From an optimization exercise on the open Yosys and OpenROAD flow, aimed at small area; shortcuts taken in it are not production practice.
At most, simulation tests tie the RTL to the original design; equivalence was not proved.
The series may have gaps, and a smaller design here may also do less where the tests do not look.
For run 8, only the layout was checked, not whether the RTL still works.
The clock cells of runs 6 and 7 come from the design's own scripts or RTL, not from TritonCTS.
The clock input has no modelled driver; a real chip could not lean on it and would need a root buffer or a full tree.
Power figures rest on the tool's default switching activity, not on a simulated workload.

### design/flow/config.mk
export PLATFORM = sky130hd
export DESIGN_NAME = wall_following_robot_top
export DESIGN_NICKNAME = wall_following_robot_top
export VERILOG_FILES = /design/flow/design.v
export SDC_FILE = /design/flow/constraint.sdc
export NUM_CORES = 4
export LEC_CHECK = 0
export CAP_MARGIN = 20
export CORE_MARGIN = 2
export CORE_UTILIZATION = 40
export SLEW_MARGIN = 20
### design/flow/constraint.sdc
create_clock -name core_clock -period 20.0 [get_ports {clk_50M}]
set_input_delay 4.0000 -clock core_clock [delete_from_list [all_inputs] [get_ports {clk_50M}]]
set_output_delay 4.0000 -clock core_clock [all_outputs]
set_load 0.01 [all_outputs]
### design/flow/design.v
module motor_driver (
    input  wire clk,
    input  wire rst_n,
    output wire pwm_out
);
    reg [7:0] counter;
    always @(posedge clk or negedge rst_n) begin
        if (!rst_n)
            counter <= 8'b0;
        else
            counter <= counter + 1'b1;
    end
    assign pwm_out = counter < 8'd180;
endmodule
module robot_drive_system (
    input  wire       clk,
    input  wire       rst_n,
    input  wire [1:0] cmd,
    output wire       left_pwm,
    output wire       left_in1,
    output wire       left_in2,
    output wire       right_pwm,
    output wire       right_in1,
    output wire       right_in2
);
    reg manual;
    always @(posedge clk or negedge rst_n) begin
        if (!rst_n)
            manual <= 1'b0;
        else
            manual <= |cmd;
    end
    wire pwm;
    motor_driver u_pwm (.clk(clk), .rst_n(rst_n), .pwm_out(pwm));
    assign left_pwm  = manual & pwm;
    assign right_pwm = manual & pwm;
    assign left_in1  = manual & cmd[0];
    assign left_in2  = manual & ~cmd[0];
    assign right_in1 = manual & ~(cmd[1] & cmd[0]);
    assign right_in2 = manual & cmd[1] & cmd[0];
endmodule
module t1b_trigger (
    input  wire clk_50M,
    input  wire reset,
    input  wire echo_rx,
    output wire trig,
    output wire trig_end
);
    reg [19:0] t;
    reg        a, b, x;
    wire fb   = ~(t[19] ^ t[16]);
    wire d51  = (t & 20'h24c00) == (20'he07ff & 20'h24c00);
    wire d551 = (t & 20'h10272) == (20'h43220 & 20'h10272);
    wire dx   = (t & 20'hff6ff) == (20'h9a531 & 20'hff6ff);
    wire wexit = ~a & b & x;
    assign trig     = a & ~b;
    assign trig_end = a & ~b & d551;
    always @(posedge clk_50M) begin
        if (reset == 0) begin
            t <= 20'h00000;
            a <= 1'b0;
            b <= 1'b0;
            x <= 1'b0;
        end else begin
            t <= wexit ? 20'h80000 : {t[18:0], fb};
            x <= (x | dx) & ~wexit;
            case ({a, b})
                2'b00: if (d51)      a <= 1'b1;
                2'b10: if (d551)     b <= 1'b1;
                2'b11: if (!echo_rx) a <= 1'b0;
                2'b01: if (x)        b <= 1'b0;
            endcase
        end
    end
endmodule
module t1b_echo_left (
    input  wire       clk_50M,
    input  wire       reset,
    input  wire       echo_rx,
    input  wire       trig_end,
    output reg  [1:0] cls
);
    reg [16:0] e;
    reg [1:0]  r;
    reg        echo_rx_dly;
    wire en    = echo_rx & reset;
    wire fb    = ~(e[16] ^ e[13]) ^ (&e[15:0]);
    wire d588  = (e & 17'h17fff) == (17'h0c40c & 17'h17fff);
    wire d4705 = (e & 17'h07f07) == (17'h172b1 & 17'h07f07);
    wire d9411 = (e & 17'h0b3d6) == (17'h1acb6 & 17'h0b3d6);
    always @(posedge clk_50M) begin
        e           <= en ? {e[15:0], fb} : 17'd0;
        echo_rx_dly <= en;
        if (!en) r <= 2'b00;
        else case (r)
            2'b00: if (d588)  r <= 2'b01;
            2'b01: if (d4705) r <= 2'b10;
            2'b10: if (d9411) r <= 2'b00;
            default: ;
        endcase
        if (reset == 0)
            cls <= 2'b00;
        else if (!echo_rx && echo_rx_dly)
            cls <= r;
        else if (!echo_rx && trig_end)
            cls <= 2'b00;
    end
endmodule
module t1b_echo_front (
    input  wire clk_50M,
    input  wire reset,
    input  wire echo_rx,
    input  wire trig_end,
    output reg  near
);
    reg [16:0] e;
    reg        r;
    reg        echo_rx_dly;
    wire en    = echo_rx & reset;
    wire fb    = ~(e[16] ^ e[13]) ^ (&e[15:0]);
    wire d588  = (e & 17'h1ffff) == (17'h0c40c & 17'h1ffff);
    wire d6176 = (e & 17'h06e9b) == (17'h12d18 & 17'h06e9b);
    always @(posedge clk_50M) begin
        e           <= en ? {e[15:0], fb} : 17'd0;
        echo_rx_dly <= en;
        if (!en) r <= 1'b0;
        else if (!r ? d588 : d6176) r <= ~r;
        if (reset == 0)
            near <= 1'b0;
        else if (!echo_rx && echo_rx_dly)
            near <= r;
        else if (!echo_rx && trig_end)
            near <= 1'b0;
    end
endmodule
module wall_follower_logic (
    input  wire       clk,
    input  wire       rst_n,
    input  wire [1:0] left_cls,
    input  wire       front_near,
    output reg  [1:0] drive_cmd
);
    always @(posedge clk or negedge rst_n) begin
        if (!rst_n)
            drive_cmd <= 2'd0;
        else if (front_near || left_cls == 2'b01)
            drive_cmd <= 2'd3;
        else if (left_cls == 2'b10)
            drive_cmd <= 2'd1;
        else
            drive_cmd <= 2'd2;
    end
endmodule
module wall_following_robot_top (
    input  wire        clk_50M,
    input  wire        rst_n,
    input  wire        echo_left,
    input  wire        echo_front,
    input  wire        echo_right,
    output wire        trig_left,
    output wire        trig_front,
    output wire        trig_right,
    output wire        left_pwm,
    output wire        left_in1,
    output wire        left_in2,
    output wire        right_pwm,
    output wire        right_in1,
    output wire        right_in2,
    output wire [2:0]  state_leds
);
    wire       end_l, end_f, end_r;
    wire [1:0] left_cls;
    wire       front_near;
    wire [1:0] drive_cmd;
    t1b_trigger trig_L (.clk_50M(clk_50M), .reset(rst_n), .echo_rx(echo_left),
                        .trig(trig_left), .trig_end(end_l));
    t1b_trigger trig_F (.clk_50M(clk_50M), .reset(rst_n), .echo_rx(echo_front),
                        .trig(trig_front), .trig_end(end_f));
    t1b_trigger trig_R (.clk_50M(clk_50M), .reset(rst_n), .echo_rx(echo_right),
                        .trig(trig_right), .trig_end(end_r));
    t1b_echo_left  echo_L (.clk_50M(clk_50M), .reset(rst_n), .echo_rx(echo_left),
                           .trig_end(end_l), .cls(left_cls));
    t1b_echo_front echo_F (.clk_50M(clk_50M), .reset(rst_n), .echo_rx(echo_front),
                           .trig_end(end_f), .near(front_near));
    wall_follower_logic u_brain (
        .clk(clk_50M), .rst_n(rst_n),
        .left_cls(left_cls), .front_near(front_near),
        .drive_cmd(drive_cmd)
    );
    assign state_leds = {1'b0, drive_cmd};
    robot_drive_system u_drive_sys (
        .clk(clk_50M), .rst_n(rst_n), .cmd(drive_cmd),
        .left_pwm(left_pwm),   .left_in1(left_in1),   .left_in2(left_in2),
        .right_pwm(right_pwm), .right_in1(right_in1), .right_in2(right_in2)
    );
endmodule
### design/flow/run.sh
#!/bin/bash
# synth_recipe.tcl (not shown) runs the flow's synth.tcl, then flattens the netlist and writes it again
# the make line also repeats each setting of config.mk as NAME=value (left out here)
make -C /OpenROAD-flow-scripts/flow DESIGN_CONFIG=/design/flow/config.mk WORK_HOME=/design/flow/orfs CLKGATE_MAP_FILE= SYNTH_SCRIPT=/design/flow/synth_recipe.tcl finish
Run 1, supply network:
Scale bar: 20 µm. Pins as bars on the die edge.
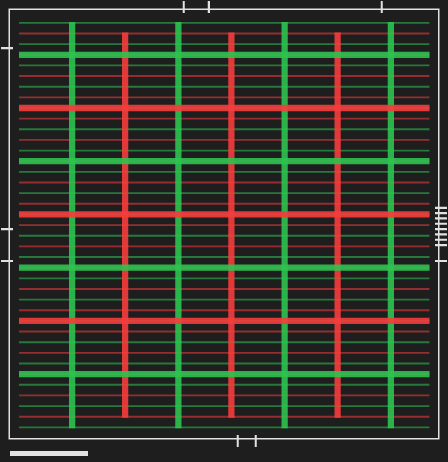
green -> VSS
red -> VDD
met4 straps = 7
rows = 38
met5 straps = 7
signal pins = 17
die extent in x: 109 µm
Core Area: 10800 µm²
Die H: 109 µm
Max IR drop VDD: 0.0463 mV

Run 1, placement by cell class:
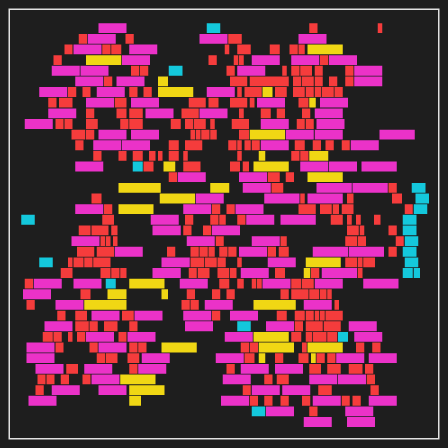
yellow -> clock drivers and dummy loads  # cells 32, share of their area 12%
cyan -> remaining buffers and delay cells  # cells 19, share of their area 3.4%
magenta -> registers  # cells 122, share of their area 49%
red -> remaining logic cells  # cells 269, share of their area 36%

==> impl_metrics.json, run 1 <==
{
  "avgSynthCellArea_um2": 10.9,
  "reg2reg_setup_slack_ns": 18.18,
  "synth_cells": 409,
  "yosysTopAreaCellShare_pct": 50.0,
  "yosysTopAreaCell": "dfxtp_1",
  "relSlewSlack_pct": 62.1,
  "power.group.top": "clock",
  "synth-edff-count": 0,
  "power_density_nw_per_um2": 110,
  "cts_sinks": 122,
  "setup_tns_ns": 0,
  "first_global_vias": 2763,
  "critPathArrivalTime_ns": 1.89,
  "num_io_pins": 17,
  "ctsResizeCount": 0,
  "async_flop_share_pct": 9.02,
  "fmax_ghz": 0.170,
  "drive_above_1_share_pct": 9.28,
  "status": "timing/DRC/antenna clean",
  "maxSlewViolCount": 0,
  "synthToLayoutAreaGrowth_pct": 19.6,
  "placed_area_um2": 4720,
  "multi_input_area_um2": 1800,
  "hold_viol_final": 0,
  "synthDistinctLibCells": 47
}
Run 1, clock distribution:
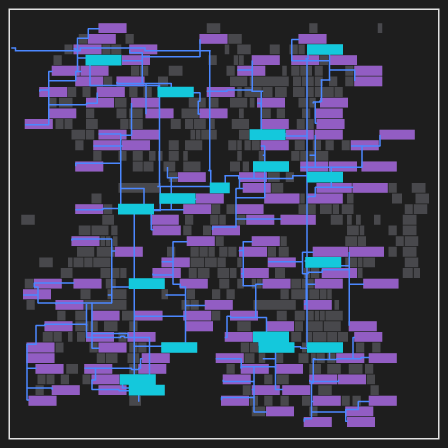
blue -> clock wires  # length 1390 µm
cyan -> clock-net drivers  # count 17
purple -> flip-flops  # count 122
flops lie = widely spread
Clock Latency Late Sink: 0.51 ns
Clock net power: 0.299 mW
Clock power frac: 51.2%

Run 1, routed metal, one color a layer:
Only two layers are drawn.
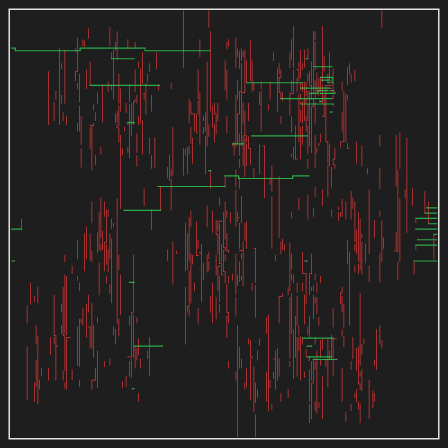
red -> M2  # wire length 3160 µm
green -> M3  # wire length 275 µm
vias: 2859
Total GRT Usage: 13.8%
Routed WL per cell: 12.5 µm
total wire length: 7.29 mm

[run 1: sequential cells by signal (all words and copies together) (netlist names), 2 cells and up]
signal,cells
trig_F.t,20
trig_L.t,20
trig_R.t,20
echo_F.e,17
echo_L.e,17
u_drive_sys.u_pwm.counter,8
echo_L.cls,2
echo_L.r,2
u_brain.drive_cmd,2
[run 1: cell families (layout without fill, tap and decap cells)]
logic type               after synthesis  count (layout)  synth area share, %
AO/OA/AOI/OAI                         44              44                 7.24
XOR/XNOR                              13              13                 2.56
adder cells (fa/ha/maj)               17              17                 4.79
buffers and inverters                 37              70                 3.30
flip-flops                           122             122                 56.2
multiplexers                           2               2                0.451
other                                  1               1               0.0844
AND/OR/NAND/NOR                      173             173                 25.3
[run 1: metal layers]
layer  wire (µm)  track usage [%]
met3         275             4.27
met2        3160             20.3
met1        3640             18.0
met4         214             7.96
met5           0                0
[run 1: path summary, 6_finish.rpt]
| kind | from | end | depth (start not counted) |
|---|---|---|---|
| max in group asynchronous | rst_n | u_drive_sys.u_pwm.counter[2]$_DFF_PN0_ | 2 |
| worst min register to register | trig_F.t[8]$_SDFF_PP0_ | trig_F.t[9]$_SDFF_PP0_ | 1 |
| worst min-delay path | trig_F.t[8]$_SDFF_PP0_ | trig_F.t[9]$_SDFF_PP0_ | 1 |
| worst max register to register | echo_L.e[1]$_SDFF_PN0_ | echo_L.r[1]$_SDFFE_PN0P_ | 4 |
| worst max-delay path | u_drive_sys.u_pwm.counter[2]$_DFF_PN0_ | right_pwm | 5 |
| min in group asynchronous | rst_n | u_drive_sys.u_pwm.counter[7]$_DFF_PN0_ | 2 |
[run 1: cell type report]
cell class	instances	area share, %
sequential	122	47.0
multi-input combinational	250	33.8
clock buffer	20	8.39
timing repair buffer	19	3.30
tap	140	3.30
clock inverter	12	2.78
inverter	19	1.34
[run 1: cells in the final DEF (no fill, tap or decap), drive strengths merged, types with 4 or more instances in the layout]
cell type	count
clkinv	7
nand4	9
nor2b	5
dfrtp	11
clkdlybuf4s50	14
and3	33
buf	5
nor4	5
nor2	5
o21ai	6
nand2	9
xnor2	11
inv	19
nor4bb	8
a21oi	7
nor4b	4
and2	63
dfxtp	111
or3	4
ha	17
nor3b	5
clkbuf	20
a21boi	14
[run 1: worst max-delay path, delay by kind of cell (launching register included)]
kind	cells	cell delay, ns
buf+inv	1	0.53
flops	1	0.41
simple gates	3	0.30
compound gates	1	0.13
Run 1, IR drop over the die:
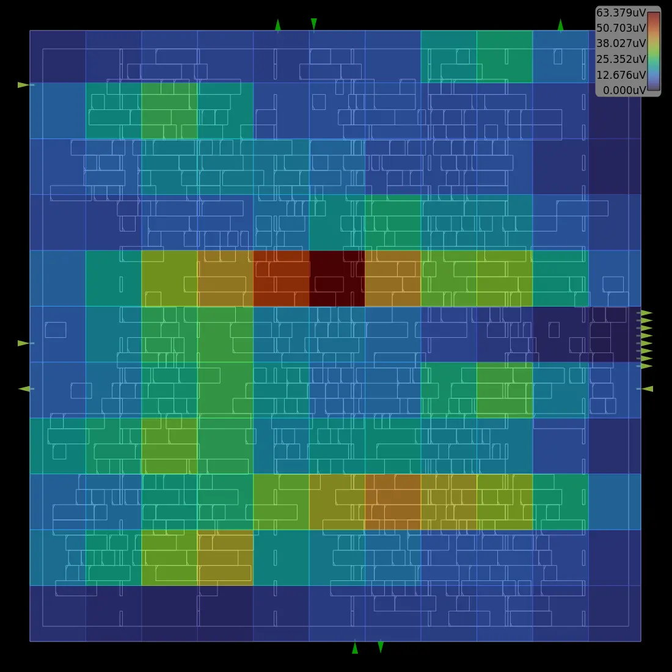

==> inputs of run 2 (changes only) <==
--- a/design/flow/design.v
+++ b/design/flow/design.v
@@ -46,8 +46,10 @@
     output wire trig,
     output wire trig_end
 );
-    reg [19:0] t;
-    reg        a, b, x;
+    localparam [19:0] TINV = 20'haaaaa;
+    reg  [19:0] ts;
+    wire [19:0] t = ts ^ TINV;
+    reg         a, b, x;
     wire fb   = ~(t[19] ^ t[16]);
     wire d51  = (t & 20'h24c00) == (20'he07ff & 20'h24c00);
     wire d551 = (t & 20'h10272) == (20'h43220 & 20'h10272);
@@ -57,19 +59,15 @@
     assign trig_end = a & ~b & d551;
     always @(posedge clk_50M) begin
         if (reset == 0) begin
-            t <= 20'h00000;
+            ts <= TINV;
             a <= 1'b0;
             b <= 1'b0;
             x <= 1'b0;
         end else begin
-            t <= wexit ? 20'h80000 : {t[18:0], fb};
+            ts <= (wexit ? 20'h80000 : {t[18:0], fb}) ^ TINV;
             x <= (x | dx) & ~wexit;
-            case ({a, b})
-                2'b00: if (d51)      a <= 1'b1;
-                2'b10: if (d551)     b <= 1'b1;
-                2'b11: if (!echo_rx) a <= 1'b0;
-                2'b01: if (x)        b <= 1'b0;
-            endcase
+            a <= a ? (~b | echo_rx) : (~b & d51);
+            b <= b ? (a | ~x) : (a & d551);
         end
     end
 endmodule
@@ -80,27 +78,24 @@
     input  wire       trig_end,
     output reg  [1:0] cls
 );
-    reg [16:0] e;
-    reg [1:0]  r;
-    reg        echo_rx_dly;
+    localparam [16:0] EINV   = 17'h0aaaa;
+    localparam [16:0] ESTART = 17'h14b89;
+    reg  [16:0] es;
+    wire [16:0] e = es ^ EINV;
+    reg  [1:0]  r;
     wire en    = echo_rx & reset;
-    wire fb    = ~(e[16] ^ e[13]) ^ (&e[15:0]);
-    wire d588  = (e & 17'h17fff) == (17'h0c40c & 17'h17fff);
-    wire d4705 = (e & 17'h07f07) == (17'h172b1 & 17'h07f07);
-    wire d9411 = (e & 17'h0b3d6) == (17'h1acb6 & 17'h0b3d6);
+    wire ones  = &e[15:0];
+    wire fb    = ~(e[16] ^ e[13]) ^ ones;
+    wire d588  = ones & e[16];
+    wire d4705 = (e & 17'h0fb43) == (17'h1545b & 17'h0fb43);
+    wire d9411 = (e & 17'h00faf) == (17'h0cfaa & 17'h00faf);
     always @(posedge clk_50M) begin
-        e           <= en ? {e[15:0], fb} : 17'd0;
-        echo_rx_dly <= en;
-        if (!en) r <= 2'b00;
-        else case (r)
-            2'b00: if (d588)  r <= 2'b01;
-            2'b01: if (d4705) r <= 2'b10;
-            2'b10: if (d9411) r <= 2'b00;
-            default: ;
-        endcase
+        es <= (en ? {e[15:0], fb} : ESTART) ^ EINV;
+        r[1] <= en & (~r[0] | (r[1] ? ~d588 : d4705));
+        r[0] <= en & (r[1] ? (r[0] | d9411) : ~(r[0] & d4705));
         if (reset == 0)
             cls <= 2'b00;
-        else if (!echo_rx && echo_rx_dly)
+        else if (!echo_rx && r != 2'b00)
             cls <= r;
         else if (!echo_rx && trig_end)
             cls <= 2'b00;
@@ -113,18 +108,21 @@
     input  wire trig_end,
     output reg  near
 );
-    reg [16:0] e;
-    reg        r;
-    reg        echo_rx_dly;
+    localparam [16:0] EINV   = 17'h0aaaa;
+    localparam [16:0] ESTART = 17'h14b89;
+    reg  [16:0] es;
+    wire [16:0] e = es ^ EINV;
+    reg         r;
+    reg         echo_rx_dly;
     wire en    = echo_rx & reset;
-    wire fb    = ~(e[16] ^ e[13]) ^ (&e[15:0]);
-    wire d588  = (e & 17'h1ffff) == (17'h0c40c & 17'h1ffff);
-    wire d6176 = (e & 17'h06e9b) == (17'h12d18 & 17'h06e9b);
+    wire ones  = &e[15:0];
+    wire fb    = ~(e[16] ^ e[13]) ^ ones;
+    wire d588  = ones & e[16];
+    wire d6176 = (e & 17'h106ff) == (17'h0e914 & 17'h106ff);
     always @(posedge clk_50M) begin
-        e           <= en ? {e[15:0], fb} : 17'd0;
+        es          <= (en ? {e[15:0], fb} : ESTART) ^ EINV;
         echo_rx_dly <= en;
-        if (!en) r <= 1'b0;
-        else if (!r ? d588 : d6176) r <= ~r;
+        r           <= en & (r ? ~d6176 : d588);
         if (reset == 0)
             near <= 1'b0;
         else if (!echo_rx && echo_rx_dly)
--- a/design/flow/config.mk
+++ b/design/flow/config.mk
@@ -8,4 +8,7 @@
 export CAP_MARGIN = 20
 export CORE_MARGIN = 2
 export CORE_UTILIZATION = 40
+export CTS_BUF_LIST = sky130_fd_sc_hd__clkbuf_4
+export CTS_CLUSTER_DIAMETER = 100
+export CTS_CLUSTER_SIZE = 30
 export SLEW_MARGIN = 20
Run 2, IR drop over the die:
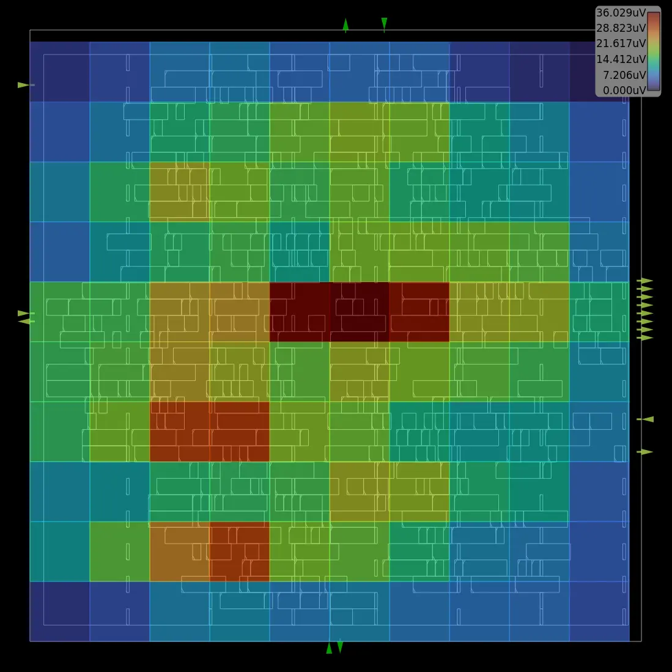
internal power: 0.340 mW
power per cell area: 98.8 nW/µm²
switching power total: 0.0931 mW
Tot Pwr: 0.433 mW

Run 2, placement by cell class:
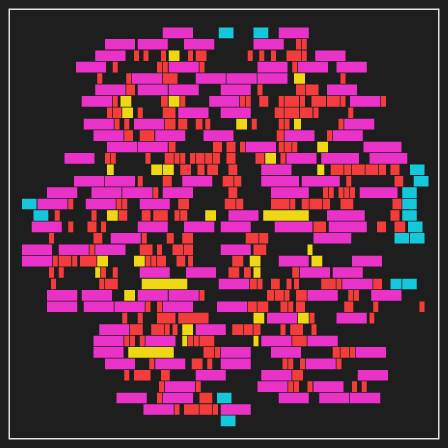
cyan -> remaining buffers and delay cells  # cells 16, share of their area 3.7%
yellow -> clock drivers and dummy loads  # cells 31, share of their area 6.5%
red -> remaining logic cells  # cells 241, share of their area 31%
magenta -> registers  # cells 121, share of their area 59%
Core Area: 9280 µm²
Util after Layout: 47.2%
Cell Rows: 35
Seq area share: 56.5%
final instance area: 4390 µm²

==> run 2 against run 1 <==
  * Still clean on timing, DRC and antenna
  * Combinational power fell by 52%
  * Worst hold slack got worse by 0.062 ns
  * Sequential power is essentially flat
  * Count of clock-buffer cells in the layout is 1 lower
==> impl_metrics.json, run 2 <==
{
  "grt_setup_unrepaired": "false",
  "maxSlewViolCount": 0,
  "avgSynthCellArea_um2": 10.3,
  "final_cell_mix": "110 x dfxtp_1, 59 x nor2_1, 54 x nand2_1",
  "cp_max_fo": 4,
  "synth_ff_type": "dfxtp_1",
  "yosysTopAreaCellShare_pct": 57.3,
  "grtUsageTotal_pct": 13.9,
  "min_to": "trig_L.ts[9]$_SDFF_PN1_",
  "cp-start-kind": "flop",
  "clockBufferDepth": 2,
  "async_flop_share_pct": 9.09,
  "status": "timing/DRC/antenna clean",
  "layout.cells.non_filler": 538,
  "synth_cells": 373,
  "critPathArrivalTime_ns": 1.87,
  "synth-edff-count": 0,
  "yosysTopAreaCell": "dfxtp_1",
  "die_w_um": 102,
  "hold_viol_final": 0,
  "fmax_ghz": 0.170,
  "rr_endpoint": "echo_L.es[0]$_SDFF_PN1_",
  "yosysWarnings": 6,
  "final_antenna_net_count": 0,
  "clk_pin_slew_ns": 0.09,
  "setup_tns_ns": 0,
  "antenna_found_initial": 0,
  "vias": 2481,
  "finalWirelength_mm": 6.26,
  "placed_area_um2": 4110,
  "ff2ff_path_depth": 4,
  "first_global_vias": 2463,
  "worstSetupEndpointType": "output pin",
  "final_nets": 403,
  "synthDistinctLibCells": 47,
  "dr.first_iter.drc_count": 44,
  "antenna_cells": 0,
  "worstSkewPairLatency_ns": 0.49,
  "vias_per_cell": 4.61,
  "cts_setup_buffers": 0,
  "worstHoldStart": "trig_L.ts[8]$_SDFF_PP0_",
  "drive_above_1_share_pct": 8.07,
  "synth.most_common_cell": "dfxtp_1",
  "ys_seq_elements": 121,
  "wl_per_cell_um": 11.6,
  "final_common_cell": "dfxtp_1",
  "synthToLayoutAreaGrowth_pct": 14.1,
  "reg2reg_setup_slack_ns": 18.55,
  "syn_nets": 379,
  "worstHoldPathCells": 1,
  "htree_levels": 4,
  "cts_sinks": 121,
  "worstReg2RegStart": "echo_L.es[1]$_DFF_P_",
  "fp.dieH_um": 102,
  "relSlewSlack_pct": 63.3,
  "peakVddDrop_mv": 0.0479,
  "top_regs": "trig_F.ts: 20 flops, trig_L.ts: 20 flops, trig_R.ts: 20 flops",
  "num_io_pins": 17,
  "ctsResizeCount": 0
}
run 2: changes by cell type after synthesis, sizes merged, moves of 8 or more:
cell	change
inv	-8
and2	-57
nor2	+54
clkbuf	-9
ha	-16
and3	-32
nand2	+46
run 2: how the worst max path moves through the flow:
stage                     depth (start not counted)                to                              startpoint
after floorplan                                   5         right_pwm  u_drive_sys.u_pwm.counter[2]$_DFF_PN0_
after global placement                            5  echo_F.r$_DFF_P_                                   rst_n
after detailed placement                          5  echo_F.r$_DFF_P_                                   rst_n
after CTS                                         5          left_pwm  u_drive_sys.u_pwm.counter[2]$_DFF_PN0_
after global routing                              5          left_pwm  u_drive_sys.u_pwm.counter[2]$_DFF_PN0_
final                                             5          left_pwm  u_drive_sys.u_pwm.counter[2]$_DFF_PN0_
run 2: worst max-delay path: stages, from the launching register on:
cell,delay [ns]
dfrtp_1,0.43
nor2_1,0.11
nor2_1,0.05
o21ai_0,0.11
and2_1,0.15
clkdlybuf4s50_1,0.53
run 2: final cells by class:
cell class / count / area (µm²)
sequential: 121 / 2480
clock buffer: 19 / 143
fill: 892 / 4900
clock inverter: 12 / 133
inverter: 12 / 45.0
multi-input combinational: 229 / 1270
timing repair buffer: 16 / 158
tap: 129 / 161
run 2: where the power goes:
group,internal (mW),total [mW],switching (mW)
Clock,0.0863,0.168,0.0812
Sequential,0.247,0.250,0.00392
Combinational,0.00732,0.0153,0.00794
Total,0.340,0.433,0.0931
run 2: kinds of logic after synthesis:
kind of cell,share of synthesized area (%)
AOI/OAI and AO/OA,5.86
other,0.0976
buffers and inverters,2.51
xor gates and xnor gates,2.96
adders and majority gates,0.326
and+or+nand+nor,23.8
DFF,64.5
run 2: per-layer routing:
metal / part of all wire, % / track usage, % / routed length, µm / vias to the layer above
met1: 52 / 18.1 / 3250 / 1145
met3: 3.6 / 5.34 / 223 / 13
met5: 0 / 0 / 0 / -
met4: 2.1 / 7.08 / 129 / 0
li1: - / - / - / 1291
met2: 42 / 20.1 / 2660 / 32
Run 2, clock distribution:
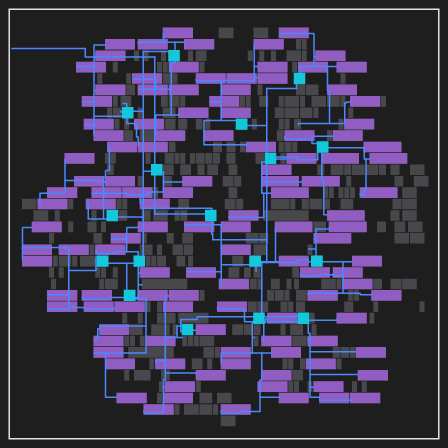

==> inputs of run 3 (changes only) <==
==> design/flow/flow/run.sh (new file) <==
#!/bin/bash
# Standard layout with smaller port buffers and a clock tree without dummy loads.
set -euo pipefail
export BUFFER_PORTS_ARGS="-buffer_cell sky130_fd_sc_hd__buf_1"
export CTS_ARGS="-sink_clustering_enable -repair_clock_nets -dont_use_dummy_load -buf_list sky130_fd_sc_hd__clkbuf_4"
export RECOVER_POWER=100
bash standard.sh > standard.log 2>&1
==> design/flow/standard.sh (new file) <==
#!/bin/bash
# synth_recipe.tcl (not shown) runs the flow's synth.tcl, then flattens the netlist and writes it again
# the make line also repeats each setting of config.mk as NAME=value (left out here)
make -C /OpenROAD-flow-scripts/flow DESIGN_CONFIG=/design/flow/config.mk WORK_HOME=/design/flow/orfs CLKGATE_MAP_FILE= SYNTH_SCRIPT=/design/flow/synth_recipe.tcl "${@:-finish}"
--- a/design/flow/config.mk
+++ b/design/flow/config.mk
@@ -8,7 +8,4 @@
 export CAP_MARGIN = 20
 export CORE_MARGIN = 2
 export CORE_UTILIZATION = 40
-export CTS_BUF_LIST = sky130_fd_sc_hd__clkbuf_4
-export CTS_CLUSTER_DIAMETER = 100
-export CTS_CLUSTER_SIZE = 30
 export SLEW_MARGIN = 20
removed: design/flow/run.sh
Run 3, clock distribution:
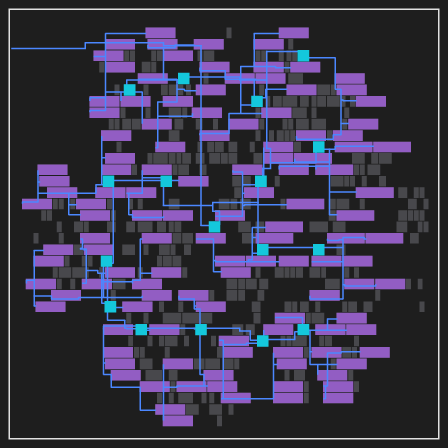
cyan -> clock-net drivers  # count 17
blue -> clock wires  # length 1220 µm
purple -> flip-flops  # count 121
routed clock nets = 18

==> run 3 against run 2 <==
  * Still clean on timing, DRC and antenna
  * Combinational power decreased by 18%
  * Flip-flop and latch count unchanged
  * Die area unchanged
  * Non-clock buffer count unchanged
==> impl_metrics.json, run 3 <==
{
  "synthDistinctLibCells": 47,
  "cp_max_fo": 32,
  "syn_nets": 379,
  "final_antenna_net_count": 0,
  "worstSetupStartpoint": "rst_n",
  "grt_setup_unrepaired": "false",
  "finalPower_mw": 0.370,
  "cp-start-kind": "primary input",
  "power_density_nw_per_um2": 89.3,
  "relSlewSlack_pct": 13.4,
  "htree_levels": 4,
  "worstSkewPairLatency_ns": 0.49,
  "avgSynthCellArea_um2": 10.3,
  "fmax_ghz": 0.180,
  "final_cell_mix": "110 x dfxtp_1, 59 x nor2_1, 54 x nand2_1",
  "ff2ff_path_depth": 4,
  "hold_viol_final": 0,
  "wl_per_cell_um": 11.8,
  "critPathArrivalTime_ns": 5.96,
  "peakVddDrop_mv": 0.0371,
  "seqPwrFrac_pct": 67.8,
  "antenna_found_initial": 0,
  "synthToLayoutAreaGrowth_pct": 7.75,
  "yosysWarnings": 6,
  "finalWirelength_mm": 6.17,
  "clkPwrFrac_pct": 28.8,
  "final_nets": 403,
  "status": "timing/DRC/antenna clean",
  "max_stage_delay_ns": 0.94,
  "rr_endpoint": "echo_L.es[0]$_SDFF_PN1_",
  "setup.worst_path.end": "echo_F.r$_DFF_P_",
  "fp.dieH_um": 102,
  "synth_ff_type": "dfxtp_1",
  "final_common_cell": "dfxtp_1",
  "antenna_cells": 0,
  "ctsResizeCount": 0,
  "coreArea_um2": 9280,
  "maxSlewViolCount": 0,
  "yosysTopAreaCell": "dfxtp_1",
  "cp_num_buf_inv": 3,
  "setup_tns_ns": 0,
  "clockBufferDepth": 2,
  "crit_chain": "buf_1 > clkbuf_1 > nand2_1 > clkinv_1 > o311a_1",
  "reg2reg_setup_slack_ns": 18.56,
  "synth.most_common_cell": "dfxtp_1"
}
Run 3, placement by cell class:
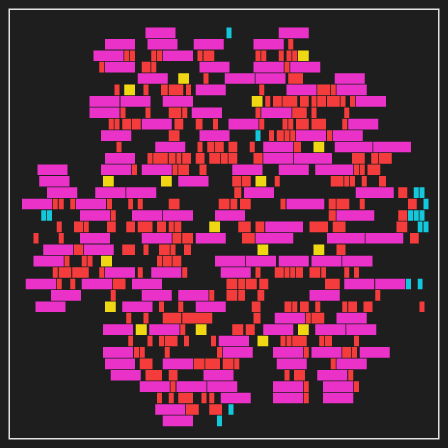
red -> remaining logic cells  # cells 241, share of their area 33%
magenta -> registers  # cells 121, share of their area 62%
cyan -> remaining buffers and delay cells  # cells 16, share of their area 1.5%
yellow -> clock-net drivers  # cells 17, share of their area 3.2%
Seq area share: 59.8%
Util after Layout: 44.6%

run 3: how the worst min path moves through the flow:
stage | startpoint | end | slack (ns) | cells past startpoint
floorplan | trig_F.ts[8]$_SDFF_PP0_ | trig_F.ts[9]$_SDFF_PN1_ | 0.34 | 1
CTS | echo_L.es[7]$_DFF_P_ | echo_L.es[8]$_SDFF_PN1_ | 0.36 | 1
detailed placement | trig_L.ts[8]$_SDFF_PP0_ | trig_L.ts[9]$_SDFF_PN1_ | 0.35 | 1
finish | echo_L.es[7]$_DFF_P_ | echo_L.es[8]$_SDFF_PN1_ | 0.36 | 1
global placement | trig_R.ts[8]$_SDFF_PP0_ | trig_R.ts[9]$_SDFF_PN1_ | 0.35 | 1
global route | echo_L.es[7]$_DFF_P_ | echo_L.es[8]$_SDFF_PN1_ | 0.39 | 1
run 3: area by class of cell:
class                   instances  area [µm²]  area share [%]
well taps                     129         161            3.90
multi-input cells             229        1270            30.6
flip-flops and latches        121        2480            59.8
clock buffers                  17         128            3.08
repair buffers                 16        60.1            1.45
inverters                      12        45.0            1.09
run 3: per-stage QoR:
step	utilization [%]	cell area [µm²]
after floorplan	-	3840
after global placement	43.3	4020
after detailed placement	43.3	4020
after CTS	44.6	4140
after global routing	44.6	4140
final	44.6	4140
run 3: routing by layer:
layer	track usage, %	vias to the layer above	part of all wire (%)
li1	-	1273	-
met1	16.8	1148	51
met2	19.7	36	44
met3	5.75	7	3.7
met4	6.15	0	1.2
met5	0	-	0
run 3: power groups by stage:
| stage | Clock, mW | Sequential [mW] | Combinational, mW |
|---|---|---|---|
| CTS | 0.113 | 0.250 | 0.0130 |
| finish | 0.107 | 0.250 | 0.0126 |
| floorplan | 0 | 0.255 | 0.00946 |
| global placement | 0 | 0.256 | 0.0127 |
| global route | 0.121 | 0.251 | 0.0145 |
| detailed placement | 0 | 0.256 | 0.0130 |
run 3: logic make-up (layout without fill, tap and decap cells):
logic type	Yosys count	after routing	synth area share, %
buffers and inverters	23	45	2.51
adders and majority gates	1	1	0.326
other	1	1	0.0976
and+or+nand+nor	179	179	23.8
DFF	121	121	64.5
AOI/OAI and AO/OA	35	35	5.86
xor gates and xnor gates	13	13	2.96
Run 3, IR drop over the die:
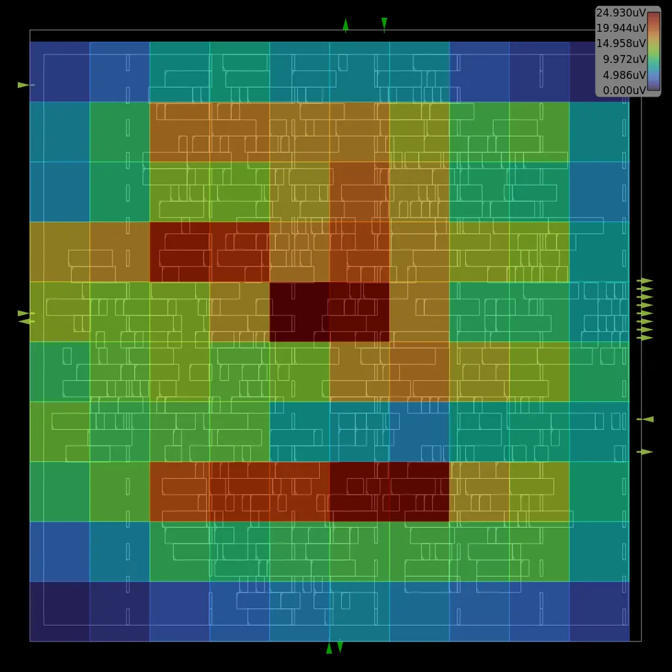

==> inputs of run 4 (changes only) <==
==> design/flow/flow/run.sh (replaced) <==
#!/bin/bash
# Standard layout with smaller port buffers and a clock tree without dummy loads.
set -euo pipefail
export BUFFER_PORTS_ARGS="-buffer_cell sky130_fd_sc_hd__buf_1"
export CTS_ARGS="-sink_clustering_enable -repair_clock_nets -dont_use_dummy_load -buf_list sky130_fd_sc_hd__clkbuf_4"
bash standard.sh > standard.log 2>&1
Run 4, IR drop over the die:
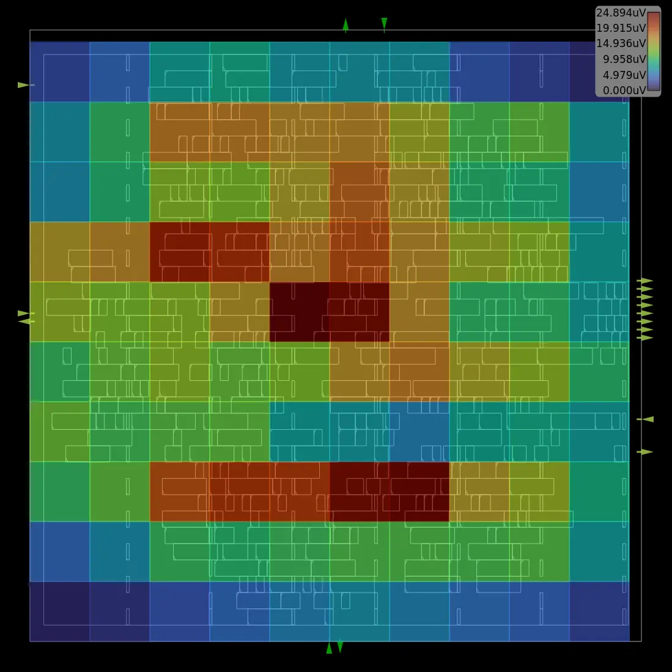
switching power total: 0.0797 mW
internal power: 0.290 mW

Run 4, supply network:
Scale bar: 20 µm. Pins as bars on the die edge.
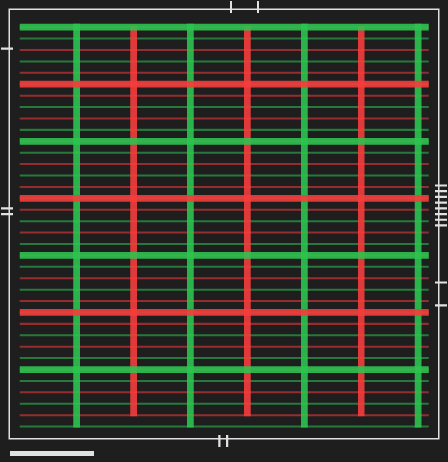
green -> VSS
red -> VDD
met5 straps = 7
met1 rails = 36
met4 straps = 7
signal pins = 17

==> run 4 against run 3 <==
  * Largest power group unchanged
  * Clock power barely moved
  * Register-to-register slack barely moved
  * Area after synthesis did not move
  * Critical endpoint is now right_pwm
  * Fmax rose by 1.0%
==> impl_metrics.json, run 4 <==
{
  "top_regs": "trig_F.ts: 20 flops, trig_L.ts: 20 flops, trig_R.ts: 20 flops",
  "htree_levels": 4,
  "final_antenna_net_count": 0,
  "worstHoldStart": "echo_L.es[7]$_DFF_P_",
  "cts_setup_buffers": 0,
  "synth_xor_area_share_pct": 2.96,
  "synth_compound_area_share_pct": 5.86,
  "final_cell_mix": "110 x dfxtp_1, 59 x nor2_1, 54 x nand2_1",
  "avgSynthCellArea_um2": 10.3,
  "cp_max_fo": 4,
  "antenna_cells": 0,
  "dr.first_iter.drc_count": 87,
  "vias_per_cell": 4.73,
  "utilization_pct": 44.6,
  "synth_ff_type": "dfxtp_1",
  "reg2reg_setup_slack_ns": 18.57,
  "synth_cells": 373,
  "syn_nets": 379,
  "setup_tns_ns": 0,
  "coreArea_um2": 9280,
  "worstReg2RegStart": "echo_L.es[9]$_DFF_P_",
  "path_depth": 5,
  "relSlewSlack_pct": 66.5,
  "hold_viol_final": 0,
  "synth-edff-count": 0,
  "final_common_cell": "dfxtp_1",
  "synthSimpleGateAreaFrac_pct": 23.8,
  "yosysTopAreaCellShare_pct": 57.3,
  "maxSlewViolCount": 0,
  "cp-start-kind": "flop",
  "wl_per_cell_um": 11.8,
  "grt_setup_unrepaired": "false",
  "worstSetupStartpoint": "u_drive_sys.u_pwm.counter[2]$_DFF_PN0_",
  "peakVddDrop_mv": 0.0371,
  "first_global_vias": 2409,
  "synthToLayoutAreaGrowth_pct": 7.85,
  "synthDistinctLibCells": 47,
  "ctsResizeCount": 0,
  "finalWirelength_mm": 6.18,
  "async_flop_share_pct": 9.09,
  "grtUsageTotal_pct": 13.3,
  "worstSetupEndpointType": "output pin",
  "power_density_nw_per_um2": 89.2,
  "fmax_ghz": 0.182,
  "worstSkewPairLatency_ns": 0.49,
  "ys_seq_elements": 121,
  "cp_num_buf_inv": 1,
  "clockBufferDepth": 2,
  "status": "timing/DRC/antenna clean",
  "crit_chain": "nor2_1 > nor2_1 > o21ai_0 > and2_1 > buf_1",
  "ff2ff_path_depth": 4,
  "cp_top_family": "flip-flops",
  "rows": 35,
  "worst_path_most_repeated_cell": "nor2_1",
  "crit_slowest_cell": "dfrtp_1",
  "die_w_um": 102,
  "vias": 2476,
  "critPathArrivalTime_ns": 1.49,
  "antenna_found_initial": 0,
  "synth.most_common_cell": "dfxtp_1"
}
## run 4: where the power goes
group / switching (mW) / internal [mW] / total (mW)
clock network: 0.0677 / 0.0388 / 0.107
registers: 0.00399 / 0.246 / 0.250
logic: 0.00796 / 0.00477 / 0.0127
## run 4: kinds of logic (layout without fill, tap and decap cells)
| group | count (synthesis) | after routing |
|---|---|---|
| and+or+nand+nor | 179 | 179 |
| AOI/OAI and AO/OA | 35 | 35 |
| other | 1 | 1 |
| DFF | 121 | 121 |
| adders and majority gates | 1 | 1 |
| buffers and inverters | 23 | 45 |
| xor gates and xnor gates | 13 | 13 |
## run 4: path summary, 6_finish.rpt
kind,end
max,right_pwm
min,echo_L.es[8]$_SDFF_PN1_
max reg2reg,echo_L.es[0]$_SDFF_PN1_
min reg2reg,echo_L.es[8]$_SDFF_PN1_
max in group asynchronous,u_drive_sys.u_pwm.counter[0]$_DFF_PN0_
min in group asynchronous,u_drive_sys.u_pwm.counter[3]$_DFF_PN0_
## run 4: per-layer routing
metal	track usage (%)	wire, µm
met5	0	0
met4	6.15	69
met3	5.75	239
met2	19.7	2700
met1	16.8	3180
## run 4: metrics by stage
step | power (mW) | std cells | hold slack (ns) | instance area [µm²] | setup WS, ns
detailed placement | 0.269 | 507 | 0.353 | 4020 | 14.78
floorplan | 0.264 | 373 | 0.343 | 3840 | 15.04
CTS | 0.376 | 524 | 0.364 | 4140 | 14.45
global route | 0.387 | 524 | 0.392 | 4140 | 14.32
global placement | 0.269 | 507 | 0.347 | 4020 | 14.80
finish | 0.370 | 524 | 0.358 | 4140 | 14.51
## run 4: cell type report
class | instances | area, µm²
fillers | 909 | 5140
repair buffers | 16 | 63.8
clock buffers | 17 | 128
well taps | 129 | 161
flip-flops and latches | 121 | 2480
inverters | 12 | 45.0
multi-input cells | 229 | 1270
Run 4, routed metal, one color a layer:
Only two layers are drawn.
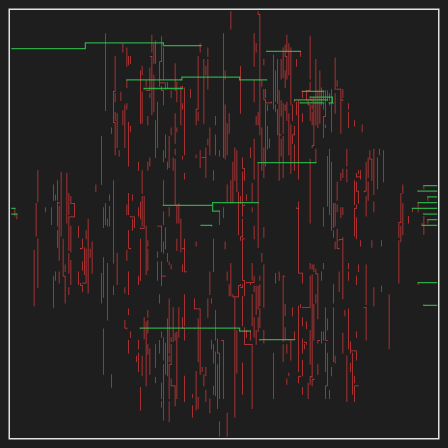

==> inputs of run 5 (changes only) <==
==> design/flow/flow/run.sh (replaced) <==
#!/bin/bash
# Standard layout with smaller port buffers and a clock tree without dummy loads.
set -euo pipefail
export BUFFER_PORTS_ARGS="-buffer_cell sky130_fd_sc_hd__buf_1"
export CTS_ARGS="-sink_clustering_enable -repair_clock_nets -dont_use_dummy_load -buf_list sky130_fd_sc_hd__clkbuf_8 -sink_clustering_size 40 -sink_clustering_max_diameter 200"
bash standard.sh > standard.log 2>&1
--- a/design/flow/config.mk
+++ b/design/flow/config.mk
@@ -7,5 +7,5 @@
 export LEC_CHECK = 0
 export CAP_MARGIN = 20
 export CORE_MARGIN = 2
-export CORE_UTILIZATION = 40
+export CORE_UTILIZATION = 60
 export SLEW_MARGIN = 20
Run 5, routed metal, one color a layer:
Only two layers are drawn.
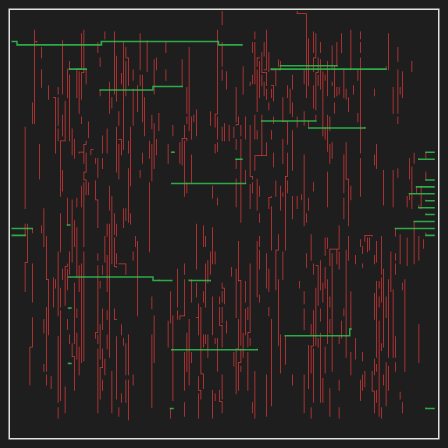
red -> M2  # wire length 2670 µm
green -> M3  # wire length 237 µm
vias: 2486
total wire length: 6.08 mm
Total GRT Usage: 20.1%

==> run 5 against run 4 <==
  * Sequential share of layout area decreased by 0.59 points
  * Fmax rose by 1.5%
  * Critical path depth is the same
  * Via count increased by 0.40%
  * Setup slack improved by 0.079 ns
  * Critical path type unchanged
  * Highest routed layer unchanged
==> impl_metrics.json, run 5 <==
{
  "setup_ws_ns": 14.59,
  "clockBufferDepth": 2,
  "vias_per_cell": 5.27,
  "grt_busiest_layer": "met2",
  "hold_viol_final": 0,
  "worstHoldStart": "trig_F.ts[8]$_SDFF_PP0_",
  "synthDistinctLibCells": 47,
  "rr_endpoint": "echo_L.es[0]$_SDFF_PN1_",
  "maxSlewViolCount": 0,
  "grt_util_met1_pct": 26.9,
  "yosysTopAreaCell": "dfxtp_1",
  "synthToLayoutAreaGrowth_pct": 8.92,
  "cts_sinks": 121,
  "setup_tns_ns": 0,
  "whs_ns": 0.365,
  "grt_setup_unrepaired": "false",
  "ctsResizeCount": 0,
  "cts_setup_buffers": 0,
  "status": "timing/DRC/antenna clean",
  "ff2ff_path_depth": 4,
  "worstSkewPairLatency_ns": 0.42,
  "avgSynthCellArea_um2": 10.3,
  "worstSetupEndpointType": "output pin",
  "critPathArrivalTime_ns": 1.41,
  "reg2reg_setup_slack_ns": 18.58,
  "yosysTopAreaCellShare_pct": 57.3,
  "min_to": "trig_F.ts[9]$_SDFF_PN1_",
  "ff_latch_area_um2": 2480,
  "synth-edff-count": 0,
  "synth_cells": 373,
  "final_common_cell": "dfxtp_1",
  "ys_seq_elements": 121,
  "worstHoldPathCells": 1,
  "final_antenna_net_count": 0,
  "cp_max_fo": 4,
  "die_w_um": 84.0,
  "rows": 29,
  "use_met2_pct": 28.8,
  "async_flop_share_pct": 9.09,
  "nFillCells": 525,
  "dr.first_iter.drc_count": 137,
  "antenna_cells": 0,
  "worstReg2RegStart": "echo_L.es[10]$_SDFF_PN0_",
  "first_global_vias": 2470,
  "synth_ff_type": "dfxtp_1"
}
Run 5, IR drop over the die:
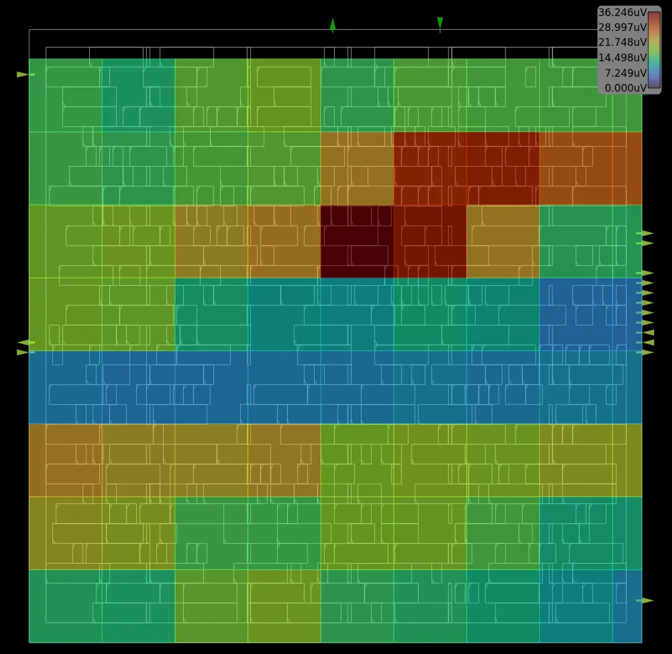
switching power total: 0.0854 mW
internal power: 0.326 mW
power per cell area: 98.3 nW/µm²
Tot Pwr: 0.412 mW

## run 5: area by class of cell
| type | instances | share of cell area [%] |
|---|---|---|
| repair buffers | 16 | 1.52 |
| well taps | 77 | 2.30 |
| clock buffers | 17 | 5.59 |
| inverters | 12 | 1.08 |
| multi-input cells | 229 | 30.3 |
| flip-flops and latches | 121 | 59.2 |
## run 5: where the power goes
part | switching (mW) | leakage [nW] | internal, mW
Clock | 0.0737 | 0.122 | 0.0743
Sequential | 0.00389 | 1.03 | 0.247
Combinational | 0.00783 | 0.472 | 0.00477
## run 5: per-layer routing
layer | vias up | wire, µm
li1 | 1267 | -
met1 | 1167 | 3060
met2 | 40 | 2670
met3 | 12 | 237
met4 | 0 | 112
met5 | - | 0
## run 5: kinds of logic (layout without fill, tap and decap cells)
| group | after synthesis | count (layout) | share of synthesized area (%) |
|---|---|---|---|
| buffers and inverters | 23 | 45 | 2.51 |
| other | 1 | 1 | 0.0976 |
| XOR/XNOR | 13 | 13 | 2.96 |
| AND/OR/NAND/NOR | 179 | 179 | 23.8 |
| AO/OA/AOI/OAI | 35 | 35 | 5.86 |
| flip-flops | 121 | 121 | 64.5 |
| adder cells (fa/ha/maj) | 1 | 1 | 0.326 |
## run 5: worst max-delay path by stage
stage | start | depth (start not counted) | to | slack (ns)
final | u_drive_sys.u_pwm.counter[2]$_DFF_PN0_ | 5 | left_pwm | 14.59
after global placement | rst_n | 5 | echo_F.r$_DFF_P_ | 14.82
after floorplan | u_drive_sys.u_pwm.counter[2]$_DFF_PN0_ | 5 | right_pwm | 15.04
after global routing | u_drive_sys.u_pwm.counter[2]$_DFF_PN0_ | 5 | right_pwm | 14.42
after CTS | u_drive_sys.u_pwm.counter[2]$_DFF_PN0_ | 5 | left_pwm | 14.55
after detailed placement | rst_n | 5 | echo_F.r$_DFF_P_ | 14.76
## run 5: critical path, stage by stage (launching register included)
cell and delay (ns):
dfrtp_1 0.41, nor2_1 0.11, nor2_1 0.05, o21ai_0 0.14
and2_1 0.16, buf_1 0.15
## run 5: through the flow
stage | area, µm² | util [%] | instances | power (mW)
final | 4190 | 66.7 | 472 | 0.412
after global routing | 4190 | 66.7 | 472 | 0.428
after CTS | 4190 | 66.7 | 472 | 0.417
after detailed placement | 3950 | 62.9 | 455 | 0.269
after global placement | 3950 | 62.9 | 455 | 0.268
after floorplan | 3840 | - | 373 | 0.264
Run 5, placement by cell class:
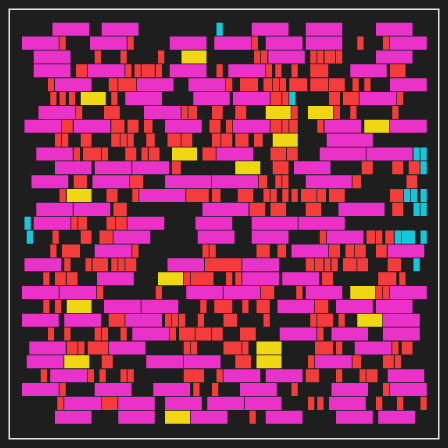

==> inputs of run 6 (changes only) <==
==> design/flow/flow/run.sh (replaced) <==
#!/bin/bash
# Standard layout, except: port buffers are buf_1, timing-slack power
# recovery is on, and after CTS the clock tree is replaced by four
# clkbuf_16 driven from the clock port (flow/post_cts.tcl).
set -euo pipefail
export BUFFER_PORTS_ARGS="-buffer_cell sky130_fd_sc_hd__buf_1"
export CTS_ARGS="-sink_clustering_enable -repair_clock_nets -dont_use_dummy_load -buf_list sky130_fd_sc_hd__clkbuf_4"
export POST_CTS_TCL="$(pwd)/flow/post_cts.tcl"
export RECOVER_POWER=100
bash standard.sh > standard.log 2>&1
==> design/flow/flow/post_cts.tcl (new file) <==
# Sourced by ORFS's cts.tcl after clock_tree_synthesis (POST_CTS_TCL).
# Replaces the CTS tree with NBUF clock buffers driven straight from the
# clock port, each driving one k-means cluster of flip-flops, then
# legalizes the new buffers.
set nbuf 4
set bufcell sky130_fd_sc_hd__clkbuf_16

set block [ord::get_db_block]
set clk [$block findNet clk_50M]

# put every clock pin of a register back on the port net
foreach inst [$block getInsts] {
  set it [$inst findITerm CLK]
  if {$it == "NULL" || $it == ""} { continue }
  if {![[$inst getMaster] isSequential]} { continue }
  set n [$it getNet]
  if {$n != "NULL" && $n != "" && [$n getName] ne "clk_50M"} {
    $it disconnect
    $it connect $clk
  }
}
# remove the buffers and nets CTS made
foreach inst [$block getInsts] {
  set name [$inst getName]
  if {[string match clkbuf_* $name] || [string match clkload* $name]} {
    puts "post_cts: removing $name ([[$inst getMaster] getName])"
    odb::dbInst_destroy $inst
  }
}
foreach net [$block getNets] {
  if {[string match clknet_* [$net getName]] && [llength [$net getITerms]] == 0} {
    odb::dbNet_destroy $net
  }
}

set sinks {}
foreach it [$clk getITerms] {
  set inst [$it getInst]
  set loc [$inst getLocation]
  set w [[$inst getMaster] getWidth]
  set h [[$inst getMaster] getHeight]
  lappend sinks [list $it [expr {[lindex $loc 0] + $w / 2}] [expr {[lindex $loc 1] + $h / 2}]]
}
set n [llength $sinks]
puts "post_cts: $n clock sinks"
set sorted [lsort -real -index 1 $sinks]
set cent {}
for {set k 0} {$k < $nbuf} {incr k} {
  set s [lindex $sorted [expr {int(($k + 0.5) * $n / $nbuf)}]]
  lappend cent [list [lindex $s 1] [lindex $s 2]]
}
for {set iter 0} {$iter < 100} {incr iter} {
  set assign {}
  foreach s $sinks {
    set best -1; set bd 1e30
    for {set k 0} {$k < $nbuf} {incr k} {
      set d [expr {abs([lindex $s 1] - [lindex $cent $k 0]) + abs([lindex $s 2] - [lindex $cent $k 1])}]
      if {$d < $bd} { set bd $d; set best $k }
    }
    lappend assign $best
  }
  set newc {}
  for {set k 0} {$k < $nbuf} {incr k} {
    set sx 0; set sy 0; set c 0
    foreach s $sinks a $assign {
      if {$a == $k} { set sx [expr {$sx + [lindex $s 1]}]; set sy [expr {$sy + [lindex $s 2]}]; incr c }
    }
    if {$c > 0} { lappend newc [list [expr {$sx / $c}] [expr {$sy / $c}]] } else { lappend newc [lindex $cent $k] }
  }
  set cent $newc
}
set master [[ord::get_db] findMaster $bufcell]
for {set k 0} {$k < $nbuf} {incr k} {
  set buf [odb::dbInst_create $block $master "clkbuf_manual_$k"]
  set net [odb::dbNet_create $block "clknet_manual_$k"]
  $net setSigType CLOCK
  [$buf findITerm A] connect $clk
  [$buf findITerm X] connect $net
  set cnt 0
  foreach s $sinks a $assign {
    if {$a == $k} {
      set it [lindex $s 0]
      $it disconnect
      $it connect $net
      incr cnt
    }
  }
  $buf setLocation [expr {int([lindex $cent $k 0])}] [expr {int([lindex $cent $k 1])}]
  $buf setPlacementStatus PLACED
  puts "post_cts: buffer $k at [lindex $cent $k] drives $cnt sinks"
}
detailed_placement
estimate_parasitics -placement
report_clock_skew
--- a/design/flow/config.mk
+++ b/design/flow/config.mk
@@ -7,5 +7,5 @@
 export LEC_CHECK = 0
 export CAP_MARGIN = 20
 export CORE_MARGIN = 2
-export CORE_UTILIZATION = 60
+export CORE_UTILIZATION = 40
 export SLEW_MARGIN = 20
Run 6, placement by cell class:
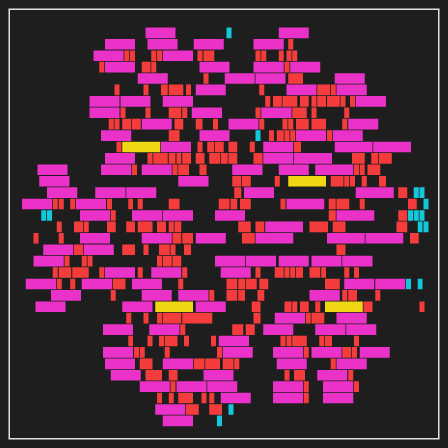
red -> remaining logic cells  # cells 241, share of their area 33%
magenta -> registers  # cells 121, share of their area 63%
yellow -> clock-net drivers  # cells 4, share of their area 2.5%
cyan -> remaining buffers and delay cells  # cells 16, share of their area 1.5%

Run 6, routed metal, one color a layer:
Only two layers are drawn.
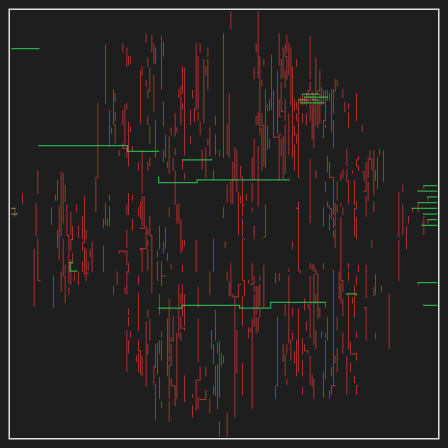
red -> M2  # wire length 2610 µm
green -> M3  # wire length 181 µm
Total GRT Usage: 12.3%
vias: 2417

==> run 6 against run 5 <==
  * Critical path depth stayed put
  * Routed wire length is 2.4% lower
  * Flip-flop and latch count stayed put
  * Synthesized cell count stayed put
  * Largest cell class unchanged
  * Largest power group unchanged
==> impl_metrics.json, run 6 <==
{
  "worstReg2RegStart": "echo_L.es[9]$_DFF_P_",
  "cp-start-kind": "primary input",
  "final_nets": 390,
  "power_density_nw_per_um2": 86.5,
  "status": "timing/DRC/antenna clean",
  "ys_seq_elements": 121,
  "yosysTopAreaCell": "dfxtp_1",
  "final_cell_area_um2": 4110,
  "worstSetupEndpointType": "flop",
  "placed_area_um2": 4020,
  "synth_ff_type": "dfxtp_1",
  "clk_pin_slew_ns": 0.12,
  "syn_nets": 379,
  "async_flop_share_pct": 9.09,
  "top_regs": "trig_F.ts: 20 flops, trig_L.ts: 20 flops, trig_R.ts: 20 flops",
  "fp.dieH_um": 102,
  "synthToLayoutAreaGrowth_pct": 7.03,
  "ff2ff_path_depth": 4,
  "peakVddDrop_mv": 0.0501,
  "num_io_pins": 17,
  "critPathArrivalTime_ns": 5.97,
  "synth-edff-count": 0,
  "wl_per_cell_um": 11.6,
  "hold_viol_final": 0,
  "finalWirelength_mm": 5.94,
  "min_to": "trig_L.ts[1]$_SDFF_PN1_",
  "relSlewSlack_pct": 13.2,
  "maxSlewViolCount": 0,
  "switching_share_pct": 18.9,
  "synth_cells": 373,
  "worstHoldPathCells": 1,
  "vias_per_cell": 4.73,
  "final_common_cell": "dfxtp_1",
  "setup_tns_ns": 0,
  "p_sw_mw": 0.0673,
  "rows": 35,
  "antenna_found_initial": 0,
  "cts_sinks": 121,
  "p_int_mw": 0.288,
  "final_antenna_net_count": 0,
  "worstHoldStart": "trig_L.ts[0]$_SDFF_PP0_",
  "fmax_ghz": 0.171,
  "dr.first_iter.drc_count": 98
}
run 6: critical path: stages:
cell and delay (ns):
buf_1 0.06, clkbuf_1 0.95, nand2_1 0.47, clkinv_1 0.29, o311a_1 0.19
run 6: worst max path at each step:
stage,startpoint,end,slack (ns),cells past startpoint
2_1_floorplan,u_drive_sys.u_pwm.counter[2]$_DFF_PN0_,right_pwm,15.04,5
3_3_place_gp,rst_n,echo_F.r$_DFF_P_,14.80,5
3_5_place_dp,rst_n,echo_F.r$_DFF_P_,14.78,5
5_1_grt,rst_n,echo_F.r$_DFF_P_,13.79,5
6_report,rst_n,echo_F.r$_DFF_P_,14.16,5
run 6: through the flow:
step,util (%),hold WS (ns),std cells
6_report,44.3,0.360,511
5_1_grt,44.3,0.389,511
3_5_place_dp,43.3,0.353,507
3_3_place_gp,43.3,0.347,507
2_1_floorplan,-,0.343,373
run 6: power groups by stage:
| stage | Combinational, mW | Sequential, mW | Clock (mW) |
|---|---|---|---|
| after detailed placement | 0.0130 | 0.256 | 0 |
| after floorplan | 0.00946 | 0.255 | 0 |
| final | 0.0126 | 0.251 | 0.0925 |
| after global routing | 0.0146 | 0.251 | 0.104 |
| after global placement | 0.0127 | 0.256 | 0 |
run 6: per-layer routing:
layer / up-vias / routed length [µm] / global-route usage [%]
met2: 33 / 2610 / 19.4
li1: 1247 / - / -
met5: - / 0 / 0
met1: 1132 / 3090 / 17.2
met3: 5 / 181 / 2.87
met4: 0 / 60 / 2.97
run 6: cells by family after synthesis:
group                    Yosys count  share of synthesized area [%]
adder cells (fa/ha/maj)            1                          0.326
buffers and inverters             23                           2.51
other                              1                         0.0976
AND/OR/NAND/NOR                  179                           23.8
AO/OA/AOI/OAI                     35                           5.86
XOR/XNOR                          13                           2.96
flip-flops                       121                           64.5
run 6: final cells by class:
cell class                      instances  area, µm²
Buffer                                  4        100
Fill cell                             892       5170
Sequential cell                       121       2480
Tap cell                              129        161
Inverter                               12       45.0
Multi-Input combinational cell        229       1270
Timing Repair Buffer                   16       60.1
Run 6, IR drop over the die:
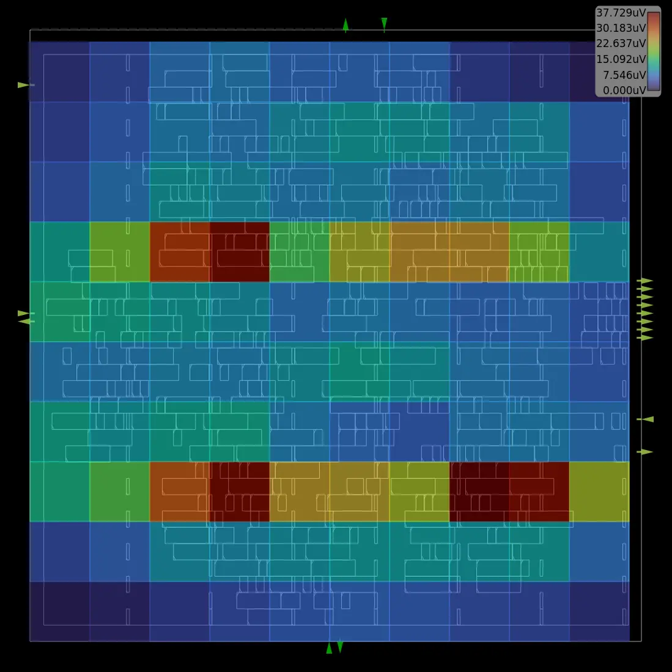

==> inputs of run 7 (changes only) <==
--- a/design/flow/config.mk
+++ b/design/flow/config.mk
@@ -7,5 +7,5 @@
 export LEC_CHECK = 0
 export CAP_MARGIN = 20
 export CORE_MARGIN = 2
-export CORE_UTILIZATION = 40
+export CORE_UTILIZATION = 70
 export SLEW_MARGIN = 20
Run 7, IR drop over the die:
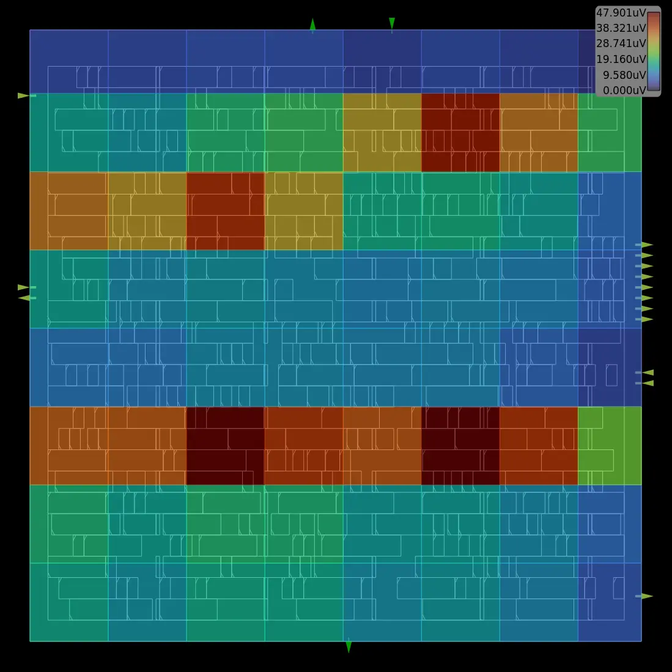
internal power: 0.288 mW
power per cell area: 88.1 nW/µm²
switching power total: 0.0674 mW
Tot Pwr: 0.356 mW

Run 7, clock distribution:
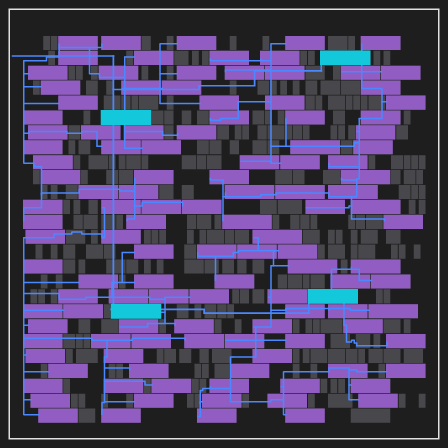
cyan -> clock-net drivers  # count 4
purple -> flip-flops  # count 121
blue -> clock wires  # length 945 µm
flops lie = widely spread

==> run 7 against run 6 <==
  * Area after synthesis is the same
  * Register-to-register slack lost 0.07 ns
  * Worst hold slack improved by 0.018 ns
  * Global-route usage grew 10 points
==> impl_metrics.json, run 7 <==
{
  "placed_area_um2": 3940,
  "cts_sinks": 121,
  "ff2ff_path_depth": 4,
  "cp-start-kind": "primary input",
  "utilization_pct": 77.6,
  "final_cell_area_um2": 4040,
  "worstHoldStart": "trig_F.ts[8]$_SDFF_PP0_",
  "seqPwrFrac_pct": 70.5,
  "antenna_cells": 0,
  "synth_ff_type": "dfxtp_1",
  "maxSlewViolCount": 0,
  "drive_above_1_share_pct": 2.36,
  "fmax_ghz": 0.170,
  "grtUsageTotal_pct": 22.3,
  "die_w_um": 78.1,
  "grt_setup_unrepaired": "false",
  "yosysTopAreaCell": "dfxtp_1",
  "antenna_found_initial": 0,
  "synth.most_common_cell": "dfxtp_1",
  "layout.cells.non_filler": 452,
  "clkPwrFrac_pct": 25.9,
  "status": "timing/DRC/antenna clean",
  "crit_slowest_cell": "clkbuf_1",
  "max_stage_delay_ns": 0.94,
  "syn_nets": 379,
  "vias_per_cell": 5.45,
  "num_io_pins": 17,
  "final_common_cell": "dfxtp_1",
  "synth_cells": 373,
  "async_flop_share_pct": 9.09,
  "ys_seq_elements": 121,
  "crit_chain": "buf_1 > clkbuf_1 > nand2_1 > clkinv_1 > o311a_1",
  "setup_ws_ns": 14.12,
  "worstSkewPairLatency_ns": 0.17,
  "avgSynthCellArea_um2": 10.3,
  "final_nets": 390,
  "whs_ns": 0.377
}
run 7: routing by layer:
metal  global-route usage, %  vias to the layer above  share of wire, %
met1                    30.8                     1179                49
met3                    4.71                        6               3.0
met2                    37.0                       33                47
li1                        -                     1245                 -
met5                       0                        -                 0
met4                    4.56                        0              0.93
run 7: final cells by class:
type / count / area [µm²] / share of cell area, %
Timing Repair Buffer: 16 / 60.1 / 1.49
Buffer: 4 / 100 / 2.48
Inverter: 12 / 45.0 / 1.12
Sequential cell: 121 / 2480 / 61.3
Multi-Input combinational cell: 229 / 1270 / 31.4
Tap cell: 70 / 87.6 / 2.17
run 7: path summary, 6_finish.rpt:
path / end
setup / recovery: echo_F.r$_DFF_P_
hold / removal: trig_F.ts[9]$_SDFF_PN1_
setup reg to reg: echo_L.es[0]$_SDFF_PN1_
hold reg to reg: trig_F.ts[9]$_SDFF_PN1_
max in group asynchronous: u_drive_sys.u_pwm.counter[1]$_DFF_PN0_
min in group asynchronous: u_drive_sys.u_pwm.counter[3]$_DFF_PN0_
run 7: logic make-up (layout without fill, tap and decap cells):
family,after synthesis,count (layout),synth area share [%]
compound gates,35,35,5.86
xor+xnor,13,13,2.96
simple gates,179,179,23.8
other cells,1,1,0.0976
flops,121,121,64.5
fa+ha+maj,1,1,0.326
buf+inv,23,32,2.51
run 7: critical path: cells and delay by family:
| family | cells | cell delay, ns |
|---|---|---|
| buf+inv | 3 | 1.31 |
| simple gates | 1 | 0.48 |
| compound gates | 1 | 0.20 |
run 7: power by group through the flow:
stage / clock network [mW] / logic [mW] / registers [mW]
floorplan: 0 / 0.00946 / 0.255
finish: 0.0923 / 0.0127 / 0.251
detailed placement: 0 / 0.0128 / 0.256
global route: 0.102 / 0.0146 / 0.252
global placement: 0 / 0.0123 / 0.256
Run 7, supply network:
Scale bar: 20 µm. Pins as bars on the die edge.
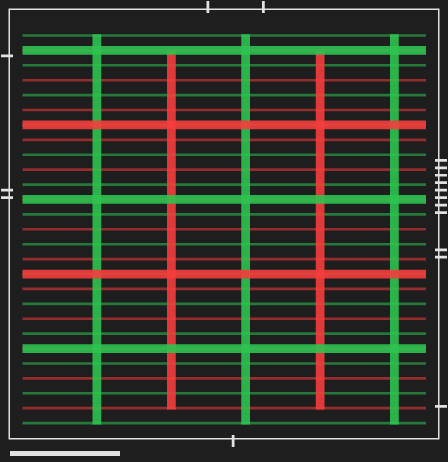

--- run 8 (changed files replaced; the others as in run 7) ---
removed: design/flow/flow/run.sh
removed: design/flow/flow/post_cts.tcl
removed: design/flow/standard.sh
==> design/flow/design.v <==
module motor_driver (
    input  wire       clk,
    input  wire       rst_n,
    input  wire       en,
    input  wire [7:0] speed,
    input  wire       direction,
    output wire       pwm_out,
    output reg        in1,
    output reg        in2
);
    reg [7:0] counter;
    always @(posedge clk or negedge rst_n) begin
        if (!rst_n) begin
            counter <= 8'b0;
        end else begin
            counter <= counter + 1'b1;
        end
    end
    assign pwm_out = (en) ? (counter < speed) : 1'b0;
    always @(*) begin
        if (!en) begin
            in1 = 1'b0;
            in2 = 1'b0;
        end else begin
            if (direction == 1'b0) begin
                in1 = 1'b1;
                in2 = 1'b0;
            end else begin
                in1 = 1'b0;
                in2 = 1'b1;
            end
        end
    end
endmodule
module robot_drive_system (
    input  wire        clk,
    input  wire        rst_n,
    input  wire [2:0]  cmd,
    input  wire [7:0]  base_speed,
    output wire        left_pwm,
    output wire        left_in1,
    output wire        left_in2,
    output wire        right_pwm,
    output wire        right_in1,
    output wire        right_in2,
    output reg         robot_busy
);
    localparam CMD_STOP   = 3'b000;
    localparam CMD_FWD    = 3'b001;
    localparam CMD_LEFT   = 3'b010;
    localparam CMD_RIGHT  = 3'b011;
    localparam CMD_UTURN  = 3'b100;
    localparam IDLE         = 2'b00;
    localparam MANUAL       = 2'b01;
    localparam UTURN_ACTIVE = 2'b10;
    reg [1:0] state, next_state;
    reg [31:0] timer;
    parameter UTURN_TICKS = 32'd50_000_000;
    reg left_en, right_en;
    reg left_dir, right_dir;
    reg [7:0] left_speed, right_speed;
    always @(posedge clk or negedge rst_n) begin
        if (!rst_n) begin
            state <= IDLE;
            timer <= 0;
        end else begin
            state <= next_state;
            if (state == UTURN_ACTIVE) 
                timer <= timer + 1;
            else 
                timer <= 0;
        end
    end
    always @(*) begin
        next_state  = state;
        left_en     = 0; right_en    = 0;
        left_dir    = 0; right_dir   = 0;
        left_speed  = 0; right_speed = 0;
        robot_busy  = 0;
        case (state)
            IDLE: begin
                if (cmd == CMD_UTURN) next_state = UTURN_ACTIVE;
                else if (cmd != CMD_STOP) next_state = MANUAL;
            end
            MANUAL: begin
                case (cmd)
                    CMD_FWD: begin
                        left_en = 1; left_dir = 0; left_speed = base_speed;
                        right_en = 1; right_dir = 0; right_speed = base_speed;
                    end
                    CMD_LEFT: begin
                        left_en = 1; left_dir = 1; left_speed = base_speed;
                        right_en = 1; right_dir = 0; right_speed = base_speed;
                    end
                    CMD_RIGHT: begin
                        left_en = 1; left_dir = 0; left_speed = base_speed;
                        right_en = 1; right_dir = 1; right_speed = base_speed;
                    end
                    CMD_STOP: begin
                        next_state = IDLE;
                    end
                    CMD_UTURN: begin
                        next_state = UTURN_ACTIVE;
                    end
                    default: next_state = IDLE;
                endcase
            end
            UTURN_ACTIVE: begin
                robot_busy = 1;
                left_en = 1; left_dir = 1; left_speed = base_speed;
                right_en = 1; right_dir = 0; right_speed = base_speed;
                if (timer >= UTURN_TICKS) begin
                    next_state = IDLE;
                end
            end
        endcase
    end
    motor_driver u_motor_left (
        .clk(clk), .rst_n(rst_n),
        .en(left_en),
        .speed(left_speed),
        .direction(left_dir),
        .pwm_out(left_pwm),
        .in1(left_in1),
        .in2(left_in2)
    );
    motor_driver u_motor_right (
        .clk(clk), .rst_n(rst_n),
        .en(right_en),
        .speed(right_speed),
        .direction(right_dir),
        .pwm_out(right_pwm),
        .in1(right_in1),
        .in2(right_in2)
    );
endmodule
module t1b_ultrasonic(
    input  wire        clk_50M, 
    input  wire        reset, 
    input  wire        echo_rx,
    output reg         trig,
    output wire        op,
    output wire [15:0] distance_out
);
    localparam INIT_DELAY   = 3'd0;
    localparam PRE_TRIGGER  = 3'd1; 
    localparam TRIGGER      = 3'd2;
    localparam MEASURE_ECHO = 3'd3;
    localparam WAIT         = 3'd4;
    reg [2:0]  state;
    reg [8:0]  counter_50M;      
    reg [19:0] trig_timer;      
    reg [16:0] echo_count;      
    reg [15:0] distance_reg; 
    reg        echo_rx_dly;         
    assign distance_out = distance_reg;
    assign op = (distance_reg > 0 && distance_reg < 70) ? 1'b1 : 1'b0;
    always @(posedge clk_50M) begin
        if (reset == 0) begin
            state <= INIT_DELAY;
            trig <= 1'b0;
            counter_50M <= 0;
            trig_timer <= 0;
        end else begin
            if (trig_timer < 600_000) 
                trig_timer <= trig_timer + 1;
            case(state)
                INIT_DELAY: begin 
                    counter_50M <= counter_50M + 1;
                    if (counter_50M >= 50) begin 
                        counter_50M <= 0;
                        state <= TRIGGER;
                    end
                end
                PRE_TRIGGER: begin 
                    counter_50M <= counter_50M + 1;
                    if (counter_50M >= 51) begin 
                        counter_50M <= 0;
                        state <= TRIGGER;
                    end
                end
                TRIGGER: begin 
                    if (counter_50M == 0) 
                        trig <= 1'b1; 
                    counter_50M <= counter_50M + 1;
                    if (counter_50M >= 500) begin 
                        trig <= 1'b0;       
                        trig_timer <= 0;    
                        counter_50M <= 0;
                        state <= MEASURE_ECHO;
                    end
                end
                MEASURE_ECHO: begin 
                    if (!echo_rx) state <= WAIT; 
                end
                WAIT: begin 
                    if (trig_timer >= 600_000) begin
                        counter_50M <= 0;
                        state <= PRE_TRIGGER;
                    end
                end
                default: state <= INIT_DELAY; 
            endcase
        end
    end
    always @(posedge clk_50M) begin 
         if (reset == 0) begin
            echo_count <= 0;
        end else begin
            if (echo_rx) 
                echo_count <= echo_count + 1;
            else 
                echo_count <= 0;
        end
    end
    always @(posedge clk_50M) begin 
        if (reset == 0) begin
            distance_reg <= 0;
            echo_rx_dly  <= 1'b0;
        end
        else begin
            echo_rx_dly <= echo_rx;
            if (echo_rx_dly && !echo_rx) begin
                distance_reg <= ((echo_count * 34) / 10000) - 1;
            end
            if (counter_50M == 500 && echo_count == 0 && !echo_rx) begin 
                 distance_reg <= 16'd0;
            end
        end
    end
endmodule
module wall_follower_logic (
    input  wire        clk,
    input  wire        rst_n,
    input  wire [15:0] dist_left,
    input  wire [15:0] dist_front,
    input  wire [15:0] dist_right,
    output reg  [2:0]  drive_cmd
);
    localparam CMD_STOP   = 3'b000;
    localparam CMD_FWD    = 3'b001;
    localparam CMD_LEFT   = 3'b010;
    localparam CMD_RIGHT  = 3'b011;
    parameter WALL_DIST_MIN = 16'd15; 
    parameter WALL_DIST_MAX = 16'd30;
    parameter FRONT_STOP    = 16'd20;
    always @(posedge clk or negedge rst_n) begin
        if (!rst_n) begin
            drive_cmd <= CMD_STOP;
        end else begin
            if (dist_front > 0 && dist_front < FRONT_STOP) begin
                drive_cmd <= CMD_RIGHT;
            end
            else if (dist_left > 0 && dist_left < WALL_DIST_MIN) begin
                drive_cmd <= CMD_RIGHT; 
            end
            else if (dist_left > WALL_DIST_MAX || dist_left == 0) begin
                drive_cmd <= CMD_LEFT;
            end
            else begin
                drive_cmd <= CMD_FWD;
            end
        end
    end
endmodule
module wall_following_robot_top (
    input  wire        clk_50M,
    input  wire        rst_n,
    input  wire        echo_left,
    input  wire        echo_front,
    input  wire        echo_right,
    output wire        trig_left,
    output wire        trig_front,
    output wire        trig_right,
    output wire        left_pwm,
    output wire        left_in1,
    output wire        left_in2,
    output wire        right_pwm,
    output wire        right_in1,
    output wire        right_in2,
    output wire [2:0]  state_leds
);
    wire [15:0] dist_left;
    wire [15:0] dist_front;
    wire [15:0] dist_right;
    wire [2:0]  drive_cmd;
    wire        robot_busy;
    wire        op_l, op_f, op_r;
    t1b_ultrasonic sensor_L (
        .clk_50M(clk_50M), .reset(rst_n), .echo_rx(echo_left), 
        .trig(trig_left), .op(op_l), .distance_out(dist_left)
    );
    t1b_ultrasonic sensor_F (
        .clk_50M(clk_50M), .reset(rst_n), .echo_rx(echo_front), 
        .trig(trig_front), .op(op_f), .distance_out(dist_front)
    );
    t1b_ultrasonic sensor_R (
        .clk_50M(clk_50M), .reset(rst_n), .echo_rx(echo_right), 
        .trig(trig_right), .op(op_r), .distance_out(dist_right)
    );
    wall_follower_logic u_brain (
        .clk(clk_50M),
        .rst_n(rst_n),
        .dist_left(dist_left),
        .dist_front(dist_front),
        .dist_right(dist_right),
        .drive_cmd(drive_cmd)
    );
    assign state_leds = drive_cmd;
    robot_drive_system u_drive_sys (
        .clk(clk_50M),
        .rst_n(rst_n),
        .cmd(drive_cmd),
        .base_speed(8'd180),
        .left_pwm(left_pwm),   .left_in1(left_in1),   .left_in2(left_in2),
        .right_pwm(right_pwm), .right_in1(right_in1), .right_in2(right_in2),
        .robot_busy(robot_busy)
    );
endmodule
==> design/flow/run.sh <==
#!/bin/bash
# synth_recipe.tcl (not shown) runs the flow's synth.tcl, then flattens the netlist and writes it again
# the make line also repeats each setting of config.mk as NAME=value (left out here)
make -C /OpenROAD-flow-scripts/flow DESIGN_CONFIG=/design/flow/config.mk WORK_HOME=/design/flow/orfs CLKGATE_MAP_FILE= SYNTH_SCRIPT=/design/flow/synth_recipe.tcl finish
==> design/flow/config.mk <==
export PLATFORM = sky130hd
export DESIGN_NAME = wall_following_robot_top
export DESIGN_NICKNAME = wall_following_robot_top
export VERILOG_FILES = /design/flow/design.v
export SDC_FILE = /design/flow/constraint.sdc
export NUM_CORES = 4
export LEC_CHECK = 0
export CAP_MARGIN = 20
export CORE_MARGIN = 2
export CORE_UTILIZATION = 40
export SLEW_MARGIN = 20
Run 8, supply network:
Scale bar: 50 µm. Pins as bars on the die edge.
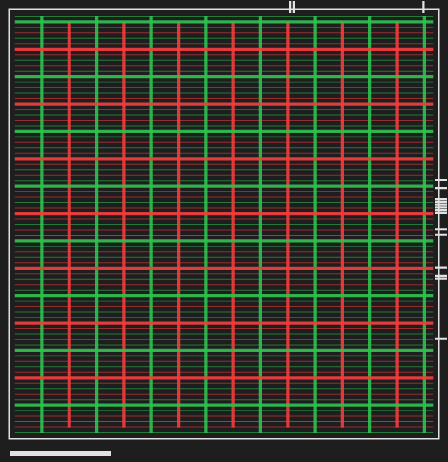
red -> VDD
green -> VSS
signal pins = 17
met5 straps = 15
rows = 76
met4 straps = 15
met1 rails = 77

Run 8, clock distribution:
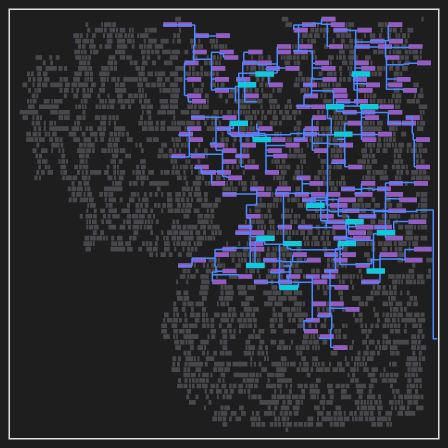
purple -> flip-flops  # count 186
cyan -> clock-net drivers  # count 17
blue -> clock wires  # length 2230 µm
routed clock nets = 18

==> run 8 against run 7 <==
  * Still clean
  * Cell area increased to 4.6 times the previous value
  * Power up 130%
  * Combinational power grew to 6.8 times the previous value
  * Clock power increased to 3.8 times the previous value
  * Sequential power grew 59%
  * Synthesized cell count rose to 6.0 times the previous value
  * First-iteration DRC count rose to 10 times the previous value
  * Cell count grew to 6.2 times the previous value
  * Utilization down 34 points
  * Global-route usage fell by 3.9 points
  * Worst hold slack improved by 0.081 ns
  * Critical endpoint is now sensor_F.distance_reg[6]$_SDFFE_PP0P_
==> impl_metrics.json, run 8 <==
{
  "max_stage_delay_ns": 0.64,
  "yosysTopAreaCellShare_pct": 19.2,
  "yosysWarnings": 4,
  "cts_sinks": 186,
  "fmax_ghz": 0.0799,
  "hold_viol_final": 0,
  "ctsResizeCount": 0,
  "synth.most_common_cell": "nor2_1",
  "synth_top_family_by_area": "compound AO/OA/AOI/OAI gates",
  "coreArea_um2": 43000,
  "wl_met1_mm": 21.7,
  "clk_pin_slew_ns": 0.08,
  "grt_busiest_layer": "met2",
  "maxSlewViolCount": 0,
  "ys_seq_elements": 186,
  "setup.worst_path.end": "sensor_F.distance_reg[6]$_SDFFE_PP0P_",
  "cp_num_buf_inv": 0,
  "use_met3_pct": 1.58,
  "fp.dieH_um": 213,
  "setup_tns_ns": 0,
  "placed_area_um2": 18000,
  "first_global_vias": 15000,
  "die_w_um": 213,
  "worstSetupEndpointType": "flop",
  "synth_cells": 2244,
  "relSlewSlack_pct": 37.7,
  "synth-edff-count": 0,
  "use_met2_pct": 30.1,
  "worstSetupStartpoint": "sensor_F.echo_count[3]$_SDFF_PN0_",
  "finalWirelength_mm": 42.4,
  "whs_ns": 0.458,
  "cp_top_family": "compound AO/OA/AOI/OAI gates",
  "synth_ff_type": "dfxtp_1",
  "yosysTopAreaCell": "dfxtp_1",
  "final_cell_mix": "258 x nor2_1, 195 x nand2_1, 167 x dfxtp_1",
  "vias": 16400,
  "htree_levels": 4,
  "status": "timing/DRC/antenna clean",
  "cp-start-kind": "flop"
}
-- run 8: changes by cell type in the layout (fill, tap and decap cells not counted), sizes merged, moves of 57 or more --
cell	delta
nand3	+97
o21ai	+110
xnor2	+108
nor2	+200
a21oi	+151
ha	+78
dfxtp	+57
nor3	+63
xor2	+90
nand2	+140
-- run 8: power breakdown --
group / internal (mW) / switching (mW)
sequential: 0.384 / 0.0155
clock: 0.194 / 0.156
combinational: 0.0396 / 0.0469
total: 0.617 / 0.218
-- run 8: how the worst min path moves through the flow --
stage,startpoint,endpoint,slack (ns),cells past startpoint
floorplan,sensor_L.distance_reg[8]$_SDFFE_PP0P_,sensor_L.distance_reg[8]$_SDFFE_PP0P_,0.43,2
global placement,sensor_L.distance_reg[7]$_SDFFE_PP0P_,sensor_L.distance_reg[7]$_SDFFE_PP0P_,0.44,2
detailed placement,sensor_F.distance_reg[13]$_SDFFE_PP0P_,sensor_F.distance_reg[13]$_SDFFE_PP0P_,0.45,2
CTS,sensor_F.distance_reg[13]$_SDFFE_PP0P_,sensor_F.distance_reg[13]$_SDFFE_PP0P_,0.46,2
global route,sensor_L.distance_reg[10]$_SDFFE_PP0P_,sensor_L.distance_reg[10]$_SDFFE_PP0P_,0.48,2
finish,sensor_L.distance_reg[10]$_SDFFE_PP0P_,sensor_L.distance_reg[10]$_SDFFE_PP0P_,0.46,2
-- run 8: final cells by class --
| type | instances | area [µm²] | area share [%] |
|---|---|---|---|
| flip-flops and latches | 186 | 3820 | 20.5 |
| clock inverters | 13 | 174 | 0.932 |
| inverters | 56 | 210 | 1.13 |
| repair buffers | 25 | 220 | 1.18 |
| well taps | 585 | 732 | 3.92 |
| multi-input cells | 1928 | 13100 | 70.0 |
| clock buffers | 19 | 443 | 2.37 |
-- run 8: per-stage QoR --
| stage | setup slack (ns) | power, mW | util [%] | std cells |
|---|---|---|---|---|
| 3_5_place_dp | 7.72 | 0.494 | 42.0 | 2780 |
| 5_1_grt | 6.58 | 0.875 | 43.4 | 2812 |
| 3_3_place_gp | 7.96 | 0.492 | 42.0 | 2780 |
| 4_1_cts | 7.64 | 0.844 | 43.4 | 2812 |
| 2_1_floorplan | 9.75 | 0.466 | - | 2244 |
| 6_report | 7.49 | 0.835 | 43.4 | 2812 |

-- static timing again, ports no longer ideal --
In the flow no input, the clock included, has a driving cell. The finished layouts below were timed again as built, in two steps.
Step 1: set_driving_cell puts a clkbuf_16 on clk_50M and a buf_2 on each other input, an assumption about the parent block.
Step 2 times the ports against the registers' clock, not the clock port: input delays grow and output delays shrink by t, the midpoint of the rising clock arrivals with the driver on.
a / b / c = no drivers / after step 1 / after step 2; a / b = the first two.
| run | t, ns | setup slack, ns | worst register clock-pin slew, ns | worst slew at a driven data input, ns |
|---|---|---|---|---|
| run 1 | 0.536 | 14.106 / 14.075 / 14.568 | 0.06 / 0.06 | 0.04 |
| run 2 | 0.514 | 14.129 / 14.100 / 14.414 | 0.10 / 0.10 | 0.03 |
| run 3 | 0.500 | 14.453 / 14.460 / 13.960 | 0.11 / 0.11 | 0.04 |
| run 4 | 0.500 | 14.510 / 14.479 / 14.780 | 0.11 / 0.11 | 0.04 |
| run 5 | 0.433 | 14.589 / 14.560 / 14.782 | 0.07 / 0.07 | 0.04 |
| run 6 | 0.238 | 14.160 / 14.214 / 13.975 | 0.12 / 0.12 | 0.04 |
| run 7 | 0.235 | 14.116 / 14.167 / 13.932 | 0.10 / 0.10 | 0.04 |
| run 8 | 0.473 | 7.486 / 7.486 / 7.486 | 0.08 / 0.08 | 0.03 |
After both steps every run listed still meets setup and hold. For run 3, which loses most, drivers alone change the setup slack by +0.007 ns; drivers and shift together by -0.493 ns.
